Background: an optimization exercise with open tools, aiming at small area and a short achievable clock period. Do not read the settings as production practice.
Where RTL was checked, it was by simulation tests only, not by an equivalence proof against the original.
Not every run is shown, and edits may drop behaviour that the tests do not exercise.
No functional check of the RTL was part of runs 1 to 10.
Power is estimated from default activity; no workload was simulated.

**Run 1: placement by cell class**

The bar under the picture is 100 microns long.
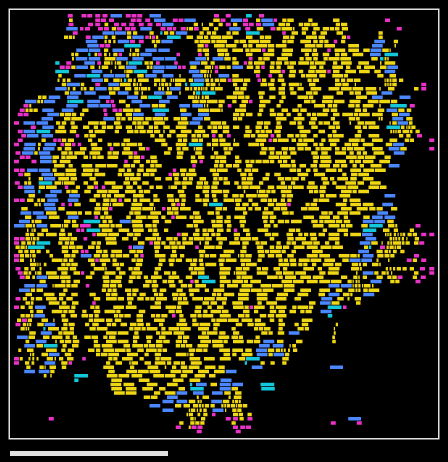
**Run 1: floorplan with the power grid**

The bar under the picture is 100 microns long. Pins as bars on the die edge. Tap cells in gray.
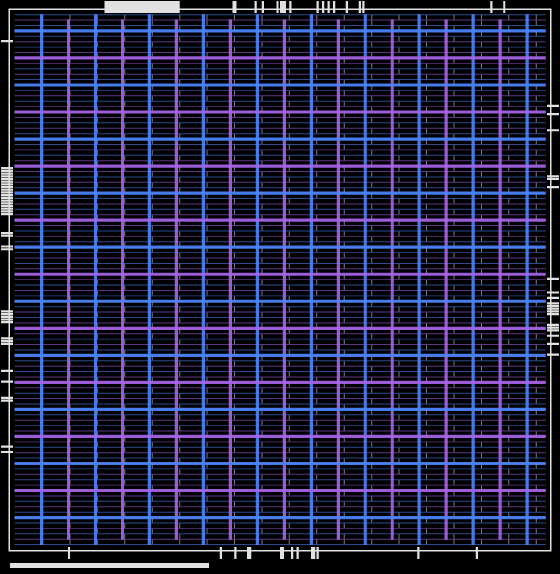
**Run 1: routed metal, one color a layer**

The bar under the picture is 100 microns long. Two of the layers only.
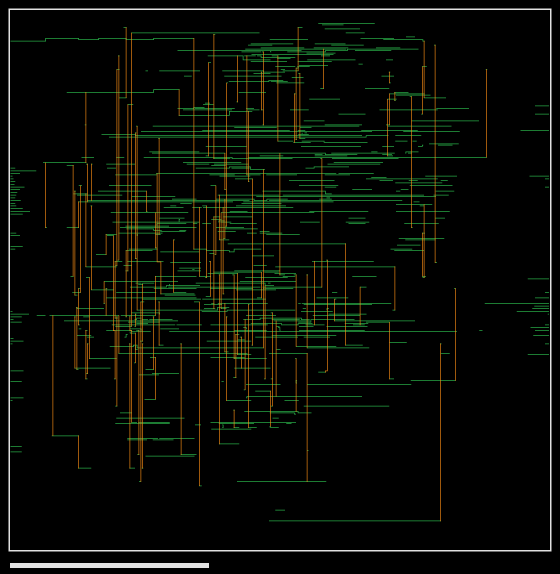
**Run 1: clock wires, drivers and flops**

The bar under the picture is 100 microns long.
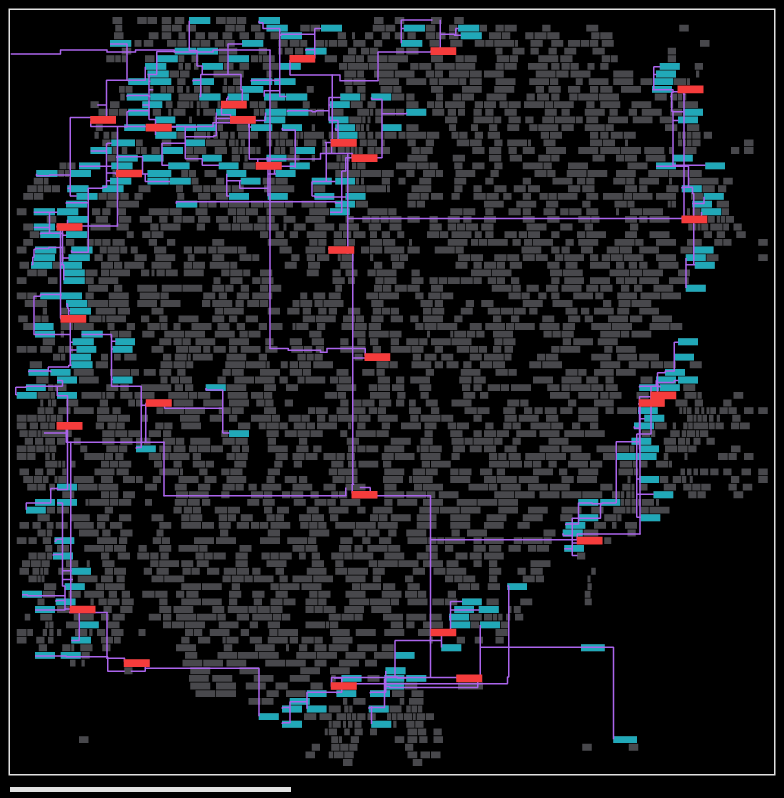
## flow/design.v in outline (module list and top-level ports)
// module FA: 7 lines
// module BSEL: 6 lines
// module BSELN: 6 lines
// module HA: 7 lines
// module KSA: 455 lines
// module Booth: 2735 lines
module Booth (
    input  CLK, RST,
    input  [31:0] x, y,
    output [63:0] p
);
  // ...
==> flow/run.sh <==
#!/bin/bash
# synth_recipe.tcl (not shown) runs the flow's synth.tcl, then flattens the netlist and writes it again
# the make line also repeats each setting of config.mk as NAME=value (left out here)
make -C /OpenROAD-flow-scripts/flow DESIGN_CONFIG=/design/flow/config.mk WORK_HOME=/design/flow/orfs CLKGATE_MAP_FILE= SYNTH_SCRIPT=/design/flow/synth_recipe.tcl finish
==> flow/config.mk <==
export PLATFORM = sky130hd
export DESIGN_NAME = Booth
export DESIGN_NICKNAME = Booth
export VERILOG_FILES = /design/flow/design.v
export SDC_FILE = /design/flow/constraint.sdc
export NUM_CORES = 4
export LEC_CHECK = 0
export CAP_MARGIN = 20
export CORE_MARGIN = 2
export CORE_UTILIZATION = 40
export SLEW_MARGIN = 20
export SYNTH_HIERARCHICAL = 1
export SYNTH_MINIMUM_KEEP_SIZE = 0
==> flow/constraint.sdc <==
create_clock -name core_clock -period 7.5 [get_ports {CLK}]
set_input_delay 1.5000 -clock core_clock [delete_from_list [all_inputs] [get_ports {CLK}]]
set_output_delay 1.5000 -clock core_clock [all_outputs]
set_load 0.01 [all_outputs]
==> results by group, run 1 <==
Power
  – Fraction of power consumed by sequential logic: 13.4%
  – Psw: 7.50 mW
  – Switching share of power: 45.9%
  – Tot Pwr: 16.3 mW
  – Internal power: 8.83 mW

Floorplan
  – Die footprint: 73800 sq um
  – Initial Util: 40.2%
  – Die X-Extent: 272 microns
  – Die height: 272 microns

Clocking
  – Clk slew on worst S/H paths: 60 ps
  – CTS Buf Count: 27
  – # clock sinks: 207
  – Clock Latency Late Sink: 590 ps
  – CTS Buffer Depth: 3
  – Resized cells post-CTS: 0
  – Hold buffers post-CTS: 0

Critical path
  – Crit Path Max Fanout: 5
  – Setup crit start kind: register
  – WP data required: 6000 ps
  – Reg2reg path depth: 10
  – Critical Path End Type: primary output
  – Crit path DAT: 5080 ps

Final layout
  – Max reg flops: 64
  – Area Overhead vs Synth: 14.8%
  – Share of post-route cells with drive strength above 1: 32.5%
  – Filler cell count: 6437

Synthesis
  – Post-synth EDFFs: 0
  – Gate Count Post-Synth: 2262
  – Synth warn: 7
  – Sequential share of the synthesized area: 14.5%
  – Syn avg cell area: 12.7 sq um

Timing
  – Tmin final: 6580 ps
  – Setup_tns: 0 ps
  – Slew Viols, Final: 0
  – Worst Clk Skew: 23.6 ps
  – F_max: 152 MHz

Global routing
  – Congestion Overflow GR: 0
  – Largest net degree at the start of global routing: 39

Route
  – Via count: 20.7k
  – Residual DRC: 0
  – DR iter-0 viols: 1670
  – 1st-pass router iterations: 5

Placement
  – Final GP Congestion: 0.900
  – Post-detail-place hpwl: 71.9 mm
  – DP Cell Count: 3443

Outcome
  – Outcome: timing/DRC/antenna clean
Notes on 'placement by cell class' above:
class	color	cells	share of their area
other buffers and delay cells	magenta	223	6.3%
flops	blue	207	13%
all other logic	yellow	2064	77%
clock drivers and dummy loads	cyan	50	3.1%
Core ar.: 71200 sq um
row count: 98
final core occ: 46.2%

Notes on 'floorplan with the power grid' above:
net	color
VSS	blue
VDD	purple
met1 rails	99
tap cells	950

Notes on 'routed metal, one color a layer' above:
layer	color	wire length
met4	orange	4950 microns
met3	green	8280 microns

Notes on 'clock wires, drivers and flops' above:
[cells driving clock nets] red | count: 27
[clock wires] purple | length: 3640 microns
[flip-flops] cyan | count: 207
routed clock nets	28

run 1: metrics by stage:
step                setup slack, ps  instance area, sq um
floorplan                      2260                 28700
global placement               1550                 31900
detailed placement             1550                 31900
CTS                             876                 32900
global route                    734                 32900
finish                          921                 32900
run 1: cell type report:
type	instances	area [sq um]	area share, %
clock buffer	33	719	2.19
clock inverter	17	249	0.757
sequential	207	4260	12.9
tap	950	1190	3.61
timing repair buffer	223	2010	6.11
multi-input combinational	2009	24300	73.8
inverter	55	206	0.627
antenna	1	2.50	0.00760
run 1: placed cells by master, fill, tap and decap left out, types with 4 or more instances in the layout:
| master | synthesis | routed |
|---|---|---|
| a21oi_1 | 33 | 33 |
| buf_4 | 0 | 92 |
| nor2_1 | 25 | 25 |
| dfxtp_2 | 0 | 77 |
| a211oi_2 | 4 | 4 |
| nand3_1 | 11 | 11 |
| clkinv_2 | 0 | 5 |
| ha_1 | 123 | 123 |
| clkbuf_16 | 0 | 28 |
| nor3_1 | 9 | 9 |
| dfxtp_4 | 0 | 4 |
| nand4_1 | 4 | 4 |
| o21ai_1 | 9 | 9 |
| a21o_1 | 7 | 7 |
| a22oi_2 | 528 | 528 |
| inv_1 | 55 | 55 |
| o21ai_0 | 24 | 24 |
| bufinv_16 | 0 | 5 |
| nand2_1 | 18 | 18 |
| dfxtp_1 | 207 | 126 |
| clkbuf_1 | 0 | 5 |
| nand2b_1 | 20 | 20 |
| xor2_1 | 49 | 49 |
| fa_1 | 440 | 440 |
| conb_1 | 1 | 18 |
| nor2b_1 | 7 | 7 |
| nand3b_1 | 15 | 15 |
| xnor2_1 | 546 | 546 |
| o21bai_1 | 7 | 7 |
| nor2b_2 | 60 | 60 |
| and3_1 | 4 | 4 |
| clkdlybuf4s50_1 | 0 | 129 |
run 1: per-layer routing:
metal / track usage [%] / share of wire (%)
met4: 12.7 / 5.0
met5: 0 / 0
met3: 5.63 / 8.3
met2: 42.5 / 46
met1: 34.6 / 41
run 1: synth_stat cells, types with 3 or more instances:
cell type / n / area (sq um)
o21ai_1: 9 / 45.0
dfxtp_1: 207 / 4140
o21ai_0: 24 / 120
o21bai_1: 7 / 52.6
and4_1: 3 / 26.3
nor2b_1: 7 / 43.8
nor2b_2: 60 / 526
a21o_1: 7 / 52.6
a22oi_2: 528 / 6610
nor3_1: 9 / 45.0
and3_1: 4 / 25.0
o21a_1: 3 / 22.5
xnor2_1: 546 / 4780
fa_1: 440 / 8810
ha_1: 123 / 1540
nand3b_1: 15 / 113
inv_1: 55 / 206
nand2b_1: 20 / 125
a211oi_2: 4 / 50.1
nor2_1: 25 / 93.8
xor2_1: 49 / 429
nand3_1: 11 / 55.1
a221oi_2: 3 / 45.0
nand2_1: 18 / 67.6
buf_6: 5 / 56.3
a21oi_1: 33 / 165
nand4_1: 4 / 25.0
run 1: power by group through the flow:
stage                     Combinational, mW  Clock (mW)  Sequential [mW]
after detailed placement               12.8           0             2.20
after global routing                   14.4        1.51             2.21
after global placement                 12.8           0             2.19
final                                  12.7        1.43             2.18
after CTS                              13.0        1.47             2.18
after floorplan                        8.23           0             2.23
run 1: cells by family after synthesis:
group | after synthesis | share of synthesized area [%]
compound gates | 649 | 26.0
xor+xnor | 595 | 18.2
fa+ha+maj | 563 | 36.1
buf+inv | 63 | 1.04
flops | 207 | 14.5
other cells | 1 | 0.0131
simple gates | 184 | 4.18
run 1: critical path, cell delays in order (launching register included):
cell	delay [ps]
dfxtp_1	300
ha_1	180
inv_1	60
fa_1	220
nand2b_1	190
a211oi_2	110
o21ai_1	660
a211oi_1	350
o31ai_2	840
o22ai_2	270
or2_1	330
a21oi_2	170
xnor2_1	120
nor2b_2	140
clkdlybuf4s50_1	530
**Run 1: routing congestion**

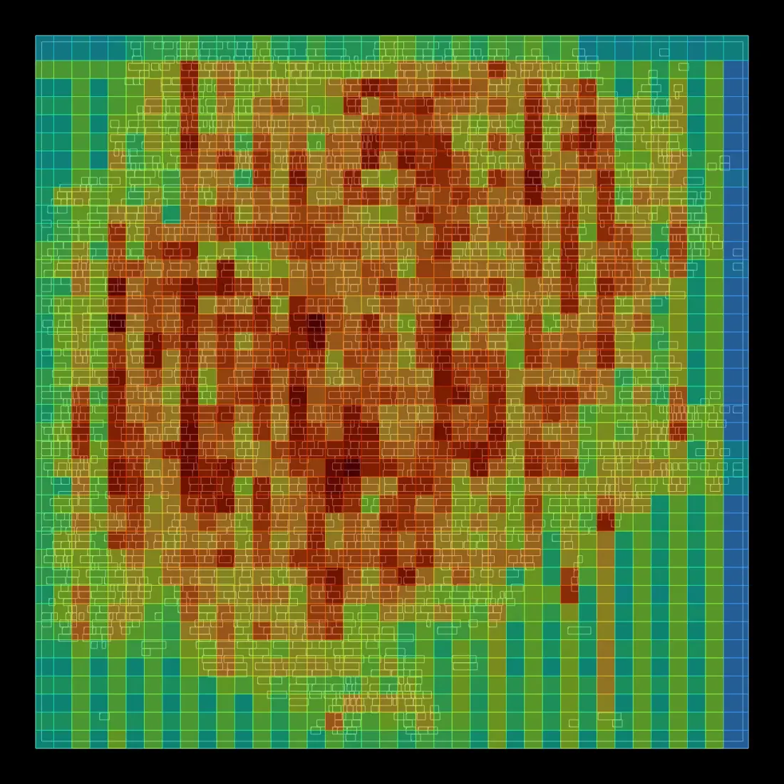

==> run 2, diff against run 1 <==
--- a/flow/config.mk
+++ b/flow/config.mk
@@ -8,6 +8,7 @@
 export CAP_MARGIN = 20
 export CORE_MARGIN = 2
 export CORE_UTILIZATION = 40
+export SETUP_SLACK_MARGIN = 3.8
 export SLEW_MARGIN = 20
 export SYNTH_HIERARCHICAL = 1
 export SYNTH_MINIMUM_KEEP_SIZE = 0
**Run 2: routing congestion**

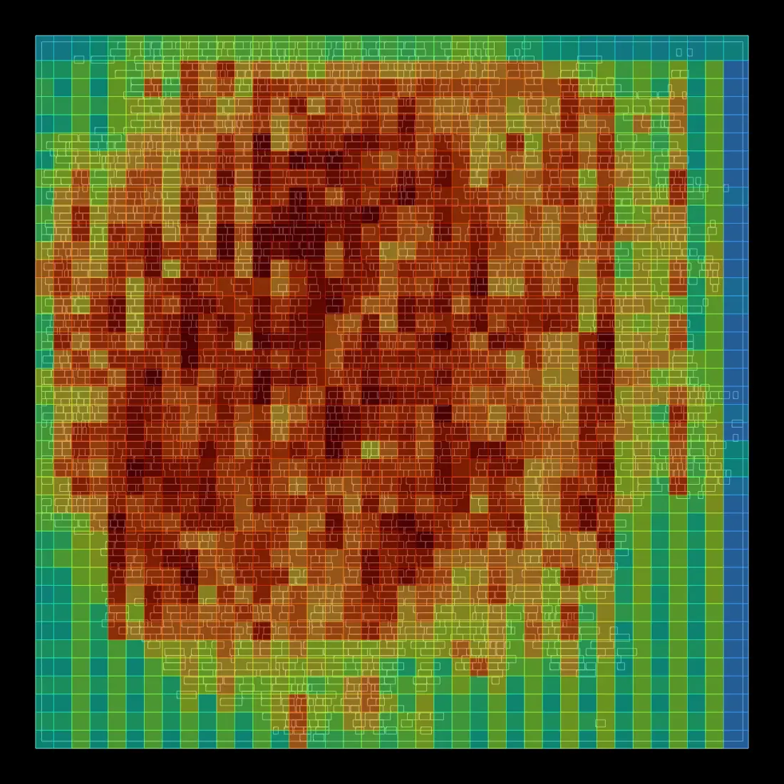
M1 GR Usage: 42.8%
most used routing layer: met2
GR Util All Layers: 36.1%
met3 GRT Util: 12.0%
final core occ: 58.4%

==> results by group, run 2 <==
Power
  – Internal power: 10.9 mW (+24%)
  – Switching share of power: 44.9% (-1.0 points)
  – Psw: 8.90 mW (+19%)

Route
  – Via count: 24.9k (+20%)
  – Residual DRC: 0 (unchanged)

Synthesis
  – Largest cells by area after synthesis: fa_1 31%, a22oi_2 23%, xnor2_1 17%
  – Post-synth EDFFs: 0 (unchanged)
  – Synth warn: 7 (unchanged)
  – Yosys top cell by area: fa_1
  – Sequential share of the synthesized area: 14.5% (unchanged)
  – Syn avg cell area: 12.7 sq um (unchanged)
  – Count leader, synth: xnor2_1
  – Commonest cells in the netlist: 546 x xnor2_1, 528 x a22oi_2, 440 x fa_1

Timing
  – Worst Clk Skew: 21.5 ps (-2.10 ps)
  – PnR worst setup slack: 2140 ps (+1220 ps)
  – F_max: 186 MHz (+23%)
  – Tmin final: 5360 ps (-1220 ps)

Critical path
  – WP data required: 6000 ps (about the same)
  – Critical path cell sequence: ha_2 > inv_2 > fa_2 > nand2b_4 > a211oi_4 > o21ai_4 > a211oi_4 > buf_6 > o31ai_4 > buf_6 > o22ai_4 > or2_1 > buf_4 > a21oi_2 > xnor2_1 > nor2b_4 > dlygate4sd2_1
  – Buf/Inv on CP: 5 (+3)

Floorplan
  – Initial Util: 40.2% (unchanged)
  – Die footprint: 73800 sq um (unchanged)
  – Die height: 272 microns (unchanged)

Clocking
  – CTS Buf Count: 25 (-7.4%)
  – Clk slew on worst S/H paths: 60 ps (about the same)
  – CTS Buffer Depth: 3 (unchanged)

Placement
  – Pre-CTS setup slack: 1880 ps (+336 ps)
  – Post-detail-place hpwl: 62.5 mm (-13%)

Final layout
  – Area Overhead vs Synth: 45.3%

Outcome
  – Outcome: timing/DRC/antenna clean
**Run 2: routed metal, one color a layer**

The bar under the picture is 100 microns long. Two of the layers only.
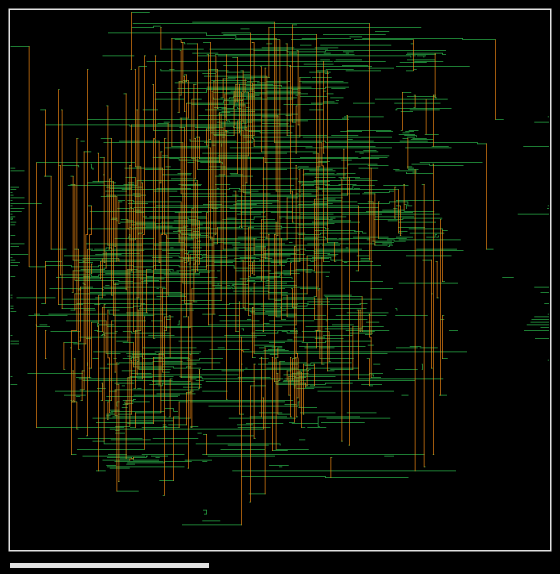
layer	color	wire length
met4	orange	12100 microns
met3	green	16400 microns

==> run 2: changes by cell type in the layout (fill, tap and decap cells not counted), moves of 29 or more <==
cell             previous run  this run
buf_12                      1       185
buf_4                      92       289
buf_6                       0       101
clkdlybuf4s50_1           129        66
dfxtp_2                    77         7
dfxtp_4                     4        81
fa_1                      440       236
fa_2                        0       204
ha_1                      123        74
ha_2                        0        29
nor2b_2                    60        25
nor2b_4                     0        40
xnor2_1                   546       468
xnor2_2                     0        76
==> run 2: power groups by stage <==
stage / combinational (mW) / sequential [mW] / clock [mW]
after floorplan: 8.79 / 2.24 / 0
after global placement: 13.1 / 2.52 / 0
after detailed placement: 13.1 / 2.53 / 0
after CTS: 15.5 / 2.02 / 1.29
after global routing: 18.1 / 2.07 / 1.36
final: 16.5 / 2.05 / 1.30
==> run 2: what timing repair did <==
action | in CTS | in global routing
hold endpoints to repair | 0 | 0
endpoints found under the setup margin | 130 | 134
resized for setup | 532 | 201
setup buffers | 512 | 51
cloned | 2 | 0
pin swaps | 179 | 155
==> run 2: cell families after synthesis <==
| kind of cell | after synthesis | share of synthesized area [%] |
|---|---|---|
| AOI/OAI and AO/OA | 649 | 26.0 |
| DFF | 207 | 14.5 |
| buffers and inverters | 63 | 1.04 |
| and+or+nand+nor | 184 | 4.18 |
| other | 1 | 0.0131 |
| xor gates and xnor gates | 595 | 18.2 |
| adders and majority gates | 563 | 36.1 |
==> run 2: cell type report <==
type / count / area [sq um]
Multi-Input combinational cell: 2009 / 26600
Sequential cell: 207 / 4460
Clock inverter: 8 / 105
Fill cell: 5419 / 29600
Tap cell: 950 / 1190
Clock buffer: 38 / 726
Timing Repair Buffer: 697 / 8390
Inverter: 55 / 206
==> run 2: routing by layer <==
layer / wire [microns] / up-vias / share of wire [%]
met4: 12100 / 0 / 8.9
met5: 0 / - / 0
met2: 59700 / 1954 / 44
met3: 16400 / 605 / 12
met1: 48000 / 12719 / 35
li1: - / 9639 / -
==> run 2: tightest hold or removal path: cells and delay by family (launching register included) <==
kind	cells	cell delay, ps
DFF	1	430
buffers and inverters	2	420
==> run 2: per-stage QoR <==
stage / cells / util (%) / total power [mW] / cell area (sq um)
2_1_floorplan: 2279 / - / 11.0 / 29600
3_3_place_gp: 3353 / 44.9 / 15.6 / 32000
3_5_place_dp: 3353 / 44.9 / 15.6 / 32000
4_1_cts: 3913 / 56.7 / 18.8 / 40400
5_1_grt: 3964 / 58.4 / 21.5 / 41600
6_report: 3964 / 58.4 / 19.8 / 41600
**Run 2: floorplan with the power grid**

The bar under the picture is 100 microns long. Pins as bars on the die edge. Tap cells in gray.
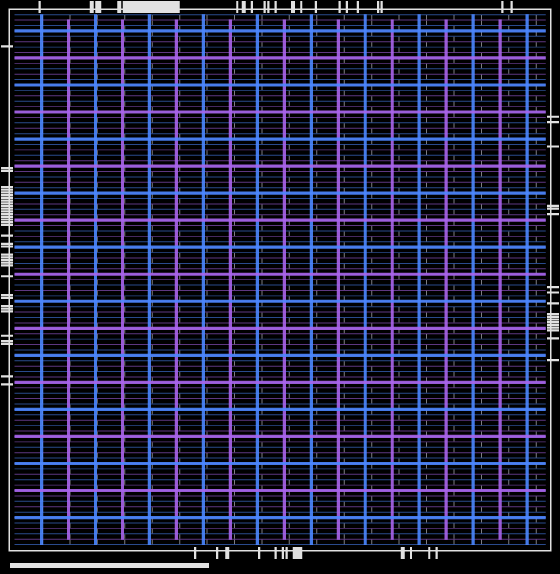

==> run 3, diff against run 2 <==
--- a/flow/config.mk
+++ b/flow/config.mk
@@ -8,7 +8,7 @@
 export CAP_MARGIN = 20
 export CORE_MARGIN = 2
 export CORE_UTILIZATION = 40
-export SETUP_SLACK_MARGIN = 3.8
+export SETUP_SLACK_MARGIN = 3.0
 export SLEW_MARGIN = 20
 export SYNTH_HIERARCHICAL = 1
 export SYNTH_MINIMUM_KEEP_SIZE = 0
**Run 3: floorplan with the power grid**

The bar under the picture is 100 microns long. Pins as bars on the die edge. Tap cells in gray.
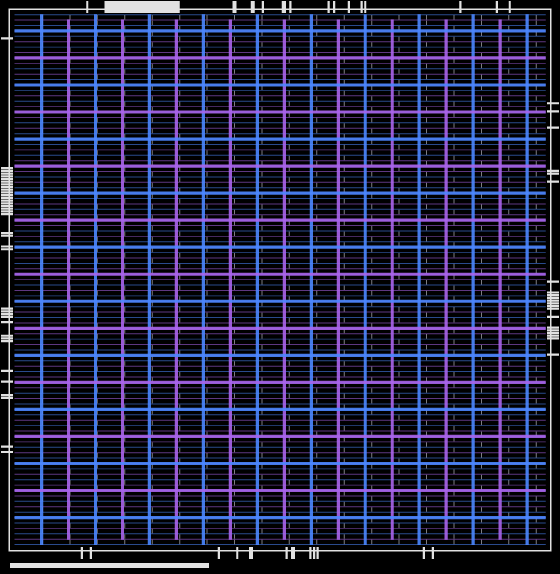
net	color
VSS	blue
VDD	purple
met5 straps	19
tap cells	950
rows	98
signal pins	130

**Run 3: clock wires, drivers and flops**

The bar under the picture is 100 microns long.
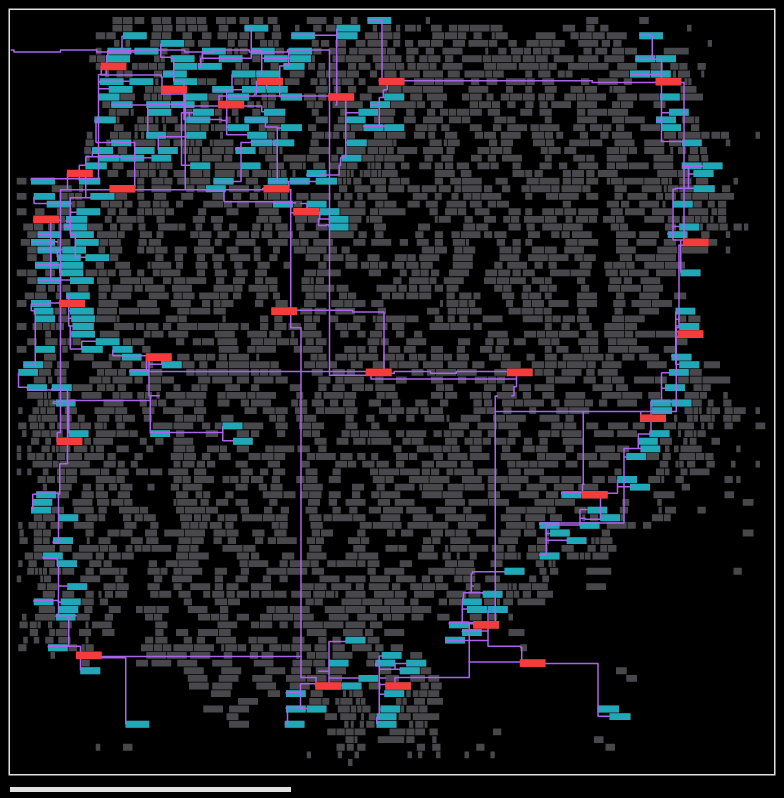
[clock wires] purple | length: 3610 microns
[flip-flops] cyan | count: 207
[cells driving clock nets] red | count: 27
routed clock nets	28
Clock Latency Late Sink: 610 ps
Clock Power: 1.36 mW
Clock power frac: 8.0%
Worst Clk Skew: 15.8 ps

==> results by group, run 3 <==
Synthesis
  – Post-synth top flop: dfxtp_1
  – Sequential share of the synthesized area: 14.5% (unchanged)
  – Share of synthesized registers carrying an async set or reset: 0%
  – Count leader, synth: xnor2_1
  – Syn avg cell area: 12.7 sq um (unchanged)
  – Synth warn: 7 (unchanged)
  – Yosys top cell by area: fa_1
  – Largest cells by area after synthesis: fa_1 31%, a22oi_2 23%, xnor2_1 17%
  – Commonest cells in the netlist: 546 x xnor2_1, 528 x a22oi_2, 440 x fa_1
  – Synth unique cells: 62
  – Post-synth EDFFs: 0 (unchanged)

Timing
  – Tmin final: 5350 ps (-10.8 ps)
  – RSZ-0062 raised after global routing: true
  – F_max: 187 MHz (+0.20%)
  – Final hold vios: 0

Critical path
  – Setup crit start kind: register
  – Critical Path End Type: primary output
  – WP data required: 6000 ps (about the same)
  – Critical path cell sequence: ha_2 > inv_2 > fa_2 > nand2b_4 > a211oi_4 > o21ai_4 > a211oi_4 > buf_6 > a31oi_4 > o21ai_4 > buf_6 > a311oi_4 > o21ba_1 > xnor2_1 > nor2b_2 > buf_2

Clocking
  – Clk slew on worst S/H paths: 60 ps (about the same)
  – CTS Buffer Depth: 3 (unchanged)
  – CTS Buf Count: 27 (+8.0%)
  – CTS H-tree lvls: 1
  – Hold buffers post-CTS: 0
  – CTS root buffer: clkbuf_16

Floorplan
  – Die height: 272 microns (unchanged)
  – Die footprint: 73800 sq um (unchanged)
  – Initial Util: 40.2% (unchanged)
  – Row count: 98
  – Core ar.: 71200 sq um

Global routing
  – Antenna violations before repair: 1
  – GR Util All Layers: 27.3% (-8.8 points)

Route
  – WL/cell: 28.4 microns
  – Via/cell ratio: 5.95
  – Via count: 21.6k (-13%)
  – Post-Route WL: 103 mm
  – Residual DRC: 0 (unchanged)
  – 1st-pass router iterations: 6

Placement
  – Placement Cell Area: 31900 sq um (-0.22%)
  – Post-detail-place hpwl: 71.5 mm (+14%)
  – Input/output buffers: 129
  – Final GP Congestion: 0.893
  – DP Cell Count: 3444 (+2.7%)

Power
  – Pwr Density: 487 nW/um^2
  – Worst vdd ir: 324 uV
  – Static Leakage: 12.1 nW

Final layout
  – Area Overhead vs Synth: 21.9%
  – Most common cell after layout, fill and taps aside: xnor2_1
  – Final core occ: 49.0% (-9.4 points)
  – Share of post-route cells with drive strength above 1: 41.8%
  – Final Cell Area: 34900 sq um (-16%)
  – Non-filler cells, final: 3620 (-8.7%)
  – Filler cell count: 6317 (+17%)
  – Commonest non-fill, non-tap cells in the layout: 534 x xnor2_1, 528 x a22oi_2, 437 x fa_1

Min path
  – Worst Hold Path Cells: 1

Outcome
  – Outcome: timing/DRC/antenna clean
-- run 3: cell counts after synthesis --
No cell type changed its count.
-- run 3: kinds of logic (layout without fill, tap and decap cells) --
group,Yosys count,after routing,synth area share (%)
AOI/OAI and AO/OA,649,649,26.0
xor gates and xnor gates,595,595,18.2
adders and majority gates,563,563,36.1
DFF,207,207,14.5
and+or+nand+nor,184,184,4.18
buffers and inverters,63,454,1.04
other,1,18,0.0131
-- run 3: critical path: cells and delay by family, from the launching register on --
kind                       cells  cell delay [ps]
AOI/OAI and AO/OA              7             1500
xor gates and xnor gates       1              110
adders and majority gates      2              520
buffers and inverters          4              490
DFF                            1              310
and+or+nand+nor                2              300
-- run 3: metrics by stage --
step	hold slack, ps	setup WS, ps	total power, mW
after floorplan	715	3200	10.5
after global placement	765	1620	14.8
after detailed placement	751	1630	14.9
after CTS	723	2100	16.9
after global routing	735	2010	18.8
final	718	2150	17.0
-- run 3: power by group --
group / internal (mW) / switching (mW) / leakage (nW)
sequential: 1.81 / 0.352 / 1.76
combinational: 6.50 / 6.99 / 9.90
clock: 0.812 / 0.549 / 0.445
total: 9.12 / 7.89 / 12.1
-- run 3: metal layers --
metal	vias up	share of wire [%]	track usage, %
met4	0	4.2	10.5
met3	221	8.1	5.46
met2	1077	47	44.7
li1	8926	-	-
met5	-	0	0
met1	11330	40	35.6
-- run 3: layout make-up --
| cell class | count | area (sq um) | area share (%) |
|---|---|---|---|
| clock buffers | 35 | 756 | 2.16 |
| clock inverters | 12 | 165 | 0.473 |
| inverters | 55 | 206 | 0.591 |
| multi-input cells | 2009 | 25100 | 71.9 |
| flip-flops and latches | 207 | 4390 | 12.6 |
| well taps | 950 | 1190 | 3.40 |
| repair buffers | 352 | 3120 | 8.92 |
-- run 3: timing repair --
item                                   CTS  global route
endpoints found under the hold margin    0             0
setup buffers                           41            88
setup endpoints to repair              103            82
pin swaps                               69            49
resized for setup                      357           137
**Run 3: placement by cell class**

The bar under the picture is 100 microns long.
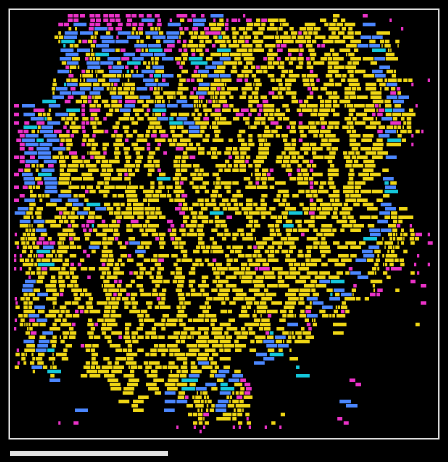

==> run 4: too many edits to list; what changed since run 3 <==
flow/design.v: 3216 -> 3321 lines; modules unchanged: 4
  KSA: edited, 455 -> 537 lines
  CPALEAF: new, 8 lines
  Booth: edited, 2735 -> 2750 lines
==> module CPALEAF as of run 4 <==
module CPALEAF (
    input  a, b, clr,
    output g, p, h
);
    assign g = a & b & ~clr;
    assign p = a ^ b;
    assign h = p & ~clr;
endmodule
--- a/flow/config.mk
+++ b/flow/config.mk
@@ -9,5 +9,5 @@
 export CORE_MARGIN = 2
 export CORE_UTILIZATION = 40
-export SETUP_SLACK_MARGIN = 3.0
+export SETUP_SLACK_MARGIN = 3.3
 export SLEW_MARGIN = 20
 export SYNTH_HIERARCHICAL = 1
**Run 4: placement by cell class**

The bar under the picture is 100 microns long.
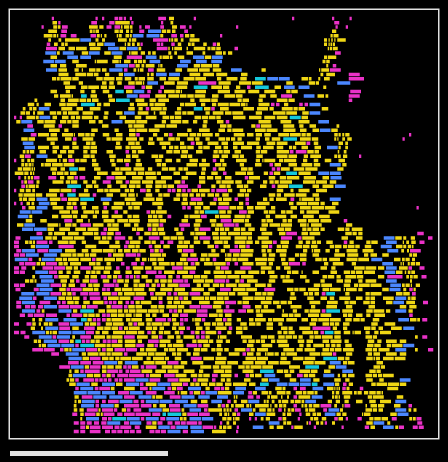
class	color	cells	share of their area
other buffers and delay cells	magenta	567	18%
clock drivers and dummy loads	cyan	32	1.8%
flops	blue	200	12%
all other logic	yellow	2069	69%
row count: 97
final core occ: 53.7%
Final Cell Area: 37700 sq um
fraction of area in registers: 11.4%

==> results by group, run 4 <==
Synthesis
  – Synth warn: 7 (unchanged)
  – Commonest cells in the netlist: 538 x xnor2_1, 528 x a22oi_2, 441 x fa_1
  – Post-synth top flop: dfxtp_1
  – Sequential share of the synthesized area: 14.1% (-0.37 points)
  – Share of synthesized registers carrying an async set or reset: 0% (unchanged)
  – Count leader, synth: xnor2_1
  – Largest cells by area after synthesis: fa_1 31%, a22oi_2 23%, xnor2_1 17%
  – Synth unique cells: 55 (-11%)
  – Syn avg cell area: 12.6 sq um (-0.86%)
  – Post-synth EDFFs: 0 (unchanged)

Timing
  – PnR worst setup slack: 2420 ps (+276 ps)
  – Tmin final: 5080 ps (-276 ps)
  – Slew Viols, Final: 0
  – Worst Clk Skew: 22.2 ps (+6.33 ps)
  – F_max: 197 MHz (+5.4%)
  – Final hold vios: 0 (unchanged)
  – RSZ-0062 raised after global routing: true

Route
  – Residual DRC: 0 (unchanged)
  – Via count: 23.6k (+9.4%)
  – 1st-pass router iterations: 7 (+1)
  – DRT antenna net count: 0
  – Post-Route WL: 116 mm (+13%)
  – Via/cell ratio: 6.19 (+4.0%)

Final layout
  – Most common cell after layout, fill and taps aside: a22oi_2
  – Share of post-route cells with drive strength above 1: 44.1% (+2.2 points)
  – Area Overhead vs Synth: 32.5%
  – Commonest non-fill, non-tap cells in the layout: 528 x a22oi_2, 516 x xnor2_1, 401 x fa_1
  – Filler cell count: 5929 (-6.1%)

Placement
  – Input/output buffers: 129 (unchanged)
  – Pre-CTS setup slack: 2010 ps (+382 ps)
  – Final GP Congestion: 0.882 (-1.2%)
  – Post-detail-place hpwl: 63.6 mm (-11%)

Floorplan
  – Initial Util: 40.5% (+0.29 points)
  – Core ar.: 70100 sq um (-1.5%)
  – Die height: 271 microns (-0.40%)
  – Die footprint: 73200 sq um (-0.80%)

Critical path
  – Crit Path Max Fanout: 5
  – WP data required: 6000 ps (about the same)
  – Critical Path End Type: primary output
  – Setup crit start kind: register

Power
  – Worst vdd ir: 495 uV (+53%)
  – Static Leakage: 13.5 nW (+12%)
  – Tot Pwr: 16.8 mW (-1.0%)
  – Pwr Density: 447 nW/um^2 (-8.2%)

Clocking
  – CTS Buffer Depth: 2 (-1)
  – Clk slew on worst S/H paths: 90 ps (+30 ps)
  – CTS H-tree lvls: 4 (+3)
  – Hold buffers post-CTS: 0 (unchanged)
  – CTS root buffer: clkbuf_16
  – CTS Buf Count: 17 (-37%)
  – Clock Latency Late Sink: 530 ps (-80 ps)

Global routing
  – GR Util All Layers: 31.2% (+3.9 points)
  – Antenna violations before repair: 1 (unchanged)

Min path
  – Worst Hold Path Cells: 2 (+1)

Outcome
  – Outcome: timing/DRC/antenna clean
**Run 4: routing congestion**

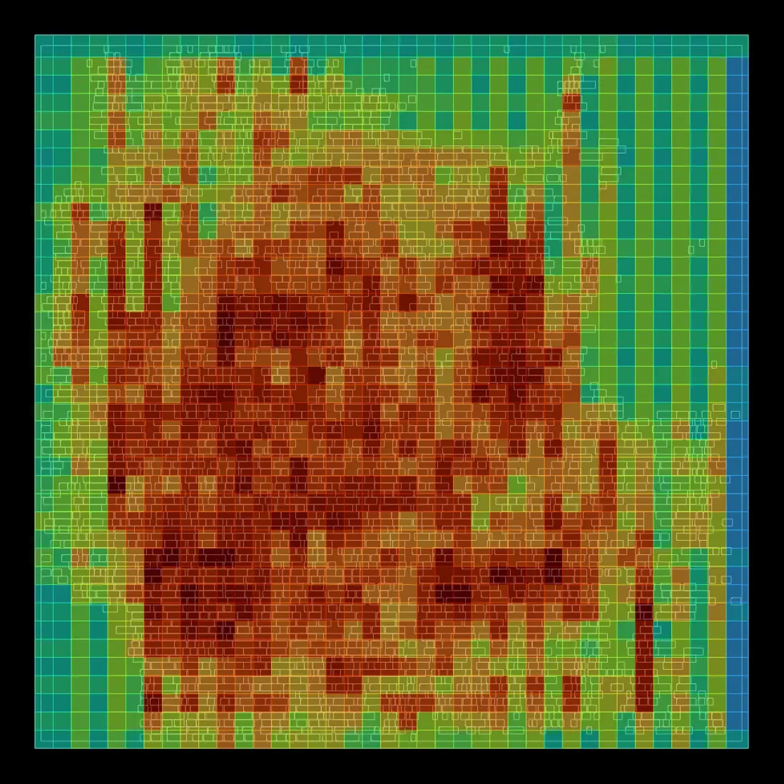
met2 GRT Util: 48.5%
WL/cell: 30.5 microns

[run 4: cell count changes in the layout (fill, tap and decap cells not counted), moves of 19 or more]
cell	previous run	this run
buf_12	7	125
fa_1	437	401
nor2b_1	4	113
nor2b_2	60	7
dfxtp_4	57	78
inv_1	52	32
buf_4	160	243
fa_2	3	40
dfxtp_2	28	9
[run 4: final cells by class]
| cell class | instances | area, sq um | area share (%) |
|---|---|---|---|
| repair buffers | 567 | 6430 | 17.1 |
| well taps | 940 | 1180 | 3.12 |
| multi-input cells | 2037 | 25000 | 66.3 |
| inverters | 32 | 120 | 0.319 |
| diodes | 1 | 2.50 | 0.00664 |
| flip-flops and latches | 200 | 4310 | 11.4 |
| clock inverters | 15 | 226 | 0.601 |
| clock buffers | 17 | 425 | 1.13 |
[run 4: cells by family (layout without fill, tap and decap cells)]
group,count (synthesis),count (layout),synth area share (%)
AOI/OAI and AO/OA,645,645,25.9
xor gates and xnor gates,594,594,18.3
adders and majority gates,558,558,36.2
and+or+nand+nor,222,222,4.69
DFF,200,200,14.1
buffers and inverters,41,631,0.660
muxes,2,2,0.0704
other,1,17,0.0132
[run 4: worst max-delay path, cell delays in order, from the launching register on]
cell and delay, ps:
dfxtp_2 350, ha_4 270, nand4_1 170, or2_1 280
or3_4 400, nor4_4 160, buf_6 180, o21ai_4 60
buf_12 150, o21bai_4 190, a221oi_4 110, o21a_2 240
buf_6 130, o311ai_4 190, buf_2 160
[run 4: report_power, final]
group	switching (mW)	internal (mW)	leakage, nW
combinational	7.28	6.54	11.5
sequential	0.219	1.76	1.71
clock	0.566	0.473	0.312
[run 4: through the flow]
stage                     hold WS (ps)  instance area (sq um)  std cells
final                              918                  37700       3809
after global routing               910                  37700       3808
after CTS                          853                  36200       3694
after detailed placement           912                  31600       3388
after global placement             914                  31600       3388
after floorplan                    910                  28800       2278
[run 4: layer usage]
layer / share of wire (%) / GRT usage [%]
met3: 11 / 7.94
met1: 37 / 38.2
met4: 7.4 / 21.2
met2: 45 / 48.5
met5: 0 / 0
[run 4: what timing repair did]
| action | 4_1_cts | 5_1_grt |
|---|---|---|
| gates resized for setup | 326 | 127 |
| pin swaps | 51 | 59 |
| buffers inserted | 271 | 114 |
| endpoints found under the setup margin | 115 | 82 |
| cloned | 3 | 0 |
**Run 4: clock wires, drivers and flops**

The bar under the picture is 100 microns long.
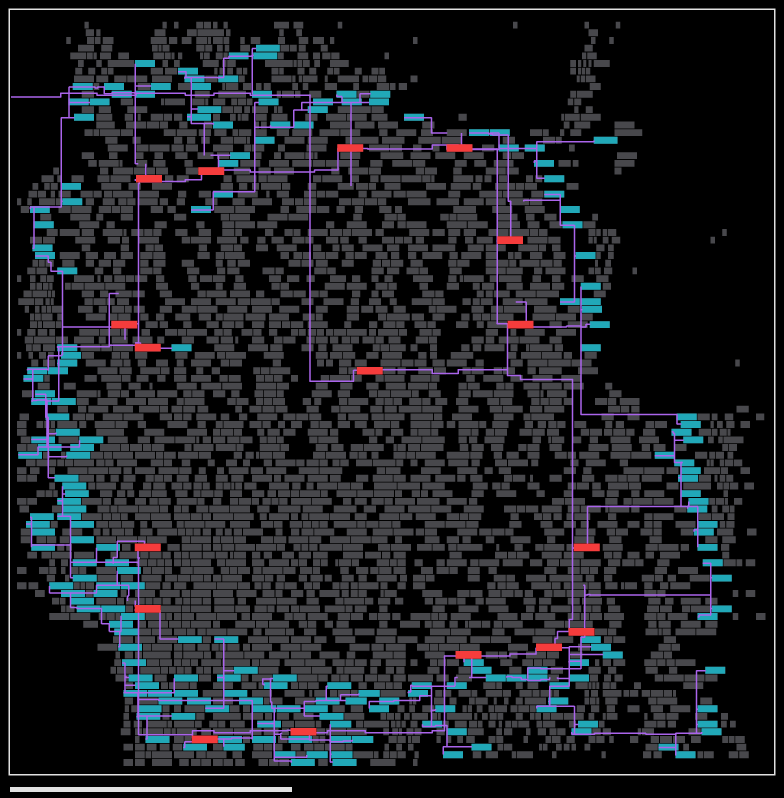

==> run 5, diff against run 4 <==
==> flow/flow/run.sh (new file) <==
#!/bin/bash
# Own layout flow: the standard flow, plus one step after floorplan that
# sets every combinational cell to the smallest drive strength of its family
# (Yosys/ABC map with a fixed load and tends to pick oversized gates). The
# later resizer steps (repair_design, repair_timing) size up what needs it.
set -euo pipefail
here=$(pwd)
export POST_FLOORPLAN_TCL="$here/flow/downsize.tcl"
bash standard.sh > "$here/standard.log" 2>&1
==> flow/flow/downsize.tcl (new file) <==
# Swap each combinational standard cell for the smallest-drive cell of the same
# function (same footprint family); leave flops, adders, buffers and ties alone.
set n 0
foreach inst [get_cells *] {
  set master [get_property $inst ref_name]
  if {![regexp {^sky130_fd_sc_hd__([a-z0-9]+)_([0-9]+)$} $master -> base size]} { continue }
  if {[regexp {^(df|sdf|edf|dl|fa|ha|conb|tap|fill|decap|buf|clkbuf|clkdly|dlygate|dlymetal|inv|clkinv|diode|lpflow|probe)} $base]} { continue }
  set best ""
  set bestsize 1000
  foreach lc [get_lib_cells sky130_fd_sc_hd__${base}_*] {
    set nm [get_name $lc]
    if {![regexp "^sky130_fd_sc_hd__${base}_(\[0-9\]+)\$" $nm -> s]} { continue }
    if {[get_property $lc dont_use]} { continue }
    if {$s < $bestsize} { set bestsize $s; set best $nm }
  }
  if {$best ne "" && $best ne $master} {
    replace_cell $inst $best
    incr n
  }
}
puts "downsize: replaced $n cells"
==> flow/standard.sh (new file) <==
#!/bin/bash
# synth_recipe.tcl (not shown) runs the flow's synth.tcl, then flattens the netlist and writes it again
# the make line also repeats each setting of config.mk as NAME=value (left out here)
make -C /OpenROAD-flow-scripts/flow DESIGN_CONFIG=/design/flow/config.mk WORK_HOME=/design/flow/orfs CLKGATE_MAP_FILE= SYNTH_SCRIPT=/design/flow/synth_recipe.tcl "${@:-finish}"
removed: flow/run.sh
**Run 5: clock wires, drivers and flops**

The bar under the picture is 100 microns long.
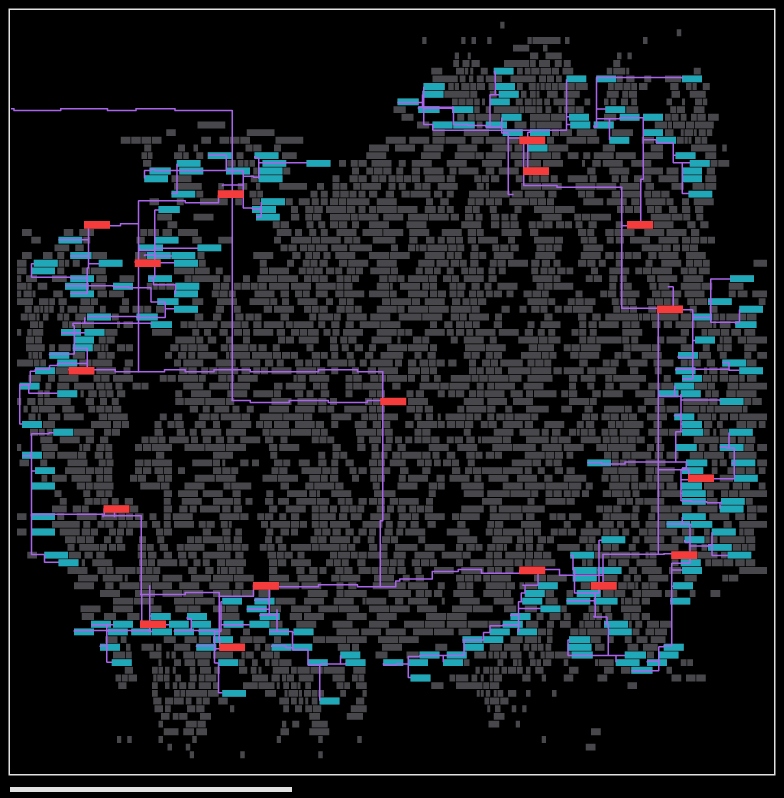
[clock wires] purple | length: 2940 microns
[cells driving clock nets] red | count: 17
[flip-flops] cyan | count: 200
routed clock nets	18

==> results by group, run 5 <==
Outcome
  – Outcome: timing/DRC/antenna clean

Synthesis
  – Post-synth top flop: dfxtp_1
  – Post-synth EDFFs: 0 (unchanged)
  – Sequential share of the synthesized area: 14.1% (unchanged)
  – Largest cells by area after synthesis: fa_1 31%, a22oi_2 23%, xnor2_1 17%

Critical path
  – Crit Path Max Fanout: 5 (unchanged)
  – Most common cell on crit path: buf_6
  – WP data required: 6000 ps (about the same)
  – Critical Path End Type: primary output
  – Critical path cell sequence: ha_4 > nand4_1 > buf_4 > buf_6 > buf_6 > nor4_4 > a221oi_2 > o211ai_1 > buf_4 > o21ai_2 > buf_6 > o22ai_4 > buf_6 > nand4_1 > a311oi_2 > xor2_1 > buf_2
  – Setup crit start kind: register
  – Buf/Inv on CP: 7 (+3)
  – Worst path depth: 17 (+3)

Floorplan
  – Initial Util: 40.5% (unchanged)
  – Die footprint: 73200 sq um (unchanged)

Final layout
  – Most common cell after layout, fill and taps aside: xnor2_1
  – Share of post-route cells with drive strength above 1: 24.6% (-20 points)
  – Diodes inserted: 0 (-1)
  – Commonest non-fill, non-tap cells in the layout: 522 x xnor2_1, 507 x a22oi_1, 411 x fa_1

Timing
  – RSZ-0062 raised after global routing: true
  – Final hold vios: 0 (unchanged)
  – Tmin final: 5150 ps (+72.4 ps)
  – PnR worst setup slack: 2350 ps (-72.4 ps)

Clocking
  – Hold buffers post-CTS: 0 (unchanged)
  – CTS Buffer Depth: 2 (unchanged)
  – Clock Latency Late Sink: 520 ps (about the same)
  – Clk slew on worst S/H paths: 80 ps (about the same)
  – CTS H-tree lvls: 4 (unchanged)
  – CTS Buf Count: 17 (unchanged)

Power
  – Static Leakage: 12.7 nW (-5.6%)
  – Worst vdd ir: 561 uV (+13%)

Route
  – Via/cell ratio: 6.18 (-0.20%)
  – WL/cell: 28.6 microns (-6.2%)
  – 1st-pass router iterations: 8 (+1)
**Run 5: floorplan with the power grid**

The bar under the picture is 100 microns long. Pins as bars on the die edge. Tap cells in gray.
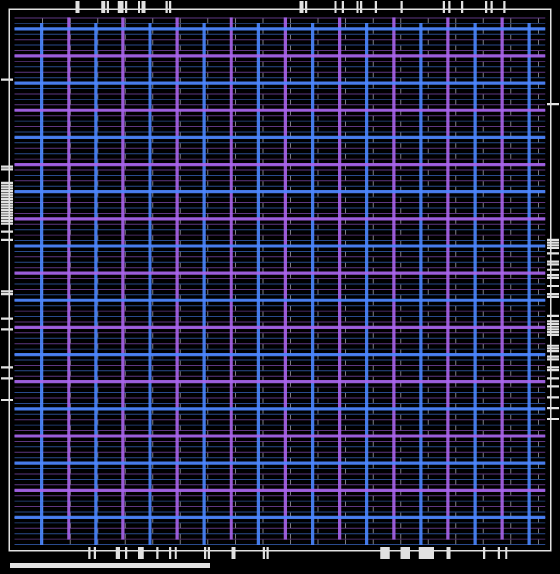
net	color
VSS	blue
VDD	purple
signal pins	130
met4 straps	19
tap cells	940

run 5: per-layer routing:
layer  global-route usage, %  part of all wire [%]  vias up
met4                    17.7                   6.9        5
met1                    33.4                    35    11523
met5                    1.38                 0.098        -
met3                    11.0                    13      514
li1                        -                     -     9213
met2                    43.8                    45     1825
run 5: final cells by class:
type                            instances  area (sq um)
Tap cell                              940          1180
Timing Repair Buffer                  495          5370
Clock inverter                         15           154
Fill cell                            6321         36100
Multi-Input combinational cell       2037         22500
Clock buffer                           17           425
Sequential cell                       200          4300
Inverter                               32           120
run 5: logic make-up (layout without fill, tap and decap cells):
group,Yosys count,count (layout),synth area share [%]
mux,2,2,0.0704
xor+xnor,594,594,18.3
compound gates,645,645,25.9
buf+inv,41,559,0.660
flops,200,200,14.1
fa+ha+maj,558,558,36.2
other cells,1,16,0.0132
simple gates,222,222,4.69
run 5: what timing repair did:
action,in CTS,in global routing
cloned,4,1
setup buffers,240,79
pin swaps,62,68
gates resized for setup,440,102
setup endpoints to repair,103,71
run 5: metrics by stage:
step	util [%]	hold slack [ps]	instances	area, sq um	total power [mW]
5_1_grt	48.6	872	3736	34100	17.8
3_5_place_dp	40.9	801	3380	28700	14.1
4_1_cts	46.9	843	3656	32900	15.9
3_3_place_gp	40.9	793	3380	28700	14.0
2_1_floorplan	-	910	2278	28800	9.86
6_report	48.6	850	3736	34100	16.1
run 5: worst reg2reg max path, delay by kind of cell, from the launching register on:
kind	cells	cell delay, ps
xor+xnor	1	200
compound gates	1	130
fa+ha+maj	7	3090
buf+inv	1	230
flops	1	500
run 5: power by group:
part | switching [mW] | internal, mW | leakage, nW
sequential | 0.253 | 1.77 | 1.71
combinational | 6.90 | 6.29 | 10.7
clock | 0.491 | 0.444 | 0.287
**Run 5: routed metal, one color a layer**

The bar under the picture is 100 microns long. Two of the layers only.
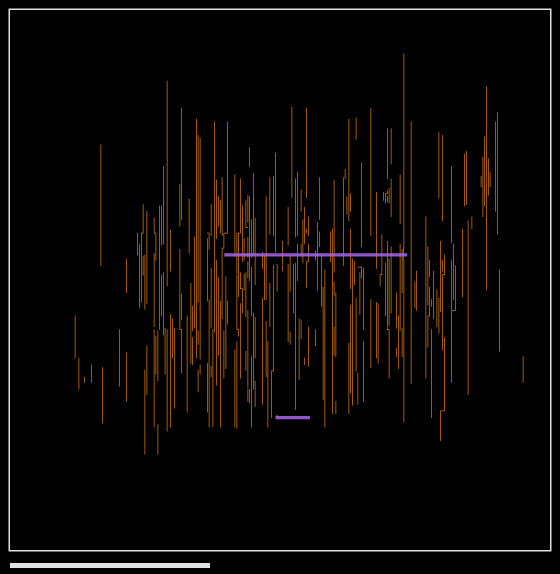

==> run 6: too many edits to list; what changed since run 5 <==
flow/design.v: 3321 -> 2331 lines; modules unchanged: 2
  BSEL8: new, 6 lines
  BSEL8N: new, 6 lines
  BSEL8B: new, 6 lines
  BSEL8A: new, 6 lines
  GPLEAF: new, 7 lines
  PLEAF: new, 6 lines
  KSA: edited, 537 -> 390 lines
  X3ADD: new, 159 lines
  Booth: edited, 2750 -> 1731 lines
  removed: BSEL, BSELN, CPALEAF
==> module X3ADD as of run 6 <==
module X3ADD (
    input  [31:0] x,
    output [33:0] x3
);
    wire [33:0] a = {x[31], x[31], x};
    wire [33:0] b = {x[31], x, 1'b0};
    wire [33:1] g, p;
    HA u_h1 (.a(a[1]), .b(b[1]), .s(p[1]), .co(g[1]));
    HA u_h2 (.a(a[2]), .b(b[2]), .s(p[2]), .co(g[2]));
    HA u_h3 (.a(a[3]), .b(b[3]), .s(p[3]), .co(g[3]));
    HA u_h4 (.a(a[4]), .b(b[4]), .s(p[4]), .co(g[4]));
    HA u_h5 (.a(a[5]), .b(b[5]), .s(p[5]), .co(g[5]));
    HA u_h6 (.a(a[6]), .b(b[6]), .s(p[6]), .co(g[6]));
    HA u_h7 (.a(a[7]), .b(b[7]), .s(p[7]), .co(g[7]));
    HA u_h8 (.a(a[8]), .b(b[8]), .s(p[8]), .co(g[8]));
    HA u_h9 (.a(a[9]), .b(b[9]), .s(p[9]), .co(g[9]));
    HA u_h10 (.a(a[10]), .b(b[10]), .s(p[10]), .co(g[10]));
    HA u_h11 (.a(a[11]), .b(b[11]), .s(p[11]), .co(g[11]));
    HA u_h12 (.a(a[12]), .b(b[12]), .s(p[12]), .co(g[12]));
    HA u_h13 (.a(a[13]), .b(b[13]), .s(p[13]), .co(g[13]));
    HA u_h14 (.a(a[14]), .b(b[14]), .s(p[14]), .co(g[14]));
    HA u_h15 (.a(a[15]), .b(b[15]), .s(p[15]), .co(g[15]));
    HA u_h16 (.a(a[16]), .b(b[16]), .s(p[16]), .co(g[16]));
    HA u_h17 (.a(a[17]), .b(b[17]), .s(p[17]), .co(g[17]));
    HA u_h18 (.a(a[18]), .b(b[18]), .s(p[18]), .co(g[18]));
    HA u_h19 (.a(a[19]), .b(b[19]), .s(p[19]), .co(g[19]));
    HA u_h20 (.a(a[20]), .b(b[20]), .s(p[20]), .co(g[20]));
    HA u_h21 (.a(a[21]), .b(b[21]), .s(p[21]), .co(g[21]));
    HA u_h22 (.a(a[22]), .b(b[22]), .s(p[22]), .co(g[22]));
    HA u_h23 (.a(a[23]), .b(b[23]), .s(p[23]), .co(g[23]));
    HA u_h24 (.a(a[24]), .b(b[24]), .s(p[24]), .co(g[24]));
    HA u_h25 (.a(a[25]), .b(b[25]), .s(p[25]), .co(g[25]));
    HA u_h26 (.a(a[26]), .b(b[26]), .s(p[26]), .co(g[26]));
    HA u_h27 (.a(a[27]), .b(b[27]), .s(p[27]), .co(g[27]));
    HA u_h28 (.a(a[28]), .b(b[28]), .s(p[28]), .co(g[28]));
    HA u_h29 (.a(a[29]), .b(b[29]), .s(p[29]), .co(g[29]));
    HA u_h30 (.a(a[30]), .b(b[30]), .s(p[30]), .co(g[30]));
    HA u_h31 (.a(a[31]), .b(b[31]), .s(p[31]), .co(g[31]));
    HA u_h32 (.a(a[32]), .b(b[32]), .s(p[32]), .co(g[32]));
    HA u_h33 (.a(a[33]), .b(b[33]), .s(p[33]), .co(g[33]));
    wire gg0 = g[2] | (p[2] & g[1]);
    wire gg1 = g[4] | (p[4] & g[3]);
    wire pp1 = p[4] & p[3];
    wire gg2 = g[6] | (p[6] & g[5]);
    wire pp2 = p[6] & p[5];
    wire gg3 = g[8] | (p[8] & g[7]);
    wire pp3 = p[8] & p[7];
    wire gg4 = g[10] | (p[10] & g[9]);
    wire pp4 = p[10] & p[9];
    wire gg5 = g[12] | (p[12] & g[11]);
    wire pp5 = p[12] & p[11];
    wire gg6 = g[14] | (p[14] & g[13]);
    wire pp6 = p[14] & p[13];
    wire gg7 = g[16] | (p[16] & g[15]);
    wire pp7 = p[16] & p[15];
    wire gg8 = g[18] | (p[18] & g[17]);
    wire pp8 = p[18] & p[17];
    wire gg9 = g[20] | (p[20] & g[19]);
    wire pp9 = p[20] & p[19];
    wire gg10 = g[22] | (p[22] & g[21]);
    wire pp10 = p[22] & p[21];
    wire gg11 = g[24] | (p[24] & g[23]);
    wire pp11 = p[24] & p[23];
    wire gg12 = g[26] | (p[26] & g[25]);
    wire pp12 = p[26] & p[25];
    wire gg13 = g[28] | (p[28] & g[27]);
    wire pp13 = p[28] & p[27];
    wire gg14 = g[30] | (p[30] & g[29]);
    wire pp14 = p[30] & p[29];
    wire gg15 = g[32] | (p[32] & g[31]);
    wire pp15 = p[32] & p[31];
    wire gg16 = gg1 | (pp1 & gg0);
    wire gg17 = gg3 | (pp3 & gg2);
    wire pp17 = pp3 & pp2;
    wire gg18 = gg5 | (pp5 & gg4);
    wire pp18 = pp5 & pp4;
    wire gg19 = gg7 | (pp7 & gg6);
    wire pp19 = pp7 & pp6;
    wire gg20 = gg9 | (pp9 & gg8);
    wire pp20 = pp9 & pp8;
    wire gg21 = gg11 | (pp11 & gg10);
    wire pp21 = pp11 & pp10;
    wire gg22 = gg13 | (pp13 & gg12);
    wire pp22 = pp13 & pp12;
    wire gg23 = gg15 | (pp15 & gg14);
    wire pp23 = pp15 & pp14;
    wire gg24 = gg17 | (pp17 & gg16);
    wire gg25 = gg19 | (pp19 & gg18);
    wire pp25 = pp19 & pp18;
    wire gg26 = gg21 | (pp21 & gg20);
    wire pp26 = pp21 & pp20;
    wire gg27 = gg23 | (pp23 & gg22);
    wire pp27 = pp23 & pp22;
    wire gg28 = gg25 | (pp25 & gg24);
    wire gg29 = gg27 | (pp27 & gg26);
    wire pp29 = pp27 & pp26;
    wire gg30 = gg29 | (pp29 & gg28);
    wire gg31 = gg26 | (pp26 & gg28);
    wire gg32 = gg18 | (pp18 & gg24);
    wire gg33 = gg20 | (pp20 & gg28);
    wire gg34 = gg22 | (pp22 & gg31);
    wire gg35 = gg2 | (pp2 & gg16);
    wire gg36 = gg4 | (pp4 & gg24);
    wire gg37 = gg6 | (pp6 & gg32);
    wire gg38 = gg8 | (pp8 & gg28);
    wire gg39 = gg10 | (pp10 & gg33);
    wire gg40 = gg12 | (pp12 & gg31);
    wire gg41 = gg14 | (pp14 & gg34);
    wire gg42 = g[3] | (p[3] & gg0);
    wire gg43 = g[5] | (p[5] & gg16);
    wire gg44 = g[7] | (p[7] & gg35);
    wire gg45 = g[9] | (p[9] & gg24);
    wire gg46 = g[11] | (p[11] & gg36);
    wire gg47 = g[13] | (p[13] & gg32);
    wire gg48 = g[15] | (p[15] & gg37);
    wire gg49 = g[17] | (p[17] & gg28);
    wire gg50 = g[19] | (p[19] & gg38);
    wire gg51 = g[21] | (p[21] & gg33);
    wire gg52 = g[23] | (p[23] & gg39);
    wire gg53 = g[25] | (p[25] & gg31);
    wire gg54 = g[27] | (p[27] & gg40);
    wire gg55 = g[29] | (p[29] & gg34);
    wire gg56 = g[31] | (p[31] & gg41);
    wire gg57 = g[33] | (p[33] & gg30);
    assign x3[0] = x[0];
    assign x3[1] = p[1];
    assign x3[2] = p[2] ^ g[1];
    assign x3[3] = p[3] ^ gg0;
    assign x3[4] = p[4] ^ gg42;
    assign x3[5] = p[5] ^ gg16;
    assign x3[6] = p[6] ^ gg43;
    assign x3[7] = p[7] ^ gg35;
    assign x3[8] = p[8] ^ gg44;
    assign x3[9] = p[9] ^ gg24;
    assign x3[10] = p[10] ^ gg45;
    assign x3[11] = p[11] ^ gg36;
    assign x3[12] = p[12] ^ gg46;
    assign x3[13] = p[13] ^ gg32;
    assign x3[14] = p[14] ^ gg47;
    assign x3[15] = p[15] ^ gg37;
    assign x3[16] = p[16] ^ gg48;
    assign x3[17] = p[17] ^ gg28;
    assign x3[18] = p[18] ^ gg49;
    assign x3[19] = p[19] ^ gg38;
    assign x3[20] = p[20] ^ gg50;
    assign x3[21] = p[21] ^ gg33;
    assign x3[22] = p[22] ^ gg51;
    assign x3[23] = p[23] ^ gg39;
    assign x3[24] = p[24] ^ gg52;
    assign x3[25] = p[25] ^ gg31;
    assign x3[26] = p[26] ^ gg53;
    assign x3[27] = p[27] ^ gg40;
    assign x3[28] = p[28] ^ gg54;
    assign x3[29] = p[29] ^ gg34;
    assign x3[30] = p[30] ^ gg55;
    assign x3[31] = p[31] ^ gg41;
    assign x3[32] = p[32] ^ gg56;
    assign x3[33] = p[33] ^ gg30;
endmodule
==> module BSEL8N as of run 6 <==
module BSEL8N (
    input  s1, s2, s3, s4, neg, a, b, t, c,
    output pp
);
    assign pp = ~(neg ^ ((s1 & a) | (s2 & b) | (s3 & t) | (s4 & c)));
endmodule
==> module BSEL8 as of run 6 <==
module BSEL8 (
    input  s1, s2, s3, s4, neg, a, b, t, c,
    output pp
);
    assign pp = neg ^ ((s1 & a) | (s2 & b) | (s3 & t) | (s4 & c));
endmodule
==> module BSEL8A as of run 6 <==
module BSEL8A (
    input  s13, neg, a,
    output pp
);
    assign pp = neg ^ (s13 & a);
endmodule
==> module GPLEAF as of run 6 <==
module GPLEAF (
    input  a, b, rst,
    output g, p
);
    assign g = a & b & ~rst;
    assign p = (a ^ b) & ~rst;
endmodule
==> module PLEAF as of run 6 <==
module PLEAF (
    input  a, rst,
    output p
);
    assign p = a & ~rst;
endmodule
==> module BSEL8B as of run 6 <==
module BSEL8B (
    input  s1, s2, s3, neg, a, b, t,
    output pp
);
    assign pp = neg ^ ((s1 & a) | (s2 & b) | (s3 & t));
endmodule
--- a/flow/config.mk
+++ b/flow/config.mk
@@ -6,8 +6,9 @@
 export NUM_CORES = 4
 export LEC_CHECK = 0
+export ABC_CLOCK_PERIOD_IN_PS = 1500
 export CAP_MARGIN = 20
 export CORE_MARGIN = 2
 export CORE_UTILIZATION = 40
-export SETUP_SLACK_MARGIN = 3.3
+export SETUP_SLACK_MARGIN = 3.5
 export SLEW_MARGIN = 20
 export SYNTH_HIERARCHICAL = 1
**Run 6: routed metal, one color a layer**

The bar under the picture is 100 microns long. Two of the layers only.
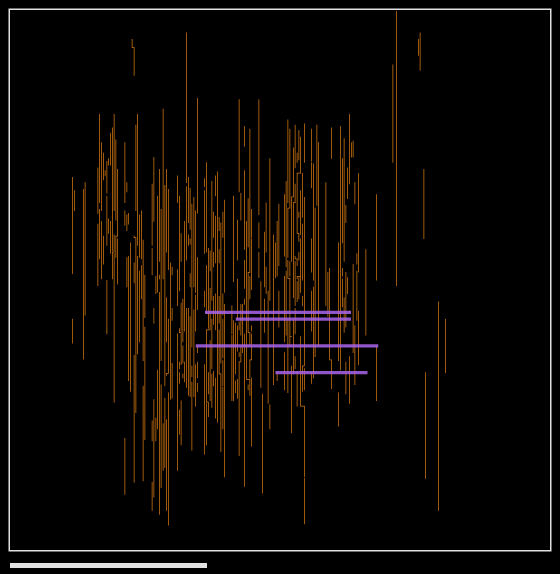
layer	color	wire length
met5	purple	266 microns
met4	orange	9300 microns
GR Util All Layers: 30.5%
via count: 26.5k
WL/cell: 30.2 microns
Post-Route WL: 120 mm

**Run 6: clock wires, drivers and flops**

The bar under the picture is 100 microns long.
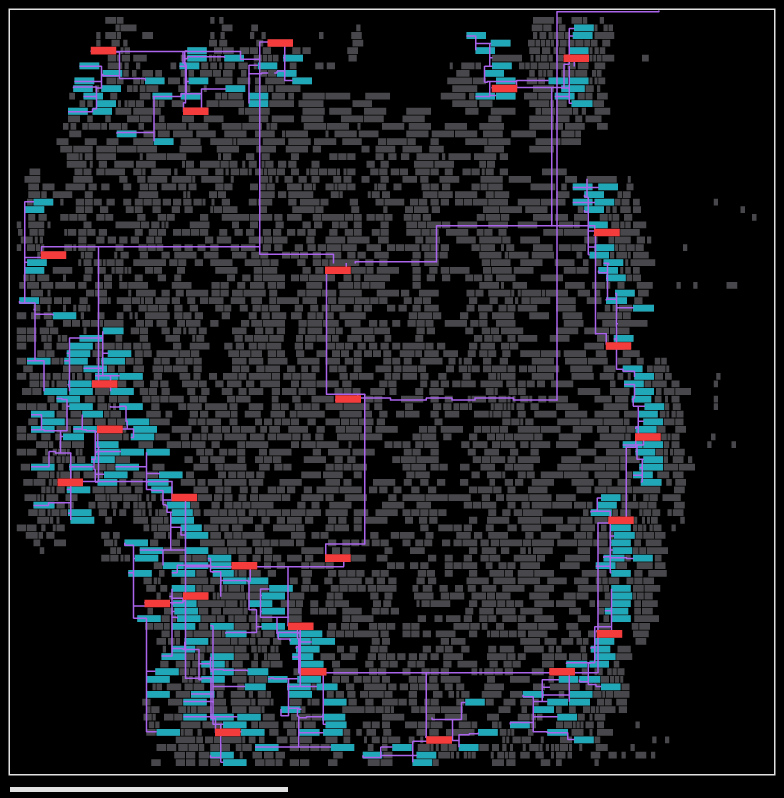
[flip-flops] cyan | count: 237
[cells driving clock nets] red | count: 26
[clock wires] purple | length: 3390 microns
flops lie	spread over the die
routed clock nets	27

==> results by group, run 6 <==
Outcome
  – Outcome: timing/DRC/antenna clean

Clocking
  – CTS H-tree lvls: 1 (-3)
  – CTS Buf Count: 26 (+9)
  – CTS Buffer Depth: 3 (+1)
  – Hold buffers post-CTS: 0 (unchanged)
  – Clock Latency Late Sink: 610 ps (+90 ps)
  – Clk slew on worst S/H paths: 70 ps (about the same)

Final layout
  – Register area: 5160 sq um (+20%)
  – Commonest non-fill, non-tap cells in the layout: 412 x xnor2_1, 361 x a22o_1, 204 x a221oi_1
  – Share of post-route cells with drive strength above 1: 33.2% (+8.6 points)
  – NumNets Final: 3539
  – Most common cell after layout, fill and taps aside: xnor2_1
  – Non-filler cells, final: 3984 (+6.6%)
  – Multi-input gate area: 25100 sq um (+12%)
  – Final Cell Area: 36800 sq um (+8.0%)

Critical path
  – Critical Path End Type: primary output
  – Setup crit start kind: register
  – Crit Path Max Fanout: 5 (unchanged)

Placement
  – Placement Cell Area: 30200 sq um (+5.4%)
  – DP Cell Count: 3701 (+9.5%)

Min path
  – Worst Hold Path Cells: 4

Power
  – Static Leakage: 13.6 nW (+6.6%)
  – Worst vdd ir: 592 uV (+5.4%)

Synthesis
  – Gate Count Post-Synth: 2512

Route
  – 1st-pass router iterations: 12 (+4)
  – Via/cell ratio: 6.65 (+7.7%)

Timing
  – RSZ-0062 raised after global routing: true
  – PnR worst setup slack: 2630 ps (+275 ps)
  – Tmin final: 4870 ps (-274 ps)

Floorplan
  – Initial Util: 40.2% (-0.30 points)
==> run 6: repair_timing <==
action	CTS	global route
buffers inserted	164	61
setup endpoints to repair	120	128
resized for setup	708	249
pin swaps	208	181
endpoints found under the hold margin	0	0
gates cloned	3	6
==> run 6: per-stage QoR <==
step	total power, mW	utilization, %	hold WS [ps]
after global placement	16.0	41.6	1030
after detailed placement	16.1	41.6	1060
final	22.6	50.6	1020
after global routing	25.0	50.6	1050
after CTS	20.0	48.0	1020
after floorplan	12.2	-	935
==> run 6: area by class of cell <==
type                            count  area share (%)
Clock buffer                       33            2.01
Tap cell                          959            3.26
Clock inverter                     15           0.592
Inverter                           38           0.388
Antenna cell                        1         0.00680
Sequential cell                   237            14.0
Timing Repair Buffer              394            11.4
Multi-Input combinational cell   2307            68.3
==> run 6: where the power goes <==
part,internal (mW),switching [mW]
registers,1.74,0.786
logic,10.6,8.05
clock network,0.841,0.580
==> run 6: worst max-delay path, stage by stage, from the launching register on <==
cell and delay, ps:
dfxtp_4 360, a211oi_4 240, o31ai_2 110, o41a_1 340, a221o_2 440, a22o_4 270, a2111o_1 440, a221oi_2 280
xnor2_1 150, buf_2 150
==> run 6: per-layer routing <==
layer | up-vias | track usage (%) | routed length (microns)
met5 | - | 0.834 | 265
met4 | 8 | 17.9 | 9300
met3 | 679 | 11.6 | 16400
met2 | 2094 | 45.3 | 49900
met1 | 12833 | 37.6 | 44500
li1 | 10892 | - | -
**Run 6: routing congestion**

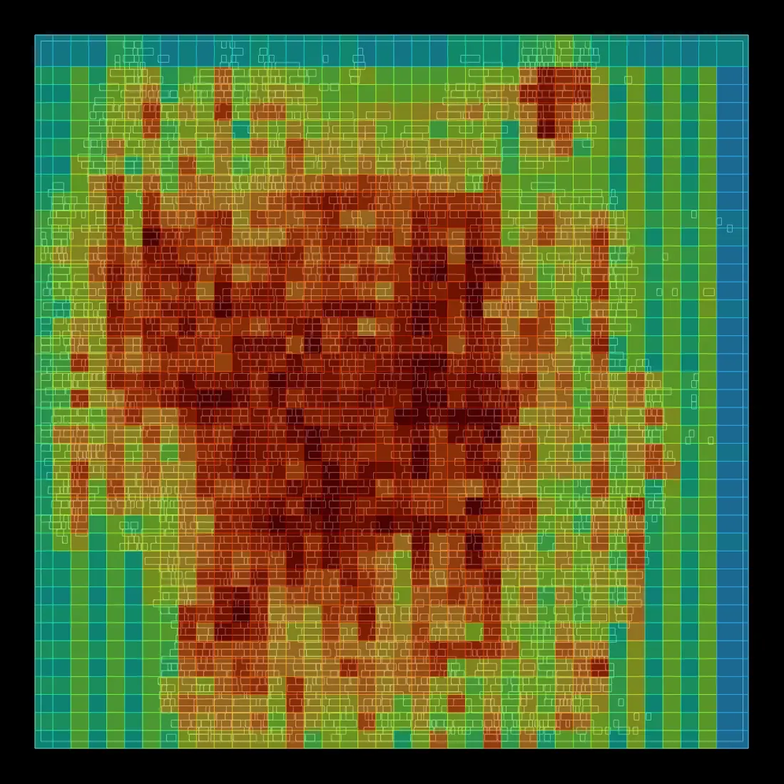

==> run 7: too many edits to list; what changed since run 6 <==
flow/design.v: 2331 -> 2439 lines; modules unchanged: 9
  KSA: edited, 390 -> 453 lines
  X3ADD: edited, 159 -> 191 lines
  PGBLK: new, 7 lines
  PGGRY: new, 6 lines
==> module PGBLK as of run 7 <==
module PGBLK (
    input  gh, ph, gl, pl,
    output g, p
);
    assign g = gh | (ph & gl);
    assign p = ph & pl;
endmodule
==> module X3ADD as of run 7 <==
module X3ADD (
    input  [31:0] x,
    output [33:0] x3
);
    wire [33:0] a = {x[31], x[31], x};
    wire [33:0] b = {x[31], x, 1'b0};
    wire [33:1] g, p;
    HA u_h1 (.a(a[1]), .b(b[1]), .s(p[1]), .co(g[1]));
    HA u_h2 (.a(a[2]), .b(b[2]), .s(p[2]), .co(g[2]));
    HA u_h3 (.a(a[3]), .b(b[3]), .s(p[3]), .co(g[3]));
    HA u_h4 (.a(a[4]), .b(b[4]), .s(p[4]), .co(g[4]));
    HA u_h5 (.a(a[5]), .b(b[5]), .s(p[5]), .co(g[5]));
    HA u_h6 (.a(a[6]), .b(b[6]), .s(p[6]), .co(g[6]));
    HA u_h7 (.a(a[7]), .b(b[7]), .s(p[7]), .co(g[7]));
    HA u_h8 (.a(a[8]), .b(b[8]), .s(p[8]), .co(g[8]));
    HA u_h9 (.a(a[9]), .b(b[9]), .s(p[9]), .co(g[9]));
    HA u_h10 (.a(a[10]), .b(b[10]), .s(p[10]), .co(g[10]));
    HA u_h11 (.a(a[11]), .b(b[11]), .s(p[11]), .co(g[11]));
    HA u_h12 (.a(a[12]), .b(b[12]), .s(p[12]), .co(g[12]));
    HA u_h13 (.a(a[13]), .b(b[13]), .s(p[13]), .co(g[13]));
    HA u_h14 (.a(a[14]), .b(b[14]), .s(p[14]), .co(g[14]));
    HA u_h15 (.a(a[15]), .b(b[15]), .s(p[15]), .co(g[15]));
    HA u_h16 (.a(a[16]), .b(b[16]), .s(p[16]), .co(g[16]));
    HA u_h17 (.a(a[17]), .b(b[17]), .s(p[17]), .co(g[17]));
    HA u_h18 (.a(a[18]), .b(b[18]), .s(p[18]), .co(g[18]));
    HA u_h19 (.a(a[19]), .b(b[19]), .s(p[19]), .co(g[19]));
    HA u_h20 (.a(a[20]), .b(b[20]), .s(p[20]), .co(g[20]));
    HA u_h21 (.a(a[21]), .b(b[21]), .s(p[21]), .co(g[21]));
    HA u_h22 (.a(a[22]), .b(b[22]), .s(p[22]), .co(g[22]));
    HA u_h23 (.a(a[23]), .b(b[23]), .s(p[23]), .co(g[23]));
    HA u_h24 (.a(a[24]), .b(b[24]), .s(p[24]), .co(g[24]));
    HA u_h25 (.a(a[25]), .b(b[25]), .s(p[25]), .co(g[25]));
    HA u_h26 (.a(a[26]), .b(b[26]), .s(p[26]), .co(g[26]));
    HA u_h27 (.a(a[27]), .b(b[27]), .s(p[27]), .co(g[27]));
    HA u_h28 (.a(a[28]), .b(b[28]), .s(p[28]), .co(g[28]));
    HA u_h29 (.a(a[29]), .b(b[29]), .s(p[29]), .co(g[29]));
    HA u_h30 (.a(a[30]), .b(b[30]), .s(p[30]), .co(g[30]));
    HA u_h31 (.a(a[31]), .b(b[31]), .s(p[31]), .co(g[31]));
    HA u_h32 (.a(a[32]), .b(b[32]), .s(p[32]), .co(g[32]));
    HA u_h33 (.a(a[33]), .b(b[33]), .s(p[33]), .co(g[33]));
    wire gg0;
    PGGRY u_pg0 (.gh(g[2]), .ph(p[2]), .gl(g[1]), .g(gg0));
    wire gg1, pp1;
    PGBLK u_pg1 (.gh(g[4]), .ph(p[4]), .gl(g[3]), .pl(p[3]), .g(gg1), .p(pp1));
    wire gg2, pp2;
    PGBLK u_pg2 (.gh(g[6]), .ph(p[6]), .gl(g[5]), .pl(p[5]), .g(gg2), .p(pp2));
    wire gg3, pp3;
    PGBLK u_pg3 (.gh(g[8]), .ph(p[8]), .gl(g[7]), .pl(p[7]), .g(gg3), .p(pp3));
    wire gg4, pp4;
    PGBLK u_pg4 (.gh(g[10]), .ph(p[10]), .gl(g[9]), .pl(p[9]), .g(gg4), .p(pp4));
    wire gg5, pp5;
    PGBLK u_pg5 (.gh(g[12]), .ph(p[12]), .gl(g[11]), .pl(p[11]), .g(gg5), .p(pp5));
    wire gg6, pp6;
    PGBLK u_pg6 (.gh(g[14]), .ph(p[14]), .gl(g[13]), .pl(p[13]), .g(gg6), .p(pp6));
    wire gg7, pp7;
    PGBLK u_pg7 (.gh(g[16]), .ph(p[16]), .gl(g[15]), .pl(p[15]), .g(gg7), .p(pp7));
    wire gg8, pp8;
    PGBLK u_pg8 (.gh(g[18]), .ph(p[18]), .gl(g[17]), .pl(p[17]), .g(gg8), .p(pp8));
    wire gg9, pp9;
    PGBLK u_pg9 (.gh(g[20]), .ph(p[20]), .gl(g[19]), .pl(p[19]), .g(gg9), .p(pp9));
    wire gg10, pp10;
    PGBLK u_pg10 (.gh(g[22]), .ph(p[22]), .gl(g[21]), .pl(p[21]), .g(gg10), .p(pp10));
    wire gg11, pp11;
    PGBLK u_pg11 (.gh(g[24]), .ph(p[24]), .gl(g[23]), .pl(p[23]), .g(gg11), .p(pp11));
    wire gg12, pp12;
    PGBLK u_pg12 (.gh(g[26]), .ph(p[26]), .gl(g[25]), .pl(p[25]), .g(gg12), .p(pp12));
    wire gg13, pp13;
    PGBLK u_pg13 (.gh(g[28]), .ph(p[28]), .gl(g[27]), .pl(p[27]), .g(gg13), .p(pp13));
    wire gg14, pp14;
    PGBLK u_pg14 (.gh(g[30]), .ph(p[30]), .gl(g[29]), .pl(p[29]), .g(gg14), .p(pp14));
    wire gg15, pp15;
    PGBLK u_pg15 (.gh(g[32]), .ph(p[32]), .gl(g[31]), .pl(p[31]), .g(gg15), .p(pp15));
    wire gg16;
    PGGRY u_pg16 (.gh(gg1), .ph(pp1), .gl(gg0), .g(gg16));
    wire gg17, pp17;
    PGBLK u_pg17 (.gh(gg3), .ph(pp3), .gl(gg2), .pl(pp2), .g(gg17), .p(pp17));
    wire gg18, pp18;
    PGBLK u_pg18 (.gh(gg5), .ph(pp5), .gl(gg4), .pl(pp4), .g(gg18), .p(pp18));
    wire gg19, pp19;
    PGBLK u_pg19 (.gh(gg7), .ph(pp7), .gl(gg6), .pl(pp6), .g(gg19), .p(pp19));
    wire gg20, pp20;
    PGBLK u_pg20 (.gh(gg9), .ph(pp9), .gl(gg8), .pl(pp8), .g(gg20), .p(pp20));
    wire gg21, pp21;
    PGBLK u_pg21 (.gh(gg11), .ph(pp11), .gl(gg10), .pl(pp10), .g(gg21), .p(pp21));
    wire gg22, pp22;
    PGBLK u_pg22 (.gh(gg13), .ph(pp13), .gl(gg12), .pl(pp12), .g(gg22), .p(pp22));
    wire gg23, pp23;
    PGBLK u_pg23 (.gh(gg15), .ph(pp15), .gl(gg14), .pl(pp14), .g(gg23), .p(pp23));
    wire gg24;
    PGGRY u_pg24 (.gh(gg17), .ph(pp17), .gl(gg16), .g(gg24));
    wire gg25, pp25;
    PGBLK u_pg25 (.gh(gg19), .ph(pp19), .gl(gg18), .pl(pp18), .g(gg25), .p(pp25));
    wire gg26, pp26;
    PGBLK u_pg26 (.gh(gg21), .ph(pp21), .gl(gg20), .pl(pp20), .g(gg26), .p(pp26));
    wire gg27, pp27;
    PGBLK u_pg27 (.gh(gg23), .ph(pp23), .gl(gg22), .pl(pp22), .g(gg27), .p(pp27));
    wire gg28;
    PGGRY u_pg28 (.gh(gg25), .ph(pp25), .gl(gg24), .g(gg28));
    wire gg29, pp29;
    PGBLK u_pg29 (.gh(gg27), .ph(pp27), .gl(gg26), .pl(pp26), .g(gg29), .p(pp29));
    wire gg30;
    PGGRY u_pg30 (.gh(gg29), .ph(pp29), .gl(gg28), .g(gg30));
    wire gg31;
    PGGRY u_pg31 (.gh(gg26), .ph(pp26), .gl(gg28), .g(gg31));
    wire gg32;
    PGGRY u_pg32 (.gh(gg18), .ph(pp18), .gl(gg24), .g(gg32));
    wire gg33;
    PGGRY u_pg33 (.gh(gg20), .ph(pp20), .gl(gg28), .g(gg33));
    wire gg34;
    PGGRY u_pg34 (.gh(gg22), .ph(pp22), .gl(gg31), .g(gg34));
    wire gg35;
    PGGRY u_pg35 (.gh(gg2), .ph(pp2), .gl(gg16), .g(gg35));
    wire gg36;
    PGGRY u_pg36 (.gh(gg4), .ph(pp4), .gl(gg24), .g(gg36));
    wire gg37;
    PGGRY u_pg37 (.gh(gg6), .ph(pp6), .gl(gg32), .g(gg37));
    wire gg38;
    PGGRY u_pg38 (.gh(gg8), .ph(pp8), .gl(gg28), .g(gg38));
    wire gg39;
    PGGRY u_pg39 (.gh(gg10), .ph(pp10), .gl(gg33), .g(gg39));
    wire gg40;
    PGGRY u_pg40 (.gh(gg12), .ph(pp12), .gl(gg31), .g(gg40));
    wire gg41;
    PGGRY u_pg41 (.gh(gg14), .ph(pp14), .gl(gg34), .g(gg41));
    wire gg42;
    PGGRY u_pg42 (.gh(g[3]), .ph(p[3]), .gl(gg0), .g(gg42));
    wire gg43;
    PGGRY u_pg43 (.gh(g[5]), .ph(p[5]), .gl(gg16), .g(gg43));
    wire gg44;
    PGGRY u_pg44 (.gh(g[7]), .ph(p[7]), .gl(gg35), .g(gg44));
    wire gg45;
    PGGRY u_pg45 (.gh(g[9]), .ph(p[9]), .gl(gg24), .g(gg45));
    wire gg46;
    PGGRY u_pg46 (.gh(g[11]), .ph(p[11]), .gl(gg36), .g(gg46));
    wire gg47;
    PGGRY u_pg47 (.gh(g[13]), .ph(p[13]), .gl(gg32), .g(gg47));
    wire gg48;
    PGGRY u_pg48 (.gh(g[15]), .ph(p[15]), .gl(gg37), .g(gg48));
    wire gg49;
    PGGRY u_pg49 (.gh(g[17]), .ph(p[17]), .gl(gg28), .g(gg49));
    wire gg50;
    PGGRY u_pg50 (.gh(g[19]), .ph(p[19]), .gl(gg38), .g(gg50));
    wire gg51;
    PGGRY u_pg51 (.gh(g[21]), .ph(p[21]), .gl(gg33), .g(gg51));
    wire gg52;
    PGGRY u_pg52 (.gh(g[23]), .ph(p[23]), .gl(gg39), .g(gg52));
    wire gg53;
    PGGRY u_pg53 (.gh(g[25]), .ph(p[25]), .gl(gg31), .g(gg53));
    wire gg54;
    PGGRY u_pg54 (.gh(g[27]), .ph(p[27]), .gl(gg40), .g(gg54));
    wire gg55;
    PGGRY u_pg55 (.gh(g[29]), .ph(p[29]), .gl(gg34), .g(gg55));
    wire gg56;
    PGGRY u_pg56 (.gh(g[31]), .ph(p[31]), .gl(gg41), .g(gg56));
    wire gg57;
    PGGRY u_pg57 (.gh(g[33]), .ph(p[33]), .gl(gg30), .g(gg57));
    assign x3[0] = x[0];
    assign x3[1] = p[1];
    assign x3[2] = p[2] ^ g[1];
    assign x3[3] = p[3] ^ gg0;
    assign x3[4] = p[4] ^ gg42;
    assign x3[5] = p[5] ^ gg16;
    assign x3[6] = p[6] ^ gg43;
    assign x3[7] = p[7] ^ gg35;
    assign x3[8] = p[8] ^ gg44;
    assign x3[9] = p[9] ^ gg24;
    assign x3[10] = p[10] ^ gg45;
    assign x3[11] = p[11] ^ gg36;
    assign x3[12] = p[12] ^ gg46;
    assign x3[13] = p[13] ^ gg32;
    assign x3[14] = p[14] ^ gg47;
    assign x3[15] = p[15] ^ gg37;
    assign x3[16] = p[16] ^ gg48;
    assign x3[17] = p[17] ^ gg28;
    assign x3[18] = p[18] ^ gg49;
    assign x3[19] = p[19] ^ gg38;
    assign x3[20] = p[20] ^ gg50;
    assign x3[21] = p[21] ^ gg33;
    assign x3[22] = p[22] ^ gg51;
    assign x3[23] = p[23] ^ gg39;
    assign x3[24] = p[24] ^ gg52;
    assign x3[25] = p[25] ^ gg31;
    assign x3[26] = p[26] ^ gg53;
    assign x3[27] = p[27] ^ gg40;
    assign x3[28] = p[28] ^ gg54;
    assign x3[29] = p[29] ^ gg34;
    assign x3[30] = p[30] ^ gg55;
    assign x3[31] = p[31] ^ gg41;
    assign x3[32] = p[32] ^ gg56;
    assign x3[33] = p[33] ^ gg30;
endmodule
==> module PGGRY as of run 7 <==
module PGGRY (
    input  gh, ph, gl,
    output g
);
    assign g = gh | (ph & gl);
endmodule
--- a/flow/config.mk
+++ b/flow/config.mk
@@ -6,5 +6,4 @@
 export NUM_CORES = 4
 export LEC_CHECK = 0
-export ABC_CLOCK_PERIOD_IN_PS = 1500
 export CAP_MARGIN = 20
 export CORE_MARGIN = 2
**Run 7: routing congestion**

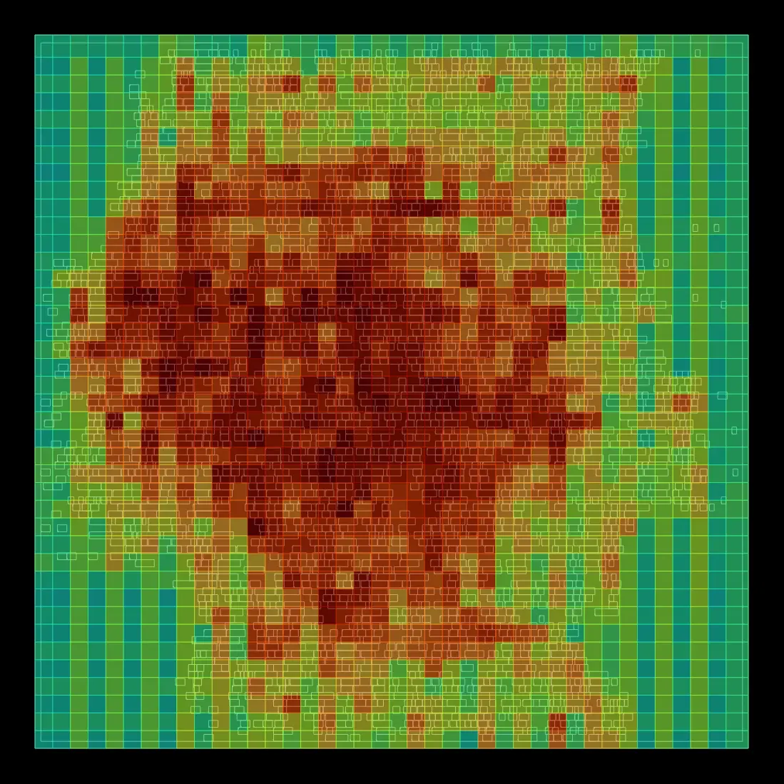
WL/cell: 31.5 microns
met3 GRT Util: 14.9%
met2 GRT Util: 43.9%
GR Util All Layers: 30.7%

==> results by group, run 7 <==
Final layout
  – Final core occ: 49.3% (-1.2 points)
  – NumNets Final: 3507 (-0.90%)
  – Final Cell Area: 36700 sq um (-0.30%)
  – Share of post-route cells with drive strength above 1: 27.6% (-5.5 points)
  – Non-filler cells, final: 3986 (+0.050%)
  – Commonest non-fill, non-tap cells in the layout: 370 x xnor2_1, 362 x a22o_1, 237 x a21o_1

Clocking
  – Clock Latency Late Sink: 590 ps (-20 ps)
  – CTS Buffer Depth: 3 (unchanged)
  – Clk slew on worst S/H paths: 60 ps (about the same)
  – Hold buffers post-CTS: 0 (unchanged)
  – CTS H-tree lvls: 1 (unchanged)

Route
  – Via/cell ratio: 6.79 (+2.1%)
  – Wl on met1: 45.0 mm (+1.0%)
  – Met3 WL post-DR: 19.8 mm (+21%)
  – 1st-pass router iterations: 10 (-2)
  – Via count: 27.1k (+2.1%)
  – Routed met2 length: 50.3 mm (+0.76%)
  – Post-Route WL: 126 mm (+4.5%)
  – Top sig layer: met5

Placement
  – Placement Cell Area: 31000 sq um (+2.6%)
  – DP Cell Count: 3757 (+1.5%)

Power
  – Static Leakage: 15.2 nW (+12%)
  – Tot Pwr: 21.2 mW (-6.3%)
  – Worst vdd ir: 766 uV (+29%)

Timing
  – Tmin final: 4390 ps (-485 ps)

Critical path
  – Crit Path Max Fanout: 8 (+3)
  – Critical Path End Type: primary output

Floorplan
  – Initial Util: 40.3% (+0.14 points)

Synthesis
  – Gate Count Post-Synth: 2561 (+2.0%)

Outcome
  – Outcome: timing/DRC/antenna clean

Min path
  – Worst Hold Path Cells: 5 (+1)
**Run 7: routed metal, one color a layer**

The bar under the picture is 100 microns long. Two of the layers only.
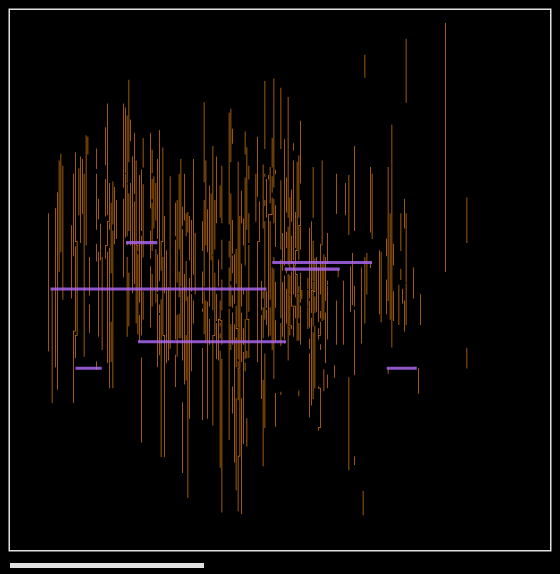
layer	color	wire length
met5	purple	301 microns
met4	orange	10400 microns

==> run 7: critical path, cell delays in order, from the launching register on <==
cell	delay, ps
dfxtp_2	320
a21o_1	200
a21o_1	200
a21o_1	170
a21o_4	210
buf_12	140
a21o_4	280
clkbuf_16	200
a21o_1	190
xor2_2	220
buf_2	170
==> run 7: where the power goes <==
part	internal (mW)	leakage, nW	switching (mW)	total [mW]
Combinational	9.55	12.7	7.89	17.4
Sequential	1.73	2.01	0.701	2.43
Clock	0.777	0.446	0.565	1.34
Total	12.1	15.2	9.16	21.2
==> run 7: area by class of cell <==
type / count / area (sq um)
antenna: 3 / 7.51
clock buffer: 38 / 798
clock inverter: 11 / 101
fill: 6688 / 37700
inverter: 22 / 82.6
multi-input combinational: 2368 / 25300
sequential: 237 / 5100
tap: 969 / 1210
timing repair buffer: 338 / 4030
==> run 7: what timing repair did <==
action / in CTS / in global routing
cloned: 8 / 9
setup endpoints to repair: 120 / 123
pin swaps: 149 / 152
buffers inserted: 107 / 53
gates resized for setup: 502 / 241
==> run 7: routing by layer <==
metal	up-vias	global-route usage, %
met5	-	1.13
met4	14	18.8
met3	764	14.9
met2	2286	43.9
met1	13129	36.9
li1	10872	-
==> run 7: stage by stage <==
stage                     setup WS, ps  hold WS, ps
after floorplan                   2980          935
after global placement            2770         1060
after detailed placement          2730         1080
after CTS                         3110         1070
after global routing              3020         1130
final                             3110         1060
**Run 7: floorplan with the power grid**

The bar under the picture is 100 microns long. Pins as bars on the die edge. Tap cells in gray.
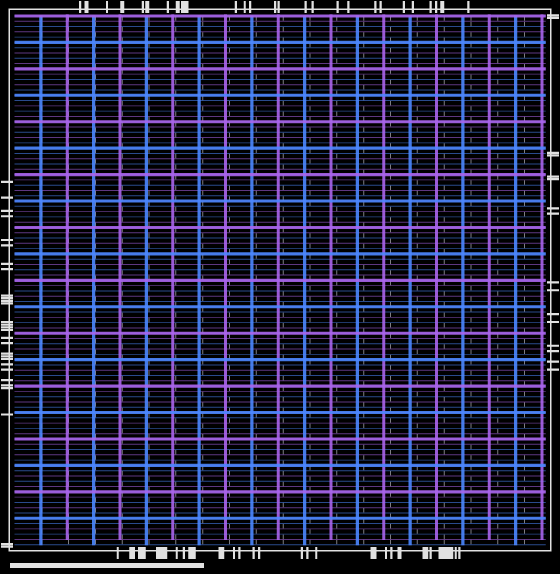

==> run 8, diff against run 7 <==
--- a/flow/flow/run.sh
+++ b/flow/flow/run.sh
@@ -6,4 +6,6 @@
 set -euo pipefail
 here=$(pwd)
 export POST_FLOORPLAN_TCL="$here/flow/downsize.tcl"
+# buffer the ports with a plain buffer (the default pick is a slow delay cell)
+export BUFFER_PORTS_ARGS="-buffer_cell sky130_fd_sc_hd__buf_2"
 bash standard.sh > "$here/standard.log" 2>&1
--- a/flow/config.mk
+++ b/flow/config.mk
@@ -8,7 +8,7 @@
 export CAP_MARGIN = 20
 export CORE_MARGIN = 2
 export CORE_UTILIZATION = 40
-export SETUP_SLACK_MARGIN = 3.5
+export SETUP_SLACK_MARGIN = 3.1
 export SLEW_MARGIN = 20
 export SYNTH_HIERARCHICAL = 1
 export SYNTH_MINIMUM_KEEP_SIZE = 0
**Run 8: floorplan with the power grid**

The bar under the picture is 100 microns long. Pins as bars on the die edge. Tap cells in gray.
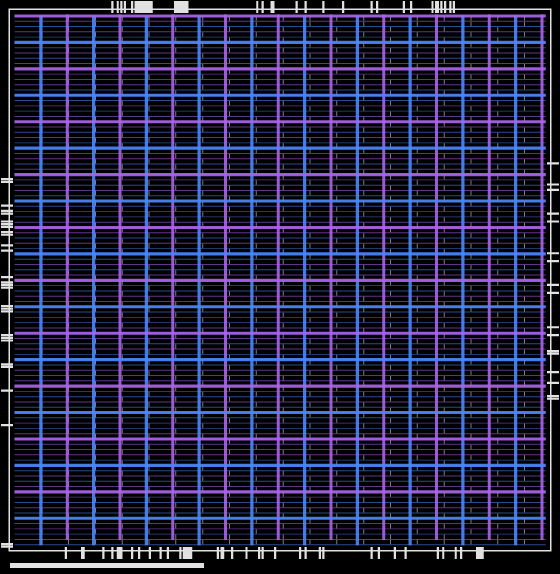
net	color
VSS	blue
VDD	purple
signal pins	130
tap cells	969
rows	100
die height: 278 microns
Core ar.: 74300 sq um

==> results by group, run 8 <==
Clocking
  – Clk slew on worst S/H paths: 60 ps (about the same)
  – Hold buffers post-CTS: 0 (unchanged)
  – CTS Buffer Depth: 3 (unchanged)
  – CTS H-tree lvls: 1 (unchanged)
  – Clock Latency Late Sink: 590 ps (about the same)

Final layout
  – Commonest non-fill, non-tap cells in the layout: 380 x xnor2_1, 362 x a22o_1, 273 x a221oi_1
  – Register area: 5040 sq um (-1.3%)
  – Multi-input gate area: 23900 sq um (-5.6%)
  – NumNets Final: 3435 (-2.1%)
  – Share of post-route cells with drive strength above 1: 19.8% (-7.9 points)
  – Non-filler cells, final: 3910 (-1.9%)
  – Final core occ: 45.1% (-4.3 points)

Global routing
  – GR Util All Layers: 27.6% (-3.2 points)
  – M1 GR Usage: 34.4% (-2.5 points)
  – Met3 GRT Util: 9.09% (-5.8 points)
  – Most used routing layer: met2
  – Met2 GRT Util: 42.2% (-1.7 points)

Critical path
  – Crit path DAT: 4870 ps
  – Critical Path End Type: register
  – Worst path depth: 12 (+2)
  – Most common cell on crit path: fa_1
  – Critical path cell sequence: buf_6 > a22o_1 > a221oi_1 > xnor2_1 > fa_1 > fa_1 > fa_2 > fa_1 > fa_2 > ha_4 > ha_4 > nor2b_1
  – Crit-path max cell delay: 580 ps (+260 ps)
  – Crit-path leading delay family: adder cells
  – Buf/Inv on CP: 1 (-2)

Route
  – 1st-pass router iterations: 13 (+3)
  – WL/cell: 29.3 microns (-7.0%)
  – Via/cell ratio: 6.60 (-2.8%)
  – Via count: 25.8k (-4.7%)
  – Residual DRC: 0
  – Post-Route WL: 115 mm (-8.8%)

Min path
  – Worst Hold Path Cells: 1 (-4)

Placement
  – DP Cell Count: 3785 (+0.75%)

Power
  – Tot Pwr: 17.4 mW (-18%)
  – Worst vdd ir: 423 uV (-45%)
  – Static Leakage: 14.4 nW (-5.1%)

Timing
  – F_max: 225 MHz
  – Tmin final: 4440 ps (+49.3 ps)
  – RSZ-0062 raised after global routing: true
  – Worst relative slew slack: 56.3%

Synthesis
  – Gate Count Post-Synth: 2561 (unchanged)

Outcome
  – Outcome: timing/DRC/antenna clean

Floorplan
  – Initial Util: 40.3% (unchanged)
**Run 8: clock wires, drivers and flops**

The bar under the picture is 100 microns long.
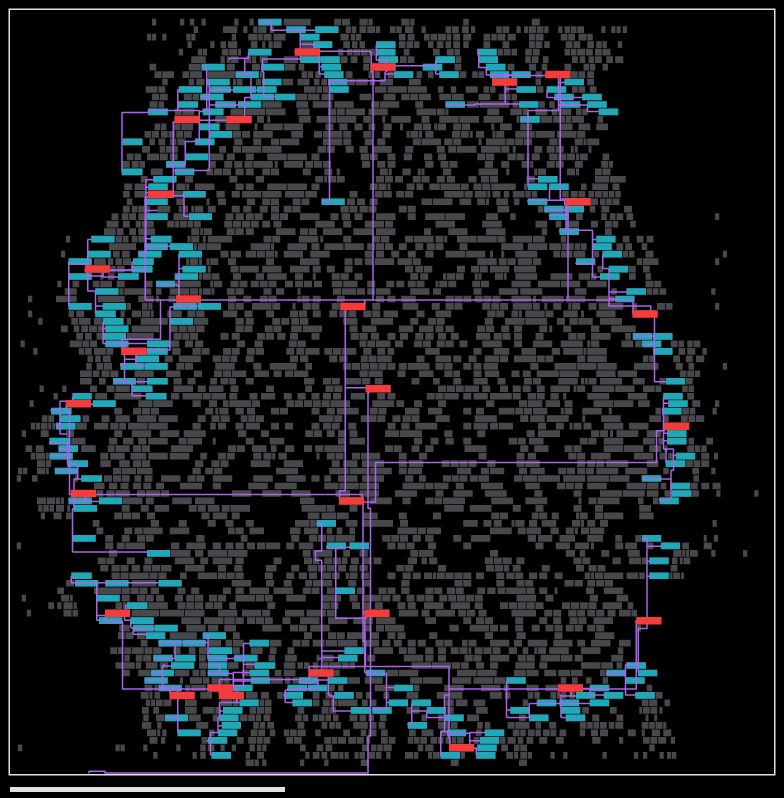
[cells driving clock nets] red | count: 27
[flip-flops] cyan | count: 237
[clock wires] purple | length: 3590 microns
routed clock nets	28
Clock Power: 1.32 mW
Clock power frac: 7.6%

## run 8: through the flow
step	setup slack, ps	area [sq um]	hold slack, ps
CTS	3080	31900	1030
global route	2960	33500	1050
floorplan	2980	30400	997
global placement	2450	30300	1130
finish	3060	33500	1060
detailed placement	2390	30300	1130
## run 8: power by group
part           total, mW  switching [mW]  internal, mW
combinational       13.7            6.61          7.09
clock               1.32           0.547         0.772
sequential          2.36           0.634          1.73
## run 8: worst reg2reg max path, stage by stage (launching register included)
cell	delay (ps)
dfxtp_1	300
buf_6	220
a22o_1	300
a221oi_1	280
xnor2_1	140
fa_1	430
fa_1	520
fa_2	550
fa_1	440
fa_2	580
ha_4	210
ha_4	220
nor2b_1	120
## run 8: area by class of cell
type | instances | share of cell area [%]
clock buffer | 41 | 2.42
inverter | 22 | 0.247
tap | 969 | 3.62
antenna | 1 | 0.00747
sequential | 237 | 15.0
timing repair buffer | 266 | 7.07
multi-input combinational | 2368 | 71.4
clock inverter | 6 | 0.194
## run 8: metal layers
layer	wire length [microns]	part of all wire [%]	vias up
met2	48900	43	1899
li1	-	-	10689
met5	66	0.058	-
met4	7880	6.9	6
met3	15400	13	547
met1	42500	37	12665
## run 8: timing repair
action | 4_1_cts | 5_1_grt
setup buffers | 21 | 54
cloned | 0 | 2
pin swaps | 15 | 53
gates resized for setup | 167 | 172
endpoints found under the setup margin | 85 | 65
**Run 8: routing congestion**

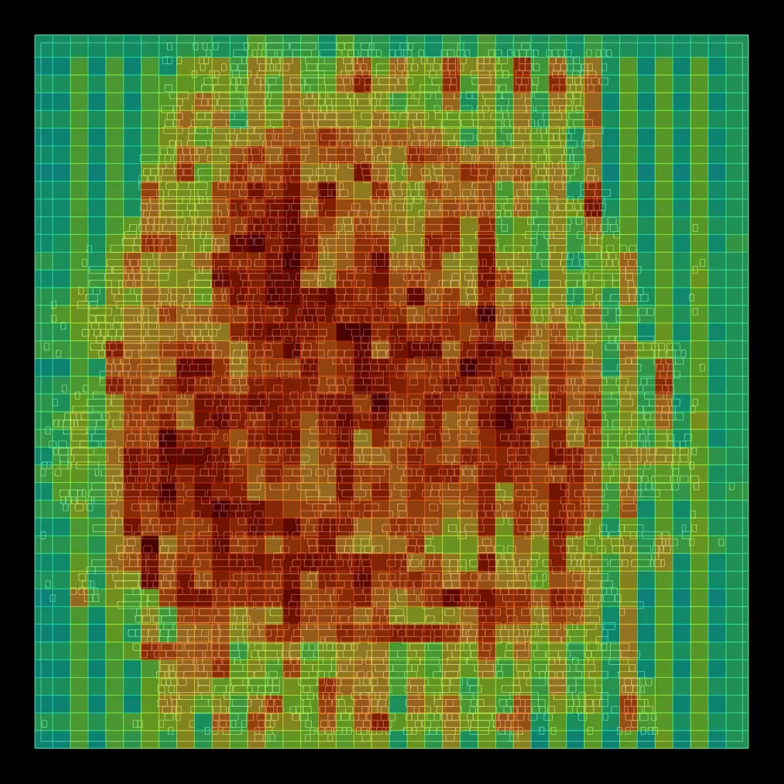

--- run 9: outline of the changes from run 8 ---
flow/design.v: 2439 -> 2472 lines; modules unchanged: 7
  BSEL8: edited, 6 -> 8 lines
  BSEL8N: edited, 6 -> 8 lines
  AOI22X2: new, 7 lines
  NANDXOR: new, 6 lines
  NANDXNOR: new, 6 lines
  BSEL4: new, 6 lines
  BSEL4N: new, 6 lines
  GPLEAF: edited, 7 -> 7 lines
  KSA: edited, 453 -> 455 lines
  Booth: edited, 1731 -> 1733 lines
  removed: PLEAF
==> module GPLEAF as of run 9 <==
module GPLEAF (
    input  a, b, rst,
    output g, p
);
    assign g = a & b & ~rst;
    assign p = a ^ b;
endmodule
==> module BSEL4 as of run 9 <==
module BSEL4 (
    input  s1, s2, neg, a, b,
    output pp
);
    assign pp = neg ^ ((s1 & a) | (s2 & b));
endmodule
==> module BSEL4N as of run 9 <==
module BSEL4N (
    input  s1, s2, neg, a, b,
    output pp
);
    assign pp = ~(neg ^ ((s1 & a) | (s2 & b)));
endmodule
==> module BSEL8 as of run 9 <==
module BSEL8 (
    input  s1, s2, s3, s4, neg, a, b, t, c,
    output pp
);
    wire u, v;
    AOI22X2 u0 (.s1(s1), .a(a), .s2(s2), .b(b), .s3(s3), .t(t), .s4(s4), .c(c), .u(u), .v(v));
    NANDXOR u2 (.u(u), .v(v), .neg(neg), .pp(pp));
endmodule
==> module NANDXNOR as of run 9 <==
module NANDXNOR (
    input  u, v, neg,
    output pp
);
    assign pp = ~(neg ^ ~(u & v));
endmodule
==> module AOI22X2 as of run 9 <==
module AOI22X2 (
    input  s1, a, s2, b, s3, t, s4, c,
    output u, v
);
    assign u = ~((s1 & a) | (s2 & b));
    assign v = ~((s3 & t) | (s4 & c));
endmodule
==> module BSEL8N as of run 9 <==
module BSEL8N (
    input  s1, s2, s3, s4, neg, a, b, t, c,
    output pp
);
    wire u, v;
    AOI22X2 u0 (.s1(s1), .a(a), .s2(s2), .b(b), .s3(s3), .t(t), .s4(s4), .c(c), .u(u), .v(v));
    NANDXNOR u2 (.u(u), .v(v), .neg(neg), .pp(pp));
endmodule
==> module NANDXOR as of run 9 <==
module NANDXOR (
    input  u, v, neg,
    output pp
);
    assign pp = neg ^ ~(u & v);
endmodule
**Run 9: routing congestion**

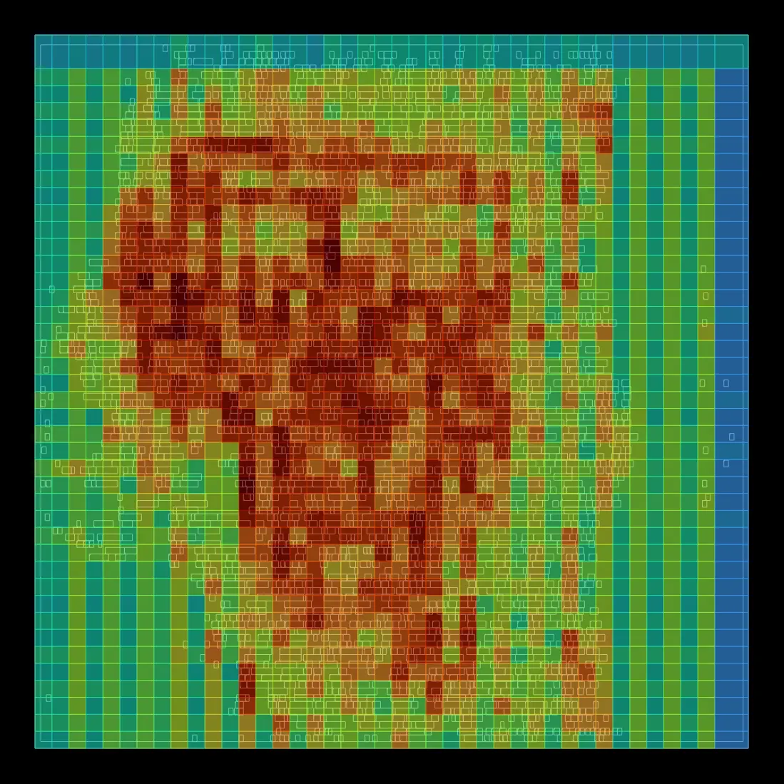
GR Util All Layers: 24.5%
met2 GRT Util: 37.0%
final core occ: 39.1%
met3 GRT Util: 7.02%
WL/cell: 25.1 microns

**Run 9: routed metal, one color a layer**

The bar under the picture is 100 microns long. Two of the layers only.
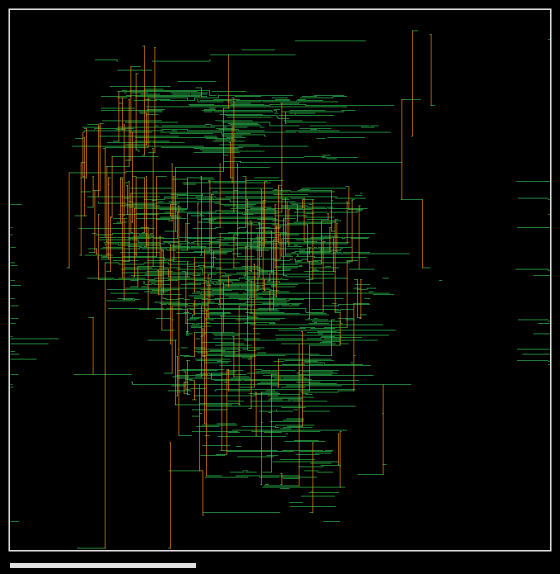
layer	color	wire length
met3	green	13200 microns
met4	orange	5470 microns

==> results by group, run 9 <==
Outcome
  – Outcome: timing/DRC/antenna clean

Final layout
  – Final Cell Area: 31500 sq um (-5.9%)
  – NumNets Final: 3581 (+4.3%)
  – Commonest non-fill, non-tap cells in the layout: 692 x a22oi_1, 359 x xor2_1, 350 x nand2_1
  – Share of post-route cells with drive strength above 1: 11.3% (-8.5 points)

Floorplan
  – Core ar.: 80700 sq um (+8.6%)
  – Die height: 290 microns (+4.3%)
  – Initial Util: 40.4% (+0.098 points)

Critical path
  – Reg2reg path depth: 11
  – Critical path cell sequence: a22oi_1 > nand2_1 > xor2_1 > fa_1 > fa_1 > fa_1 > fa_1 > fa_1 > ha_1 > ha_1 > nor2b_1
  – Crit-path max cell delay: 840 ps (+260 ps)
  – Most common cell on crit path: fa_1
  – Crit path DAT: 4790 ps (-80 ps)

Timing
  – F_max: 230 MHz (+2.2%)
  – Tmin final: 4340 ps (-95.2 ps)
  – RSZ-0062 raised after global routing: true
  – Ratio of final minimum period to clock period: 57.9%

Clocking
  – CTS Buffer Depth: 3 (unchanged)
  – Hold buffers post-CTS: 0 (unchanged)
  – Clock Latency Late Sink: 580 ps (about the same)
  – CTS H-tree lvls: 1 (unchanged)
  – Clk slew on worst S/H paths: 60 ps (about the same)

Power
  – Worst vdd ir: 467 uV (+10%)

Synthesis
  – Gate Count Post-Synth: 2866 (+12%)

Route
  – Residual DRC: 0 (unchanged)
  – Via/cell ratio: 6.08 (-7.8%)
  – Post-Route WL: 104 mm (-9.3%)
  – 1st-pass router iterations: 11 (-2)
==> run 9: cell count changes in the layout (fill, tap and decap cells not counted), sizes merged, moves of 84 or more <==
| cell | change |
|---|---|
| a22oi | +692 |
| a221oi | -362 |
| a22o | -362 |
| nand2 | +330 |
| xnor2 | -248 |
| xor2 | +248 |
| buf | -84 |
==> run 9: timing repair <==
item	in CTS	in global routing
pin swaps	0	2
setup buffers	1	6
hold endpoints to repair	0	0
setup endpoints to repair	61	70
resized for setup	57	59
cloned	0	0
==> run 9: area by class of cell <==
cell class / instances / area [sq um]
diodes: 2 / 5.00
clock inverters: 10 / 180
multi-input cells: 2602 / 23000
clock buffers: 39 / 822
inverters: 22 / 82.6
fillers: 7993 / 49100
flip-flops and latches: 238 / 5040
well taps: 1060 / 1330
repair buffers: 177 / 1110
==> run 9: through the flow <==
step / worst slack, ps / power [mW] / std cells / util, %
detailed placement: 2910 / 14.0 / 4092 / 37.3
finish: 3160 / 15.6 / 4150 / 39.1
floorplan: 3010 / 11.7 / 2878 / -
CTS: 3060 / 15.8 / 4142 / 38.8
global route: 3080 / 17.7 / 4150 / 39.1
global placement: 2950 / 13.8 / 4092 / 37.3
==> run 9: routing by layer <==
metal	global-route usage [%]	vias up	wire length, microns
li1	-	10903	-
met1	31.9	12192	40500
met2	37.0	1752	44800
met3	7.02	393	13200
met4	12.7	0	5470
met5	0	-	0
==> run 9: report_power, final <==
part | internal, mW | leakage (nW) | total [mW] | switching [mW]
Clock | 0.927 | 0.489 | 1.47 | 0.548
Combinational | 5.52 | 12.1 | 11.4 | 5.93
Sequential | 1.93 | 2.02 | 2.68 | 0.749
==> run 9: critical path, delay by kind of cell, from the launching register on <==
kind	cells	cell delay, ps
simple gates	2	240
compound gates	1	210
fa+ha+maj	7	2740
xor+xnor	1	200
flops	1	840
**Run 9: floorplan with the power grid**

The bar under the picture is 100 microns long. Pins as bars on the die edge. Tap cells in gray.
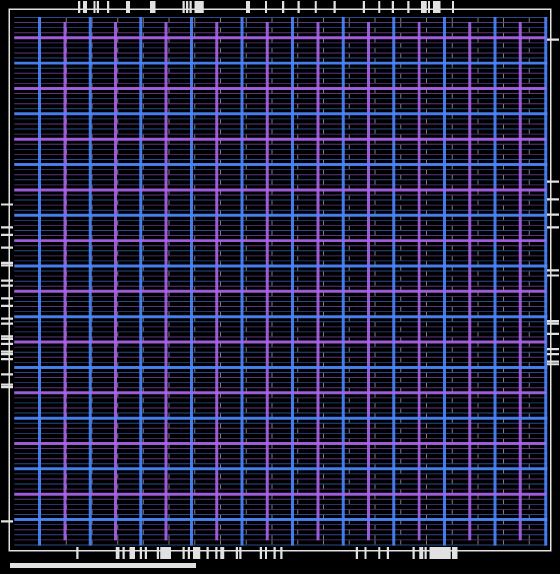

==> run 10, diff against run 9 <==
--- a/flow/config.mk
+++ b/flow/config.mk
@@ -8,7 +8,7 @@
 export CAP_MARGIN = 20
 export CORE_MARGIN = 2
 export CORE_UTILIZATION = 40
-export SETUP_SLACK_MARGIN = 3.1
+export SETUP_SLACK_MARGIN = 3.4
 export SLEW_MARGIN = 20
 export SYNTH_HIERARCHICAL = 1
 export SYNTH_MINIMUM_KEEP_SIZE = 0
**Run 10: floorplan with the power grid**

The bar under the picture is 100 microns long. Pins as bars on the die edge. Tap cells in gray.
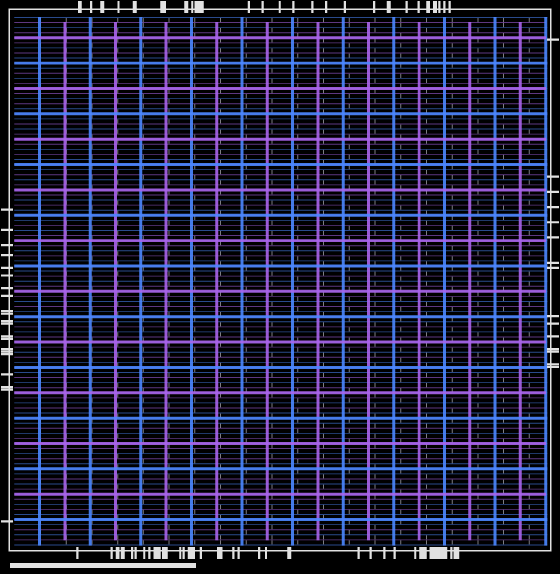
net	color
VSS	blue
VDD	purple
met4 straps	21
signal pins	130
rows	104
met1 rails	105

==> results by group, run 10 <==
Clocking
  – CTS Buffer Depth: 3 (unchanged)
  – Hold buffers post-CTS: 0 (unchanged)
  – CTS H-tree lvls: 1 (unchanged)
  – Clk slew on worst S/H paths: 60 ps (about the same)
  – Clock Latency Late Sink: 590 ps (about the same)

Critical path
  – Crit-path max cell delay: 540 ps (-300 ps)
  – Crit path DAT: 4660 ps (-130 ps)
  – Critical path cell sequence: buf_4 > a22oi_1 > nand2_1 > xor2_2 > fa_2 > fa_1 > fa_2 > fa_2 > fa_1 > ha_4 > ha_1 > nor2b_1

Outcome
  – Outcome: timing/DRC/antenna clean

Final layout
  – Filler cell count: 7704 (-3.6%)
  – Diodes inserted: 0 (-2)
  – Share of post-route cells with drive strength above 1: 22.3% (+11 points)

Route
  – Residual DRC: 0 (unchanged)
  – WL/cell: 28.4 microns (+13%)
  – 1st-pass router iterations: 15 (+4)

Floorplan
  – Core ar.: 80700 sq um (unchanged)

Power
  – Switching share of power: 46.1% (-0.24 points)
  – Internal power: 9.80 mW (+17%)
  – Worst vdd ir: 441 uV (-5.4%)
  – Comb pwr share: 78.4% (+5.0 points)
  – Psw: 8.36 mW (+16%)
  – Fraction of power consumed by sequential logic: 14.2% (-3.0 points)

Timing
  – Ratio of final minimum period to clock period: 56.0% (-1.9 points)
  – Tmin final: 4200 ps (-142 ps)

Synthesis
  – Gate Count Post-Synth: 2866 (unchanged)
**Run 10: routed metal, one color a layer**

The bar under the picture is 100 microns long. Two of the layers only.
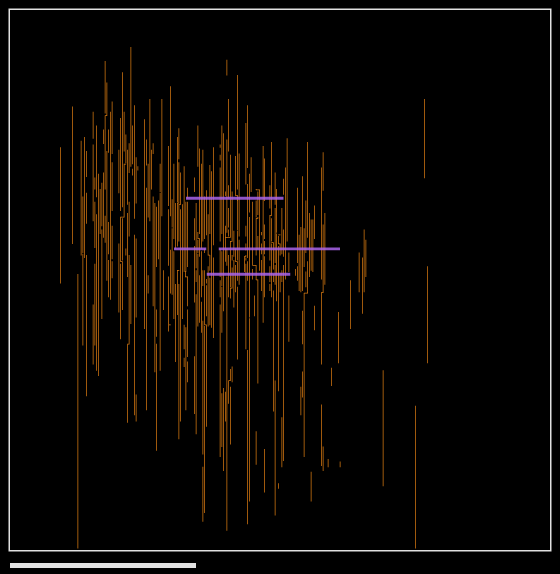
layer	color	wire length
met5	purple	173 microns
met4	orange	9630 microns

## run 10: layer usage
| metal | global-route usage, % | routed length, microns |
|---|---|---|
| met5 | 0.625 | 172 |
| met4 | 15.8 | 9630 |
| met3 | 9.56 | 18500 |
| met2 | 40.0 | 49900 |
| met1 | 35.5 | 45400 |
## run 10: power groups by stage
| stage | clock network, mW | logic [mW] | registers [mW] |
|---|---|---|---|
| floorplan | 0 | 9.46 | 2.66 |
| global placement | 0 | 11.8 | 2.68 |
| detailed placement | 0 | 12.0 | 2.68 |
| CTS | 1.36 | 12.7 | 2.53 |
| global route | 1.42 | 16.3 | 2.57 |
| finish | 1.33 | 14.2 | 2.58 |
## run 10: what timing repair did
item,CTS,global route
setup buffers,109,100
resized for setup,167,198
setup endpoints to repair,92,83
gates cloned,4,3
pin swaps,22,77
## run 10: metrics by stage
| step | cell area (sq um) | setup slack, ps | hold WS (ps) | instances | utilization, % |
|---|---|---|---|---|---|
| 2_1_floorplan | 33000 | 3010 | 879 | 2878 | - |
| 3_3_place_gp | 30200 | 2990 | 894 | 4082 | 37.4 |
| 3_5_place_dp | 30200 | 2940 | 897 | 4082 | 37.4 |
| 4_1_cts | 33200 | 3310 | 879 | 4243 | 41.1 |
| 5_1_grt | 35000 | 3240 | 918 | 4346 | 43.4 |
| 6_report | 35000 | 3300 | 882 | 4346 | 43.4 |
## run 10: tightest hold or removal path: stages, from the launching register on
cell and delay (ps):
dfxtp_4 500, xnor2_1 230, ha_1 110
## run 10: layout make-up
| class | count | area, sq um | area share (%) |
|---|---|---|---|
| Inverter | 22 | 82.6 | 0.236 |
| Sequential cell | 238 | 5130 | 14.7 |
| Tap cell | 1060 | 1330 | 3.79 |
| Clock buffer | 32 | 724 | 2.07 |
| Timing Repair Buffer | 371 | 3690 | 10.5 |
| Clock inverter | 16 | 158 | 0.450 |
| Multi-Input combinational cell | 2607 | 23900 | 68.2 |
**Run 10: clock wires, drivers and flops**

The bar under the picture is 100 microns long.
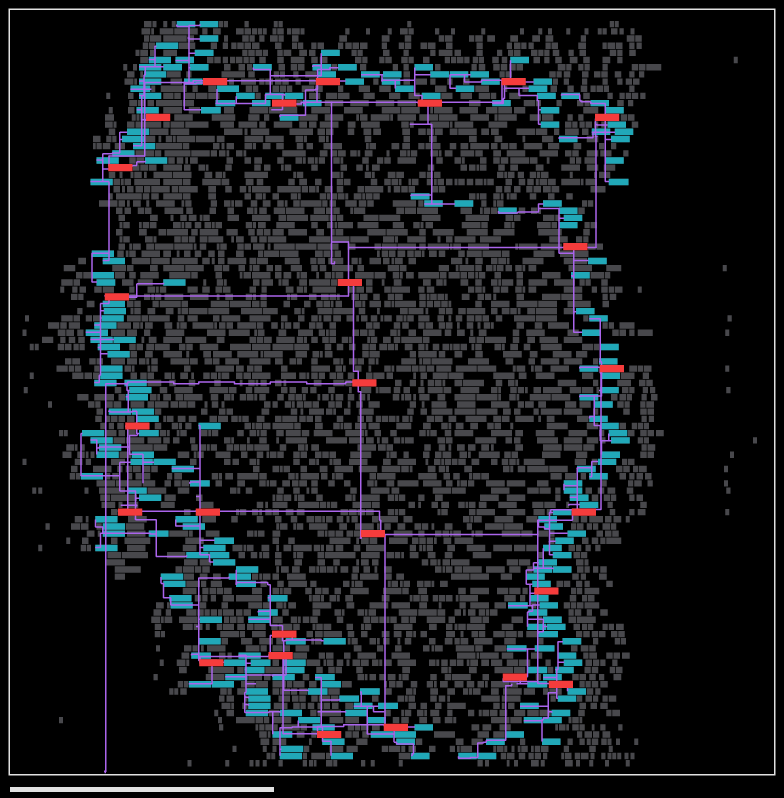

==> run 11, diff against run 10 <==
--- a/flow/design.v
+++ b/flow/design.v
@@ -16,36 +16,13 @@
     input  s1, s2, s3, s4, neg, a, b, t, c,
     output pp
 );
-    wire u, v;
-    AOI22X2 u0 (.s1(s1), .a(a), .s2(s2), .b(b), .s3(s3), .t(t), .s4(s4), .c(c), .u(u), .v(v));
-    NANDXOR u2 (.u(u), .v(v), .neg(neg), .pp(pp));
+    assign pp = neg ^ ((s1 & a) | (s2 & b) | (s3 & t) | (s4 & c));
 endmodule
 module BSEL8N (
     input  s1, s2, s3, s4, neg, a, b, t, c,
     output pp
 );
-    wire u, v;
-    AOI22X2 u0 (.s1(s1), .a(a), .s2(s2), .b(b), .s3(s3), .t(t), .s4(s4), .c(c), .u(u), .v(v));
-    NANDXNOR u2 (.u(u), .v(v), .neg(neg), .pp(pp));
-endmodule
-module AOI22X2 (
-    input  s1, a, s2, b, s3, t, s4, c,
-    output u, v
-);
-    assign u = ~((s1 & a) | (s2 & b));
-    assign v = ~((s3 & t) | (s4 & c));
-endmodule
-module NANDXOR (
-    input  u, v, neg,
-    output pp
-);
-    assign pp = neg ^ ~(u & v);
-endmodule
-module NANDXNOR (
-    input  u, v, neg,
-    output pp
-);
-    assign pp = ~(neg ^ ~(u & v));
+    assign pp = ~(neg ^ ((s1 & a) | (s2 & b) | (s3 & t) | (s4 & c)));
 endmodule
 module BSEL8B (
     input  s1, s2, s3, neg, a, b, t,
--- a/flow/config.mk
+++ b/flow/config.mk
@@ -8,7 +8,7 @@
 export CAP_MARGIN = 20
 export CORE_MARGIN = 2
 export CORE_UTILIZATION = 40
-export SETUP_SLACK_MARGIN = 3.4
+export SETUP_SLACK_MARGIN = 3.1
 export SLEW_MARGIN = 20
 export SYNTH_HIERARCHICAL = 1
 export SYNTH_MINIMUM_KEEP_SIZE = 0
**Run 11: clock wires, drivers and flops**

The bar under the picture is 100 microns long.
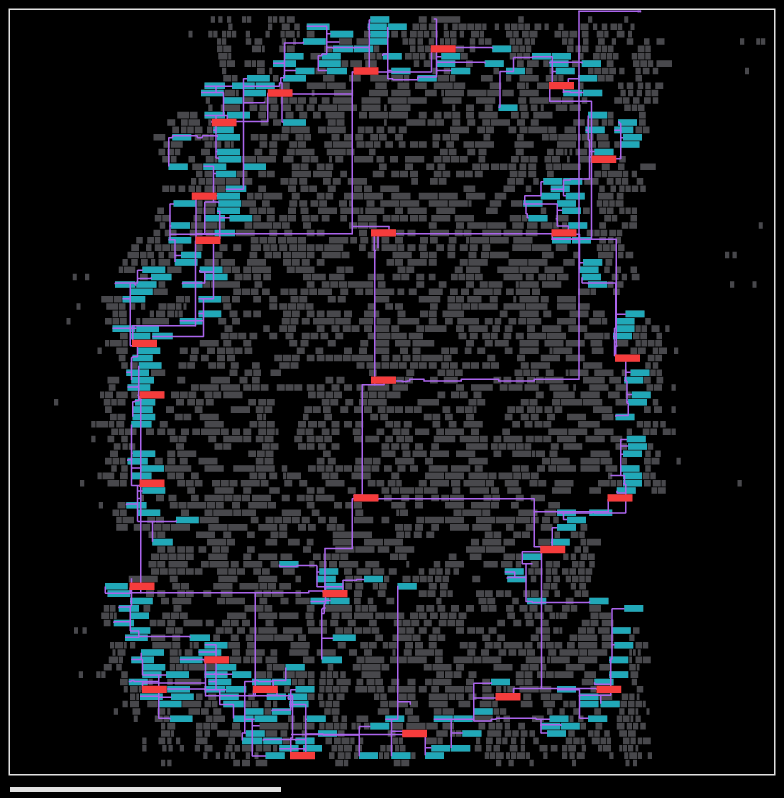
[cells driving clock nets] red | count: 27
[flip-flops] cyan | count: 238
[clock wires] purple | length: 3500 microns
routed clock nets	28
flops lie	spread over the die

==> results by group, run 11 <==
Timing
  – Worst Tran Pin Value: 700 ps
  – RSZ-0062 raised after global routing: true
  – F_max: 229 MHz
  – Hold_ws: 972 ps (+90.2 ps)
  – Tmin final: 4360 ps (+156 ps)
  – Final hold vios: 0
  – Setup_tns: 0 ps
  – Worst Clk Skew: 21.2 ps
  – Ratio of final minimum period to clock period: 58.1% (+2.1 points)

Power
  – Tot Pwr: 15.9 mW
  – Comb pwr share: 74.3% (-4.1 points)
  – Fraction of power consumed by sequential logic: 16.5% (+2.3 points)
  – Static Leakage: 13.3 nW
  – Pwr Density: 500 nW/um^2
  – Internal power: 8.62 mW (-12%)
  – Psw: 7.32 mW (-13%)
  – Worst vdd ir: 290 uV (-34%)
  – Switching share of power: 45.9% (-0.14 points)

Floorplan
  – Initial Util: 40.2%
  – I/O pins: 130
  – Die footprint: 79700 sq um
  – Die X-Extent: 282 microns
  – Die height: 282 microns

Route
  – Residual DRC: 0 (unchanged)
  – WL/cell: 27.9 microns (-2.1%)
  – Via count: 24.7k
  – DRT antenna net count: 0
  – 1st-pass router iterations: 6 (-9)

Critical path
  – Critical Path End Type: register
  – Reg2Reg Setup Slack: 3140 ps
  – Worst setup path class: register to register
  – Crit Path Max Fanout: 10
  – Reg2reg path depth: 11
  – Crit path DAT: 4790 ps (+130 ps)
  – WP data required: 7940 ps

Job
  – Max-Cap Viols: 0

Clocking
  – CTS Buf Count: 27
  – Clock Latency Late Sink: 590 ps (about the same)
  – Clk slew on worst S/H paths: 60 ps (about the same)
  – # clock sinks: 238
  – CTS Buffer Depth: 3 (unchanged)
  – CTS root buffer: clkbuf_16
  – CTS tree: done
  – CTS H-tree lvls: 1 (unchanged)

Min path
  – Tightest Hold Check Type: register to register
  – Worst Hold Path Cells: 4

Final layout
  – Share of post-route cells with drive strength above 1: 15.8% (-6.5 points)
  – Max reg flops: 64
  – Most common cell after layout, fill and taps aside: xnor2_1

Placement
  – Placement Cell Area: 29800 sq um (-1.5%)
  – Final GP Congestion: 0.939
  – Post-detail-place hpwl: 68.3 mm
  – Input/output buffers: 129

Outcome
  – Outcome: timing/DRC/antenna clean

Global routing
  – GR Util All Layers: 25.4%
  – Antenna violations before repair: 5
  – Vias in the first global route: 24.7k

Synthesis
  – Syn avg cell area: 12.2 sq um
  – Gate Count Post-Synth: 2536 (-12%)
**Run 11: placement by cell class**

The bar under the picture is 100 microns long.
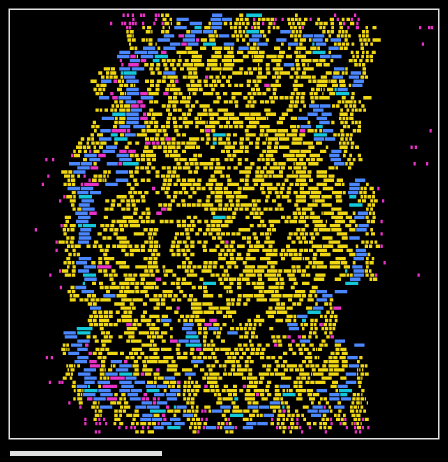
class	color	cells	share of their area
flops	blue	238	17%
all other logic	yellow	2294	75%
other buffers and delay cells	magenta	208	5.1%
clock drivers and dummy loads	cyan	50	3.2%
row count: 102
Final Cell Area: 31900 sq um
fraction of area in registers: 15.9%
final core occ: 41.4%
Core ar.: 77100 sq um

## run 11: critical path, cell delays in order, from the launching register on
cell      delay, ps
dfxtp_2         610
a22o_1          220
a221oi_1         60
xnor2_1         450
fa_1            550
fa_1            420
fa_1            400
fa_1            510
fa_1            410
ha_1            290
ha_1            170
nor2b_1         120
## run 11: final cells by class
| cell class | count | area, sq um |
|---|---|---|
| Antenna cell | 2 | 5.00 |
| Fill cell | 7368 | 45200 |
| Sequential cell | 238 | 5060 |
| Inverter | 22 | 82.6 |
| Clock inverter | 15 | 215 |
| Clock buffer | 35 | 766 |
| Timing Repair Buffer | 208 | 1550 |
| Tap cell | 1040 | 1300 |
| Multi-Input combinational cell | 2272 | 22900 |
## run 11: stage by stage
step           setup WS (ps)  instances
5_1_grt                 3040       3832
6_report                3140       3832
4_1_cts                 3100       3810
3_3_place_gp            2620       3756
2_1_floorplan           3070       2548
3_5_place_dp            2570       3756
## run 11: power by group through the flow
stage | sequential [mW] | combinational (mW) | clock, mW
floorplan | 2.55 | 9.18 | 0
global placement | 2.60 | 11.4 | 0
detailed placement | 2.61 | 11.6 | 0
CTS | 2.58 | 11.9 | 1.49
global route | 2.63 | 13.7 | 1.54
finish | 2.63 | 11.8 | 1.46
## run 11: per-layer routing
| metal | GRT usage (%) | wire, microns | vias up |
|---|---|---|---|
| li1 | - | - | 10324 |
| met1 | 33.0 | 39900 | 12065 |
| met2 | 38.6 | 45400 | 1777 |
| met3 | 7.29 | 14400 | 494 |
| met4 | 12.6 | 6920 | 6 |
| met5 | 0 | 45 | - |
## run 11: timing repair
| item | in CTS | in global routing |
|---|---|---|
| hold buffers | 0 | 0 |
| pin swaps | 7 | 22 |
| buffers inserted | 4 | 20 |
| gates resized for setup | 112 | 118 |
| setup endpoints to repair | 86 | 65 |

==> what the ideal ports hide <==
Ports are ideal in the flow. The routed layouts listed here were re-timed in OpenROAD.
Step 1 assumes that a clkbuf_16 drives the clock port and a buf_2 every other input.
Step 2 times the ports against the registers' clock, not the clock port: input delays grow and output delays shrink by t, the midpoint of the rising clock arrivals with the driver on.
a / b / c = ideal / step 1 / step 2; a / b = the first two.
| run | t, ns | setup WS [ns] | hold WS [ns] | latest minus earliest clock arrival (ns) | pins driven straight from the clock port |
|---|---|---|---|---|---|
| run 1 | 0.642 | 0.921 / 0.858 / 1.500 | 0.753 / 0.753 / 0.753 | 0.023 / 0.024 | 1 |
| run 2 | 0.680 | 2.137 / 2.068 / 2.748 | 0.908 / 0.908 / 0.908 | 0.022 / 0.022 | 1 |
| run 3 | 0.664 | 2.148 / 2.081 / 2.745 | 0.718 / 0.718 / 0.718 | 0.017 / 0.016 | 1 |
| run 4 | 0.577 | 2.424 / 2.362 / 2.939 | 0.918 / 0.918 / 0.918 | 0.023 / 0.022 | 1 |
| run 5 | 0.573 | 2.351 / 2.290 / 2.862 | 0.850 / 0.850 / 0.850 | 0.019 / 0.019 | 1 |
| run 6 | 0.672 | 2.626 / 2.554 / 2.981 | 1.019 / 1.019 / 1.019 | 0.012 / 0.012 | 1 |
| run 7 | 0.655 | 3.110 / 3.040 / 3.076 | 1.064 / 1.064 / 1.064 | 0.019 / 0.020 | 1 |
| run 8 | 0.637 | 3.061 / 3.061 / 3.061 | 1.063 / 1.023 / 1.127 | 0.022 / 0.022 | 1 |
| run 9 | 0.629 | 3.156 / 3.153 / 3.156 | 0.904 / 0.904 / 0.904 | 0.031 / 0.031 | 1 |
| run 10 | 0.649 | 3.298 / 3.298 / 3.298 | 0.882 / 0.882 / 0.882 | 0.013 / 0.013 | 1 |
| run 11 | 0.647 | 3.142 / 3.128 / 3.142 | 0.972 / 0.972 / 0.972 | 0.023 / 0.023 | 1 |
After both steps setup and hold are still met in every run listed. For run 7, which loses most, drivers alone change the setup slack by -0.070 ns; drivers and shift together by -0.034 ns.
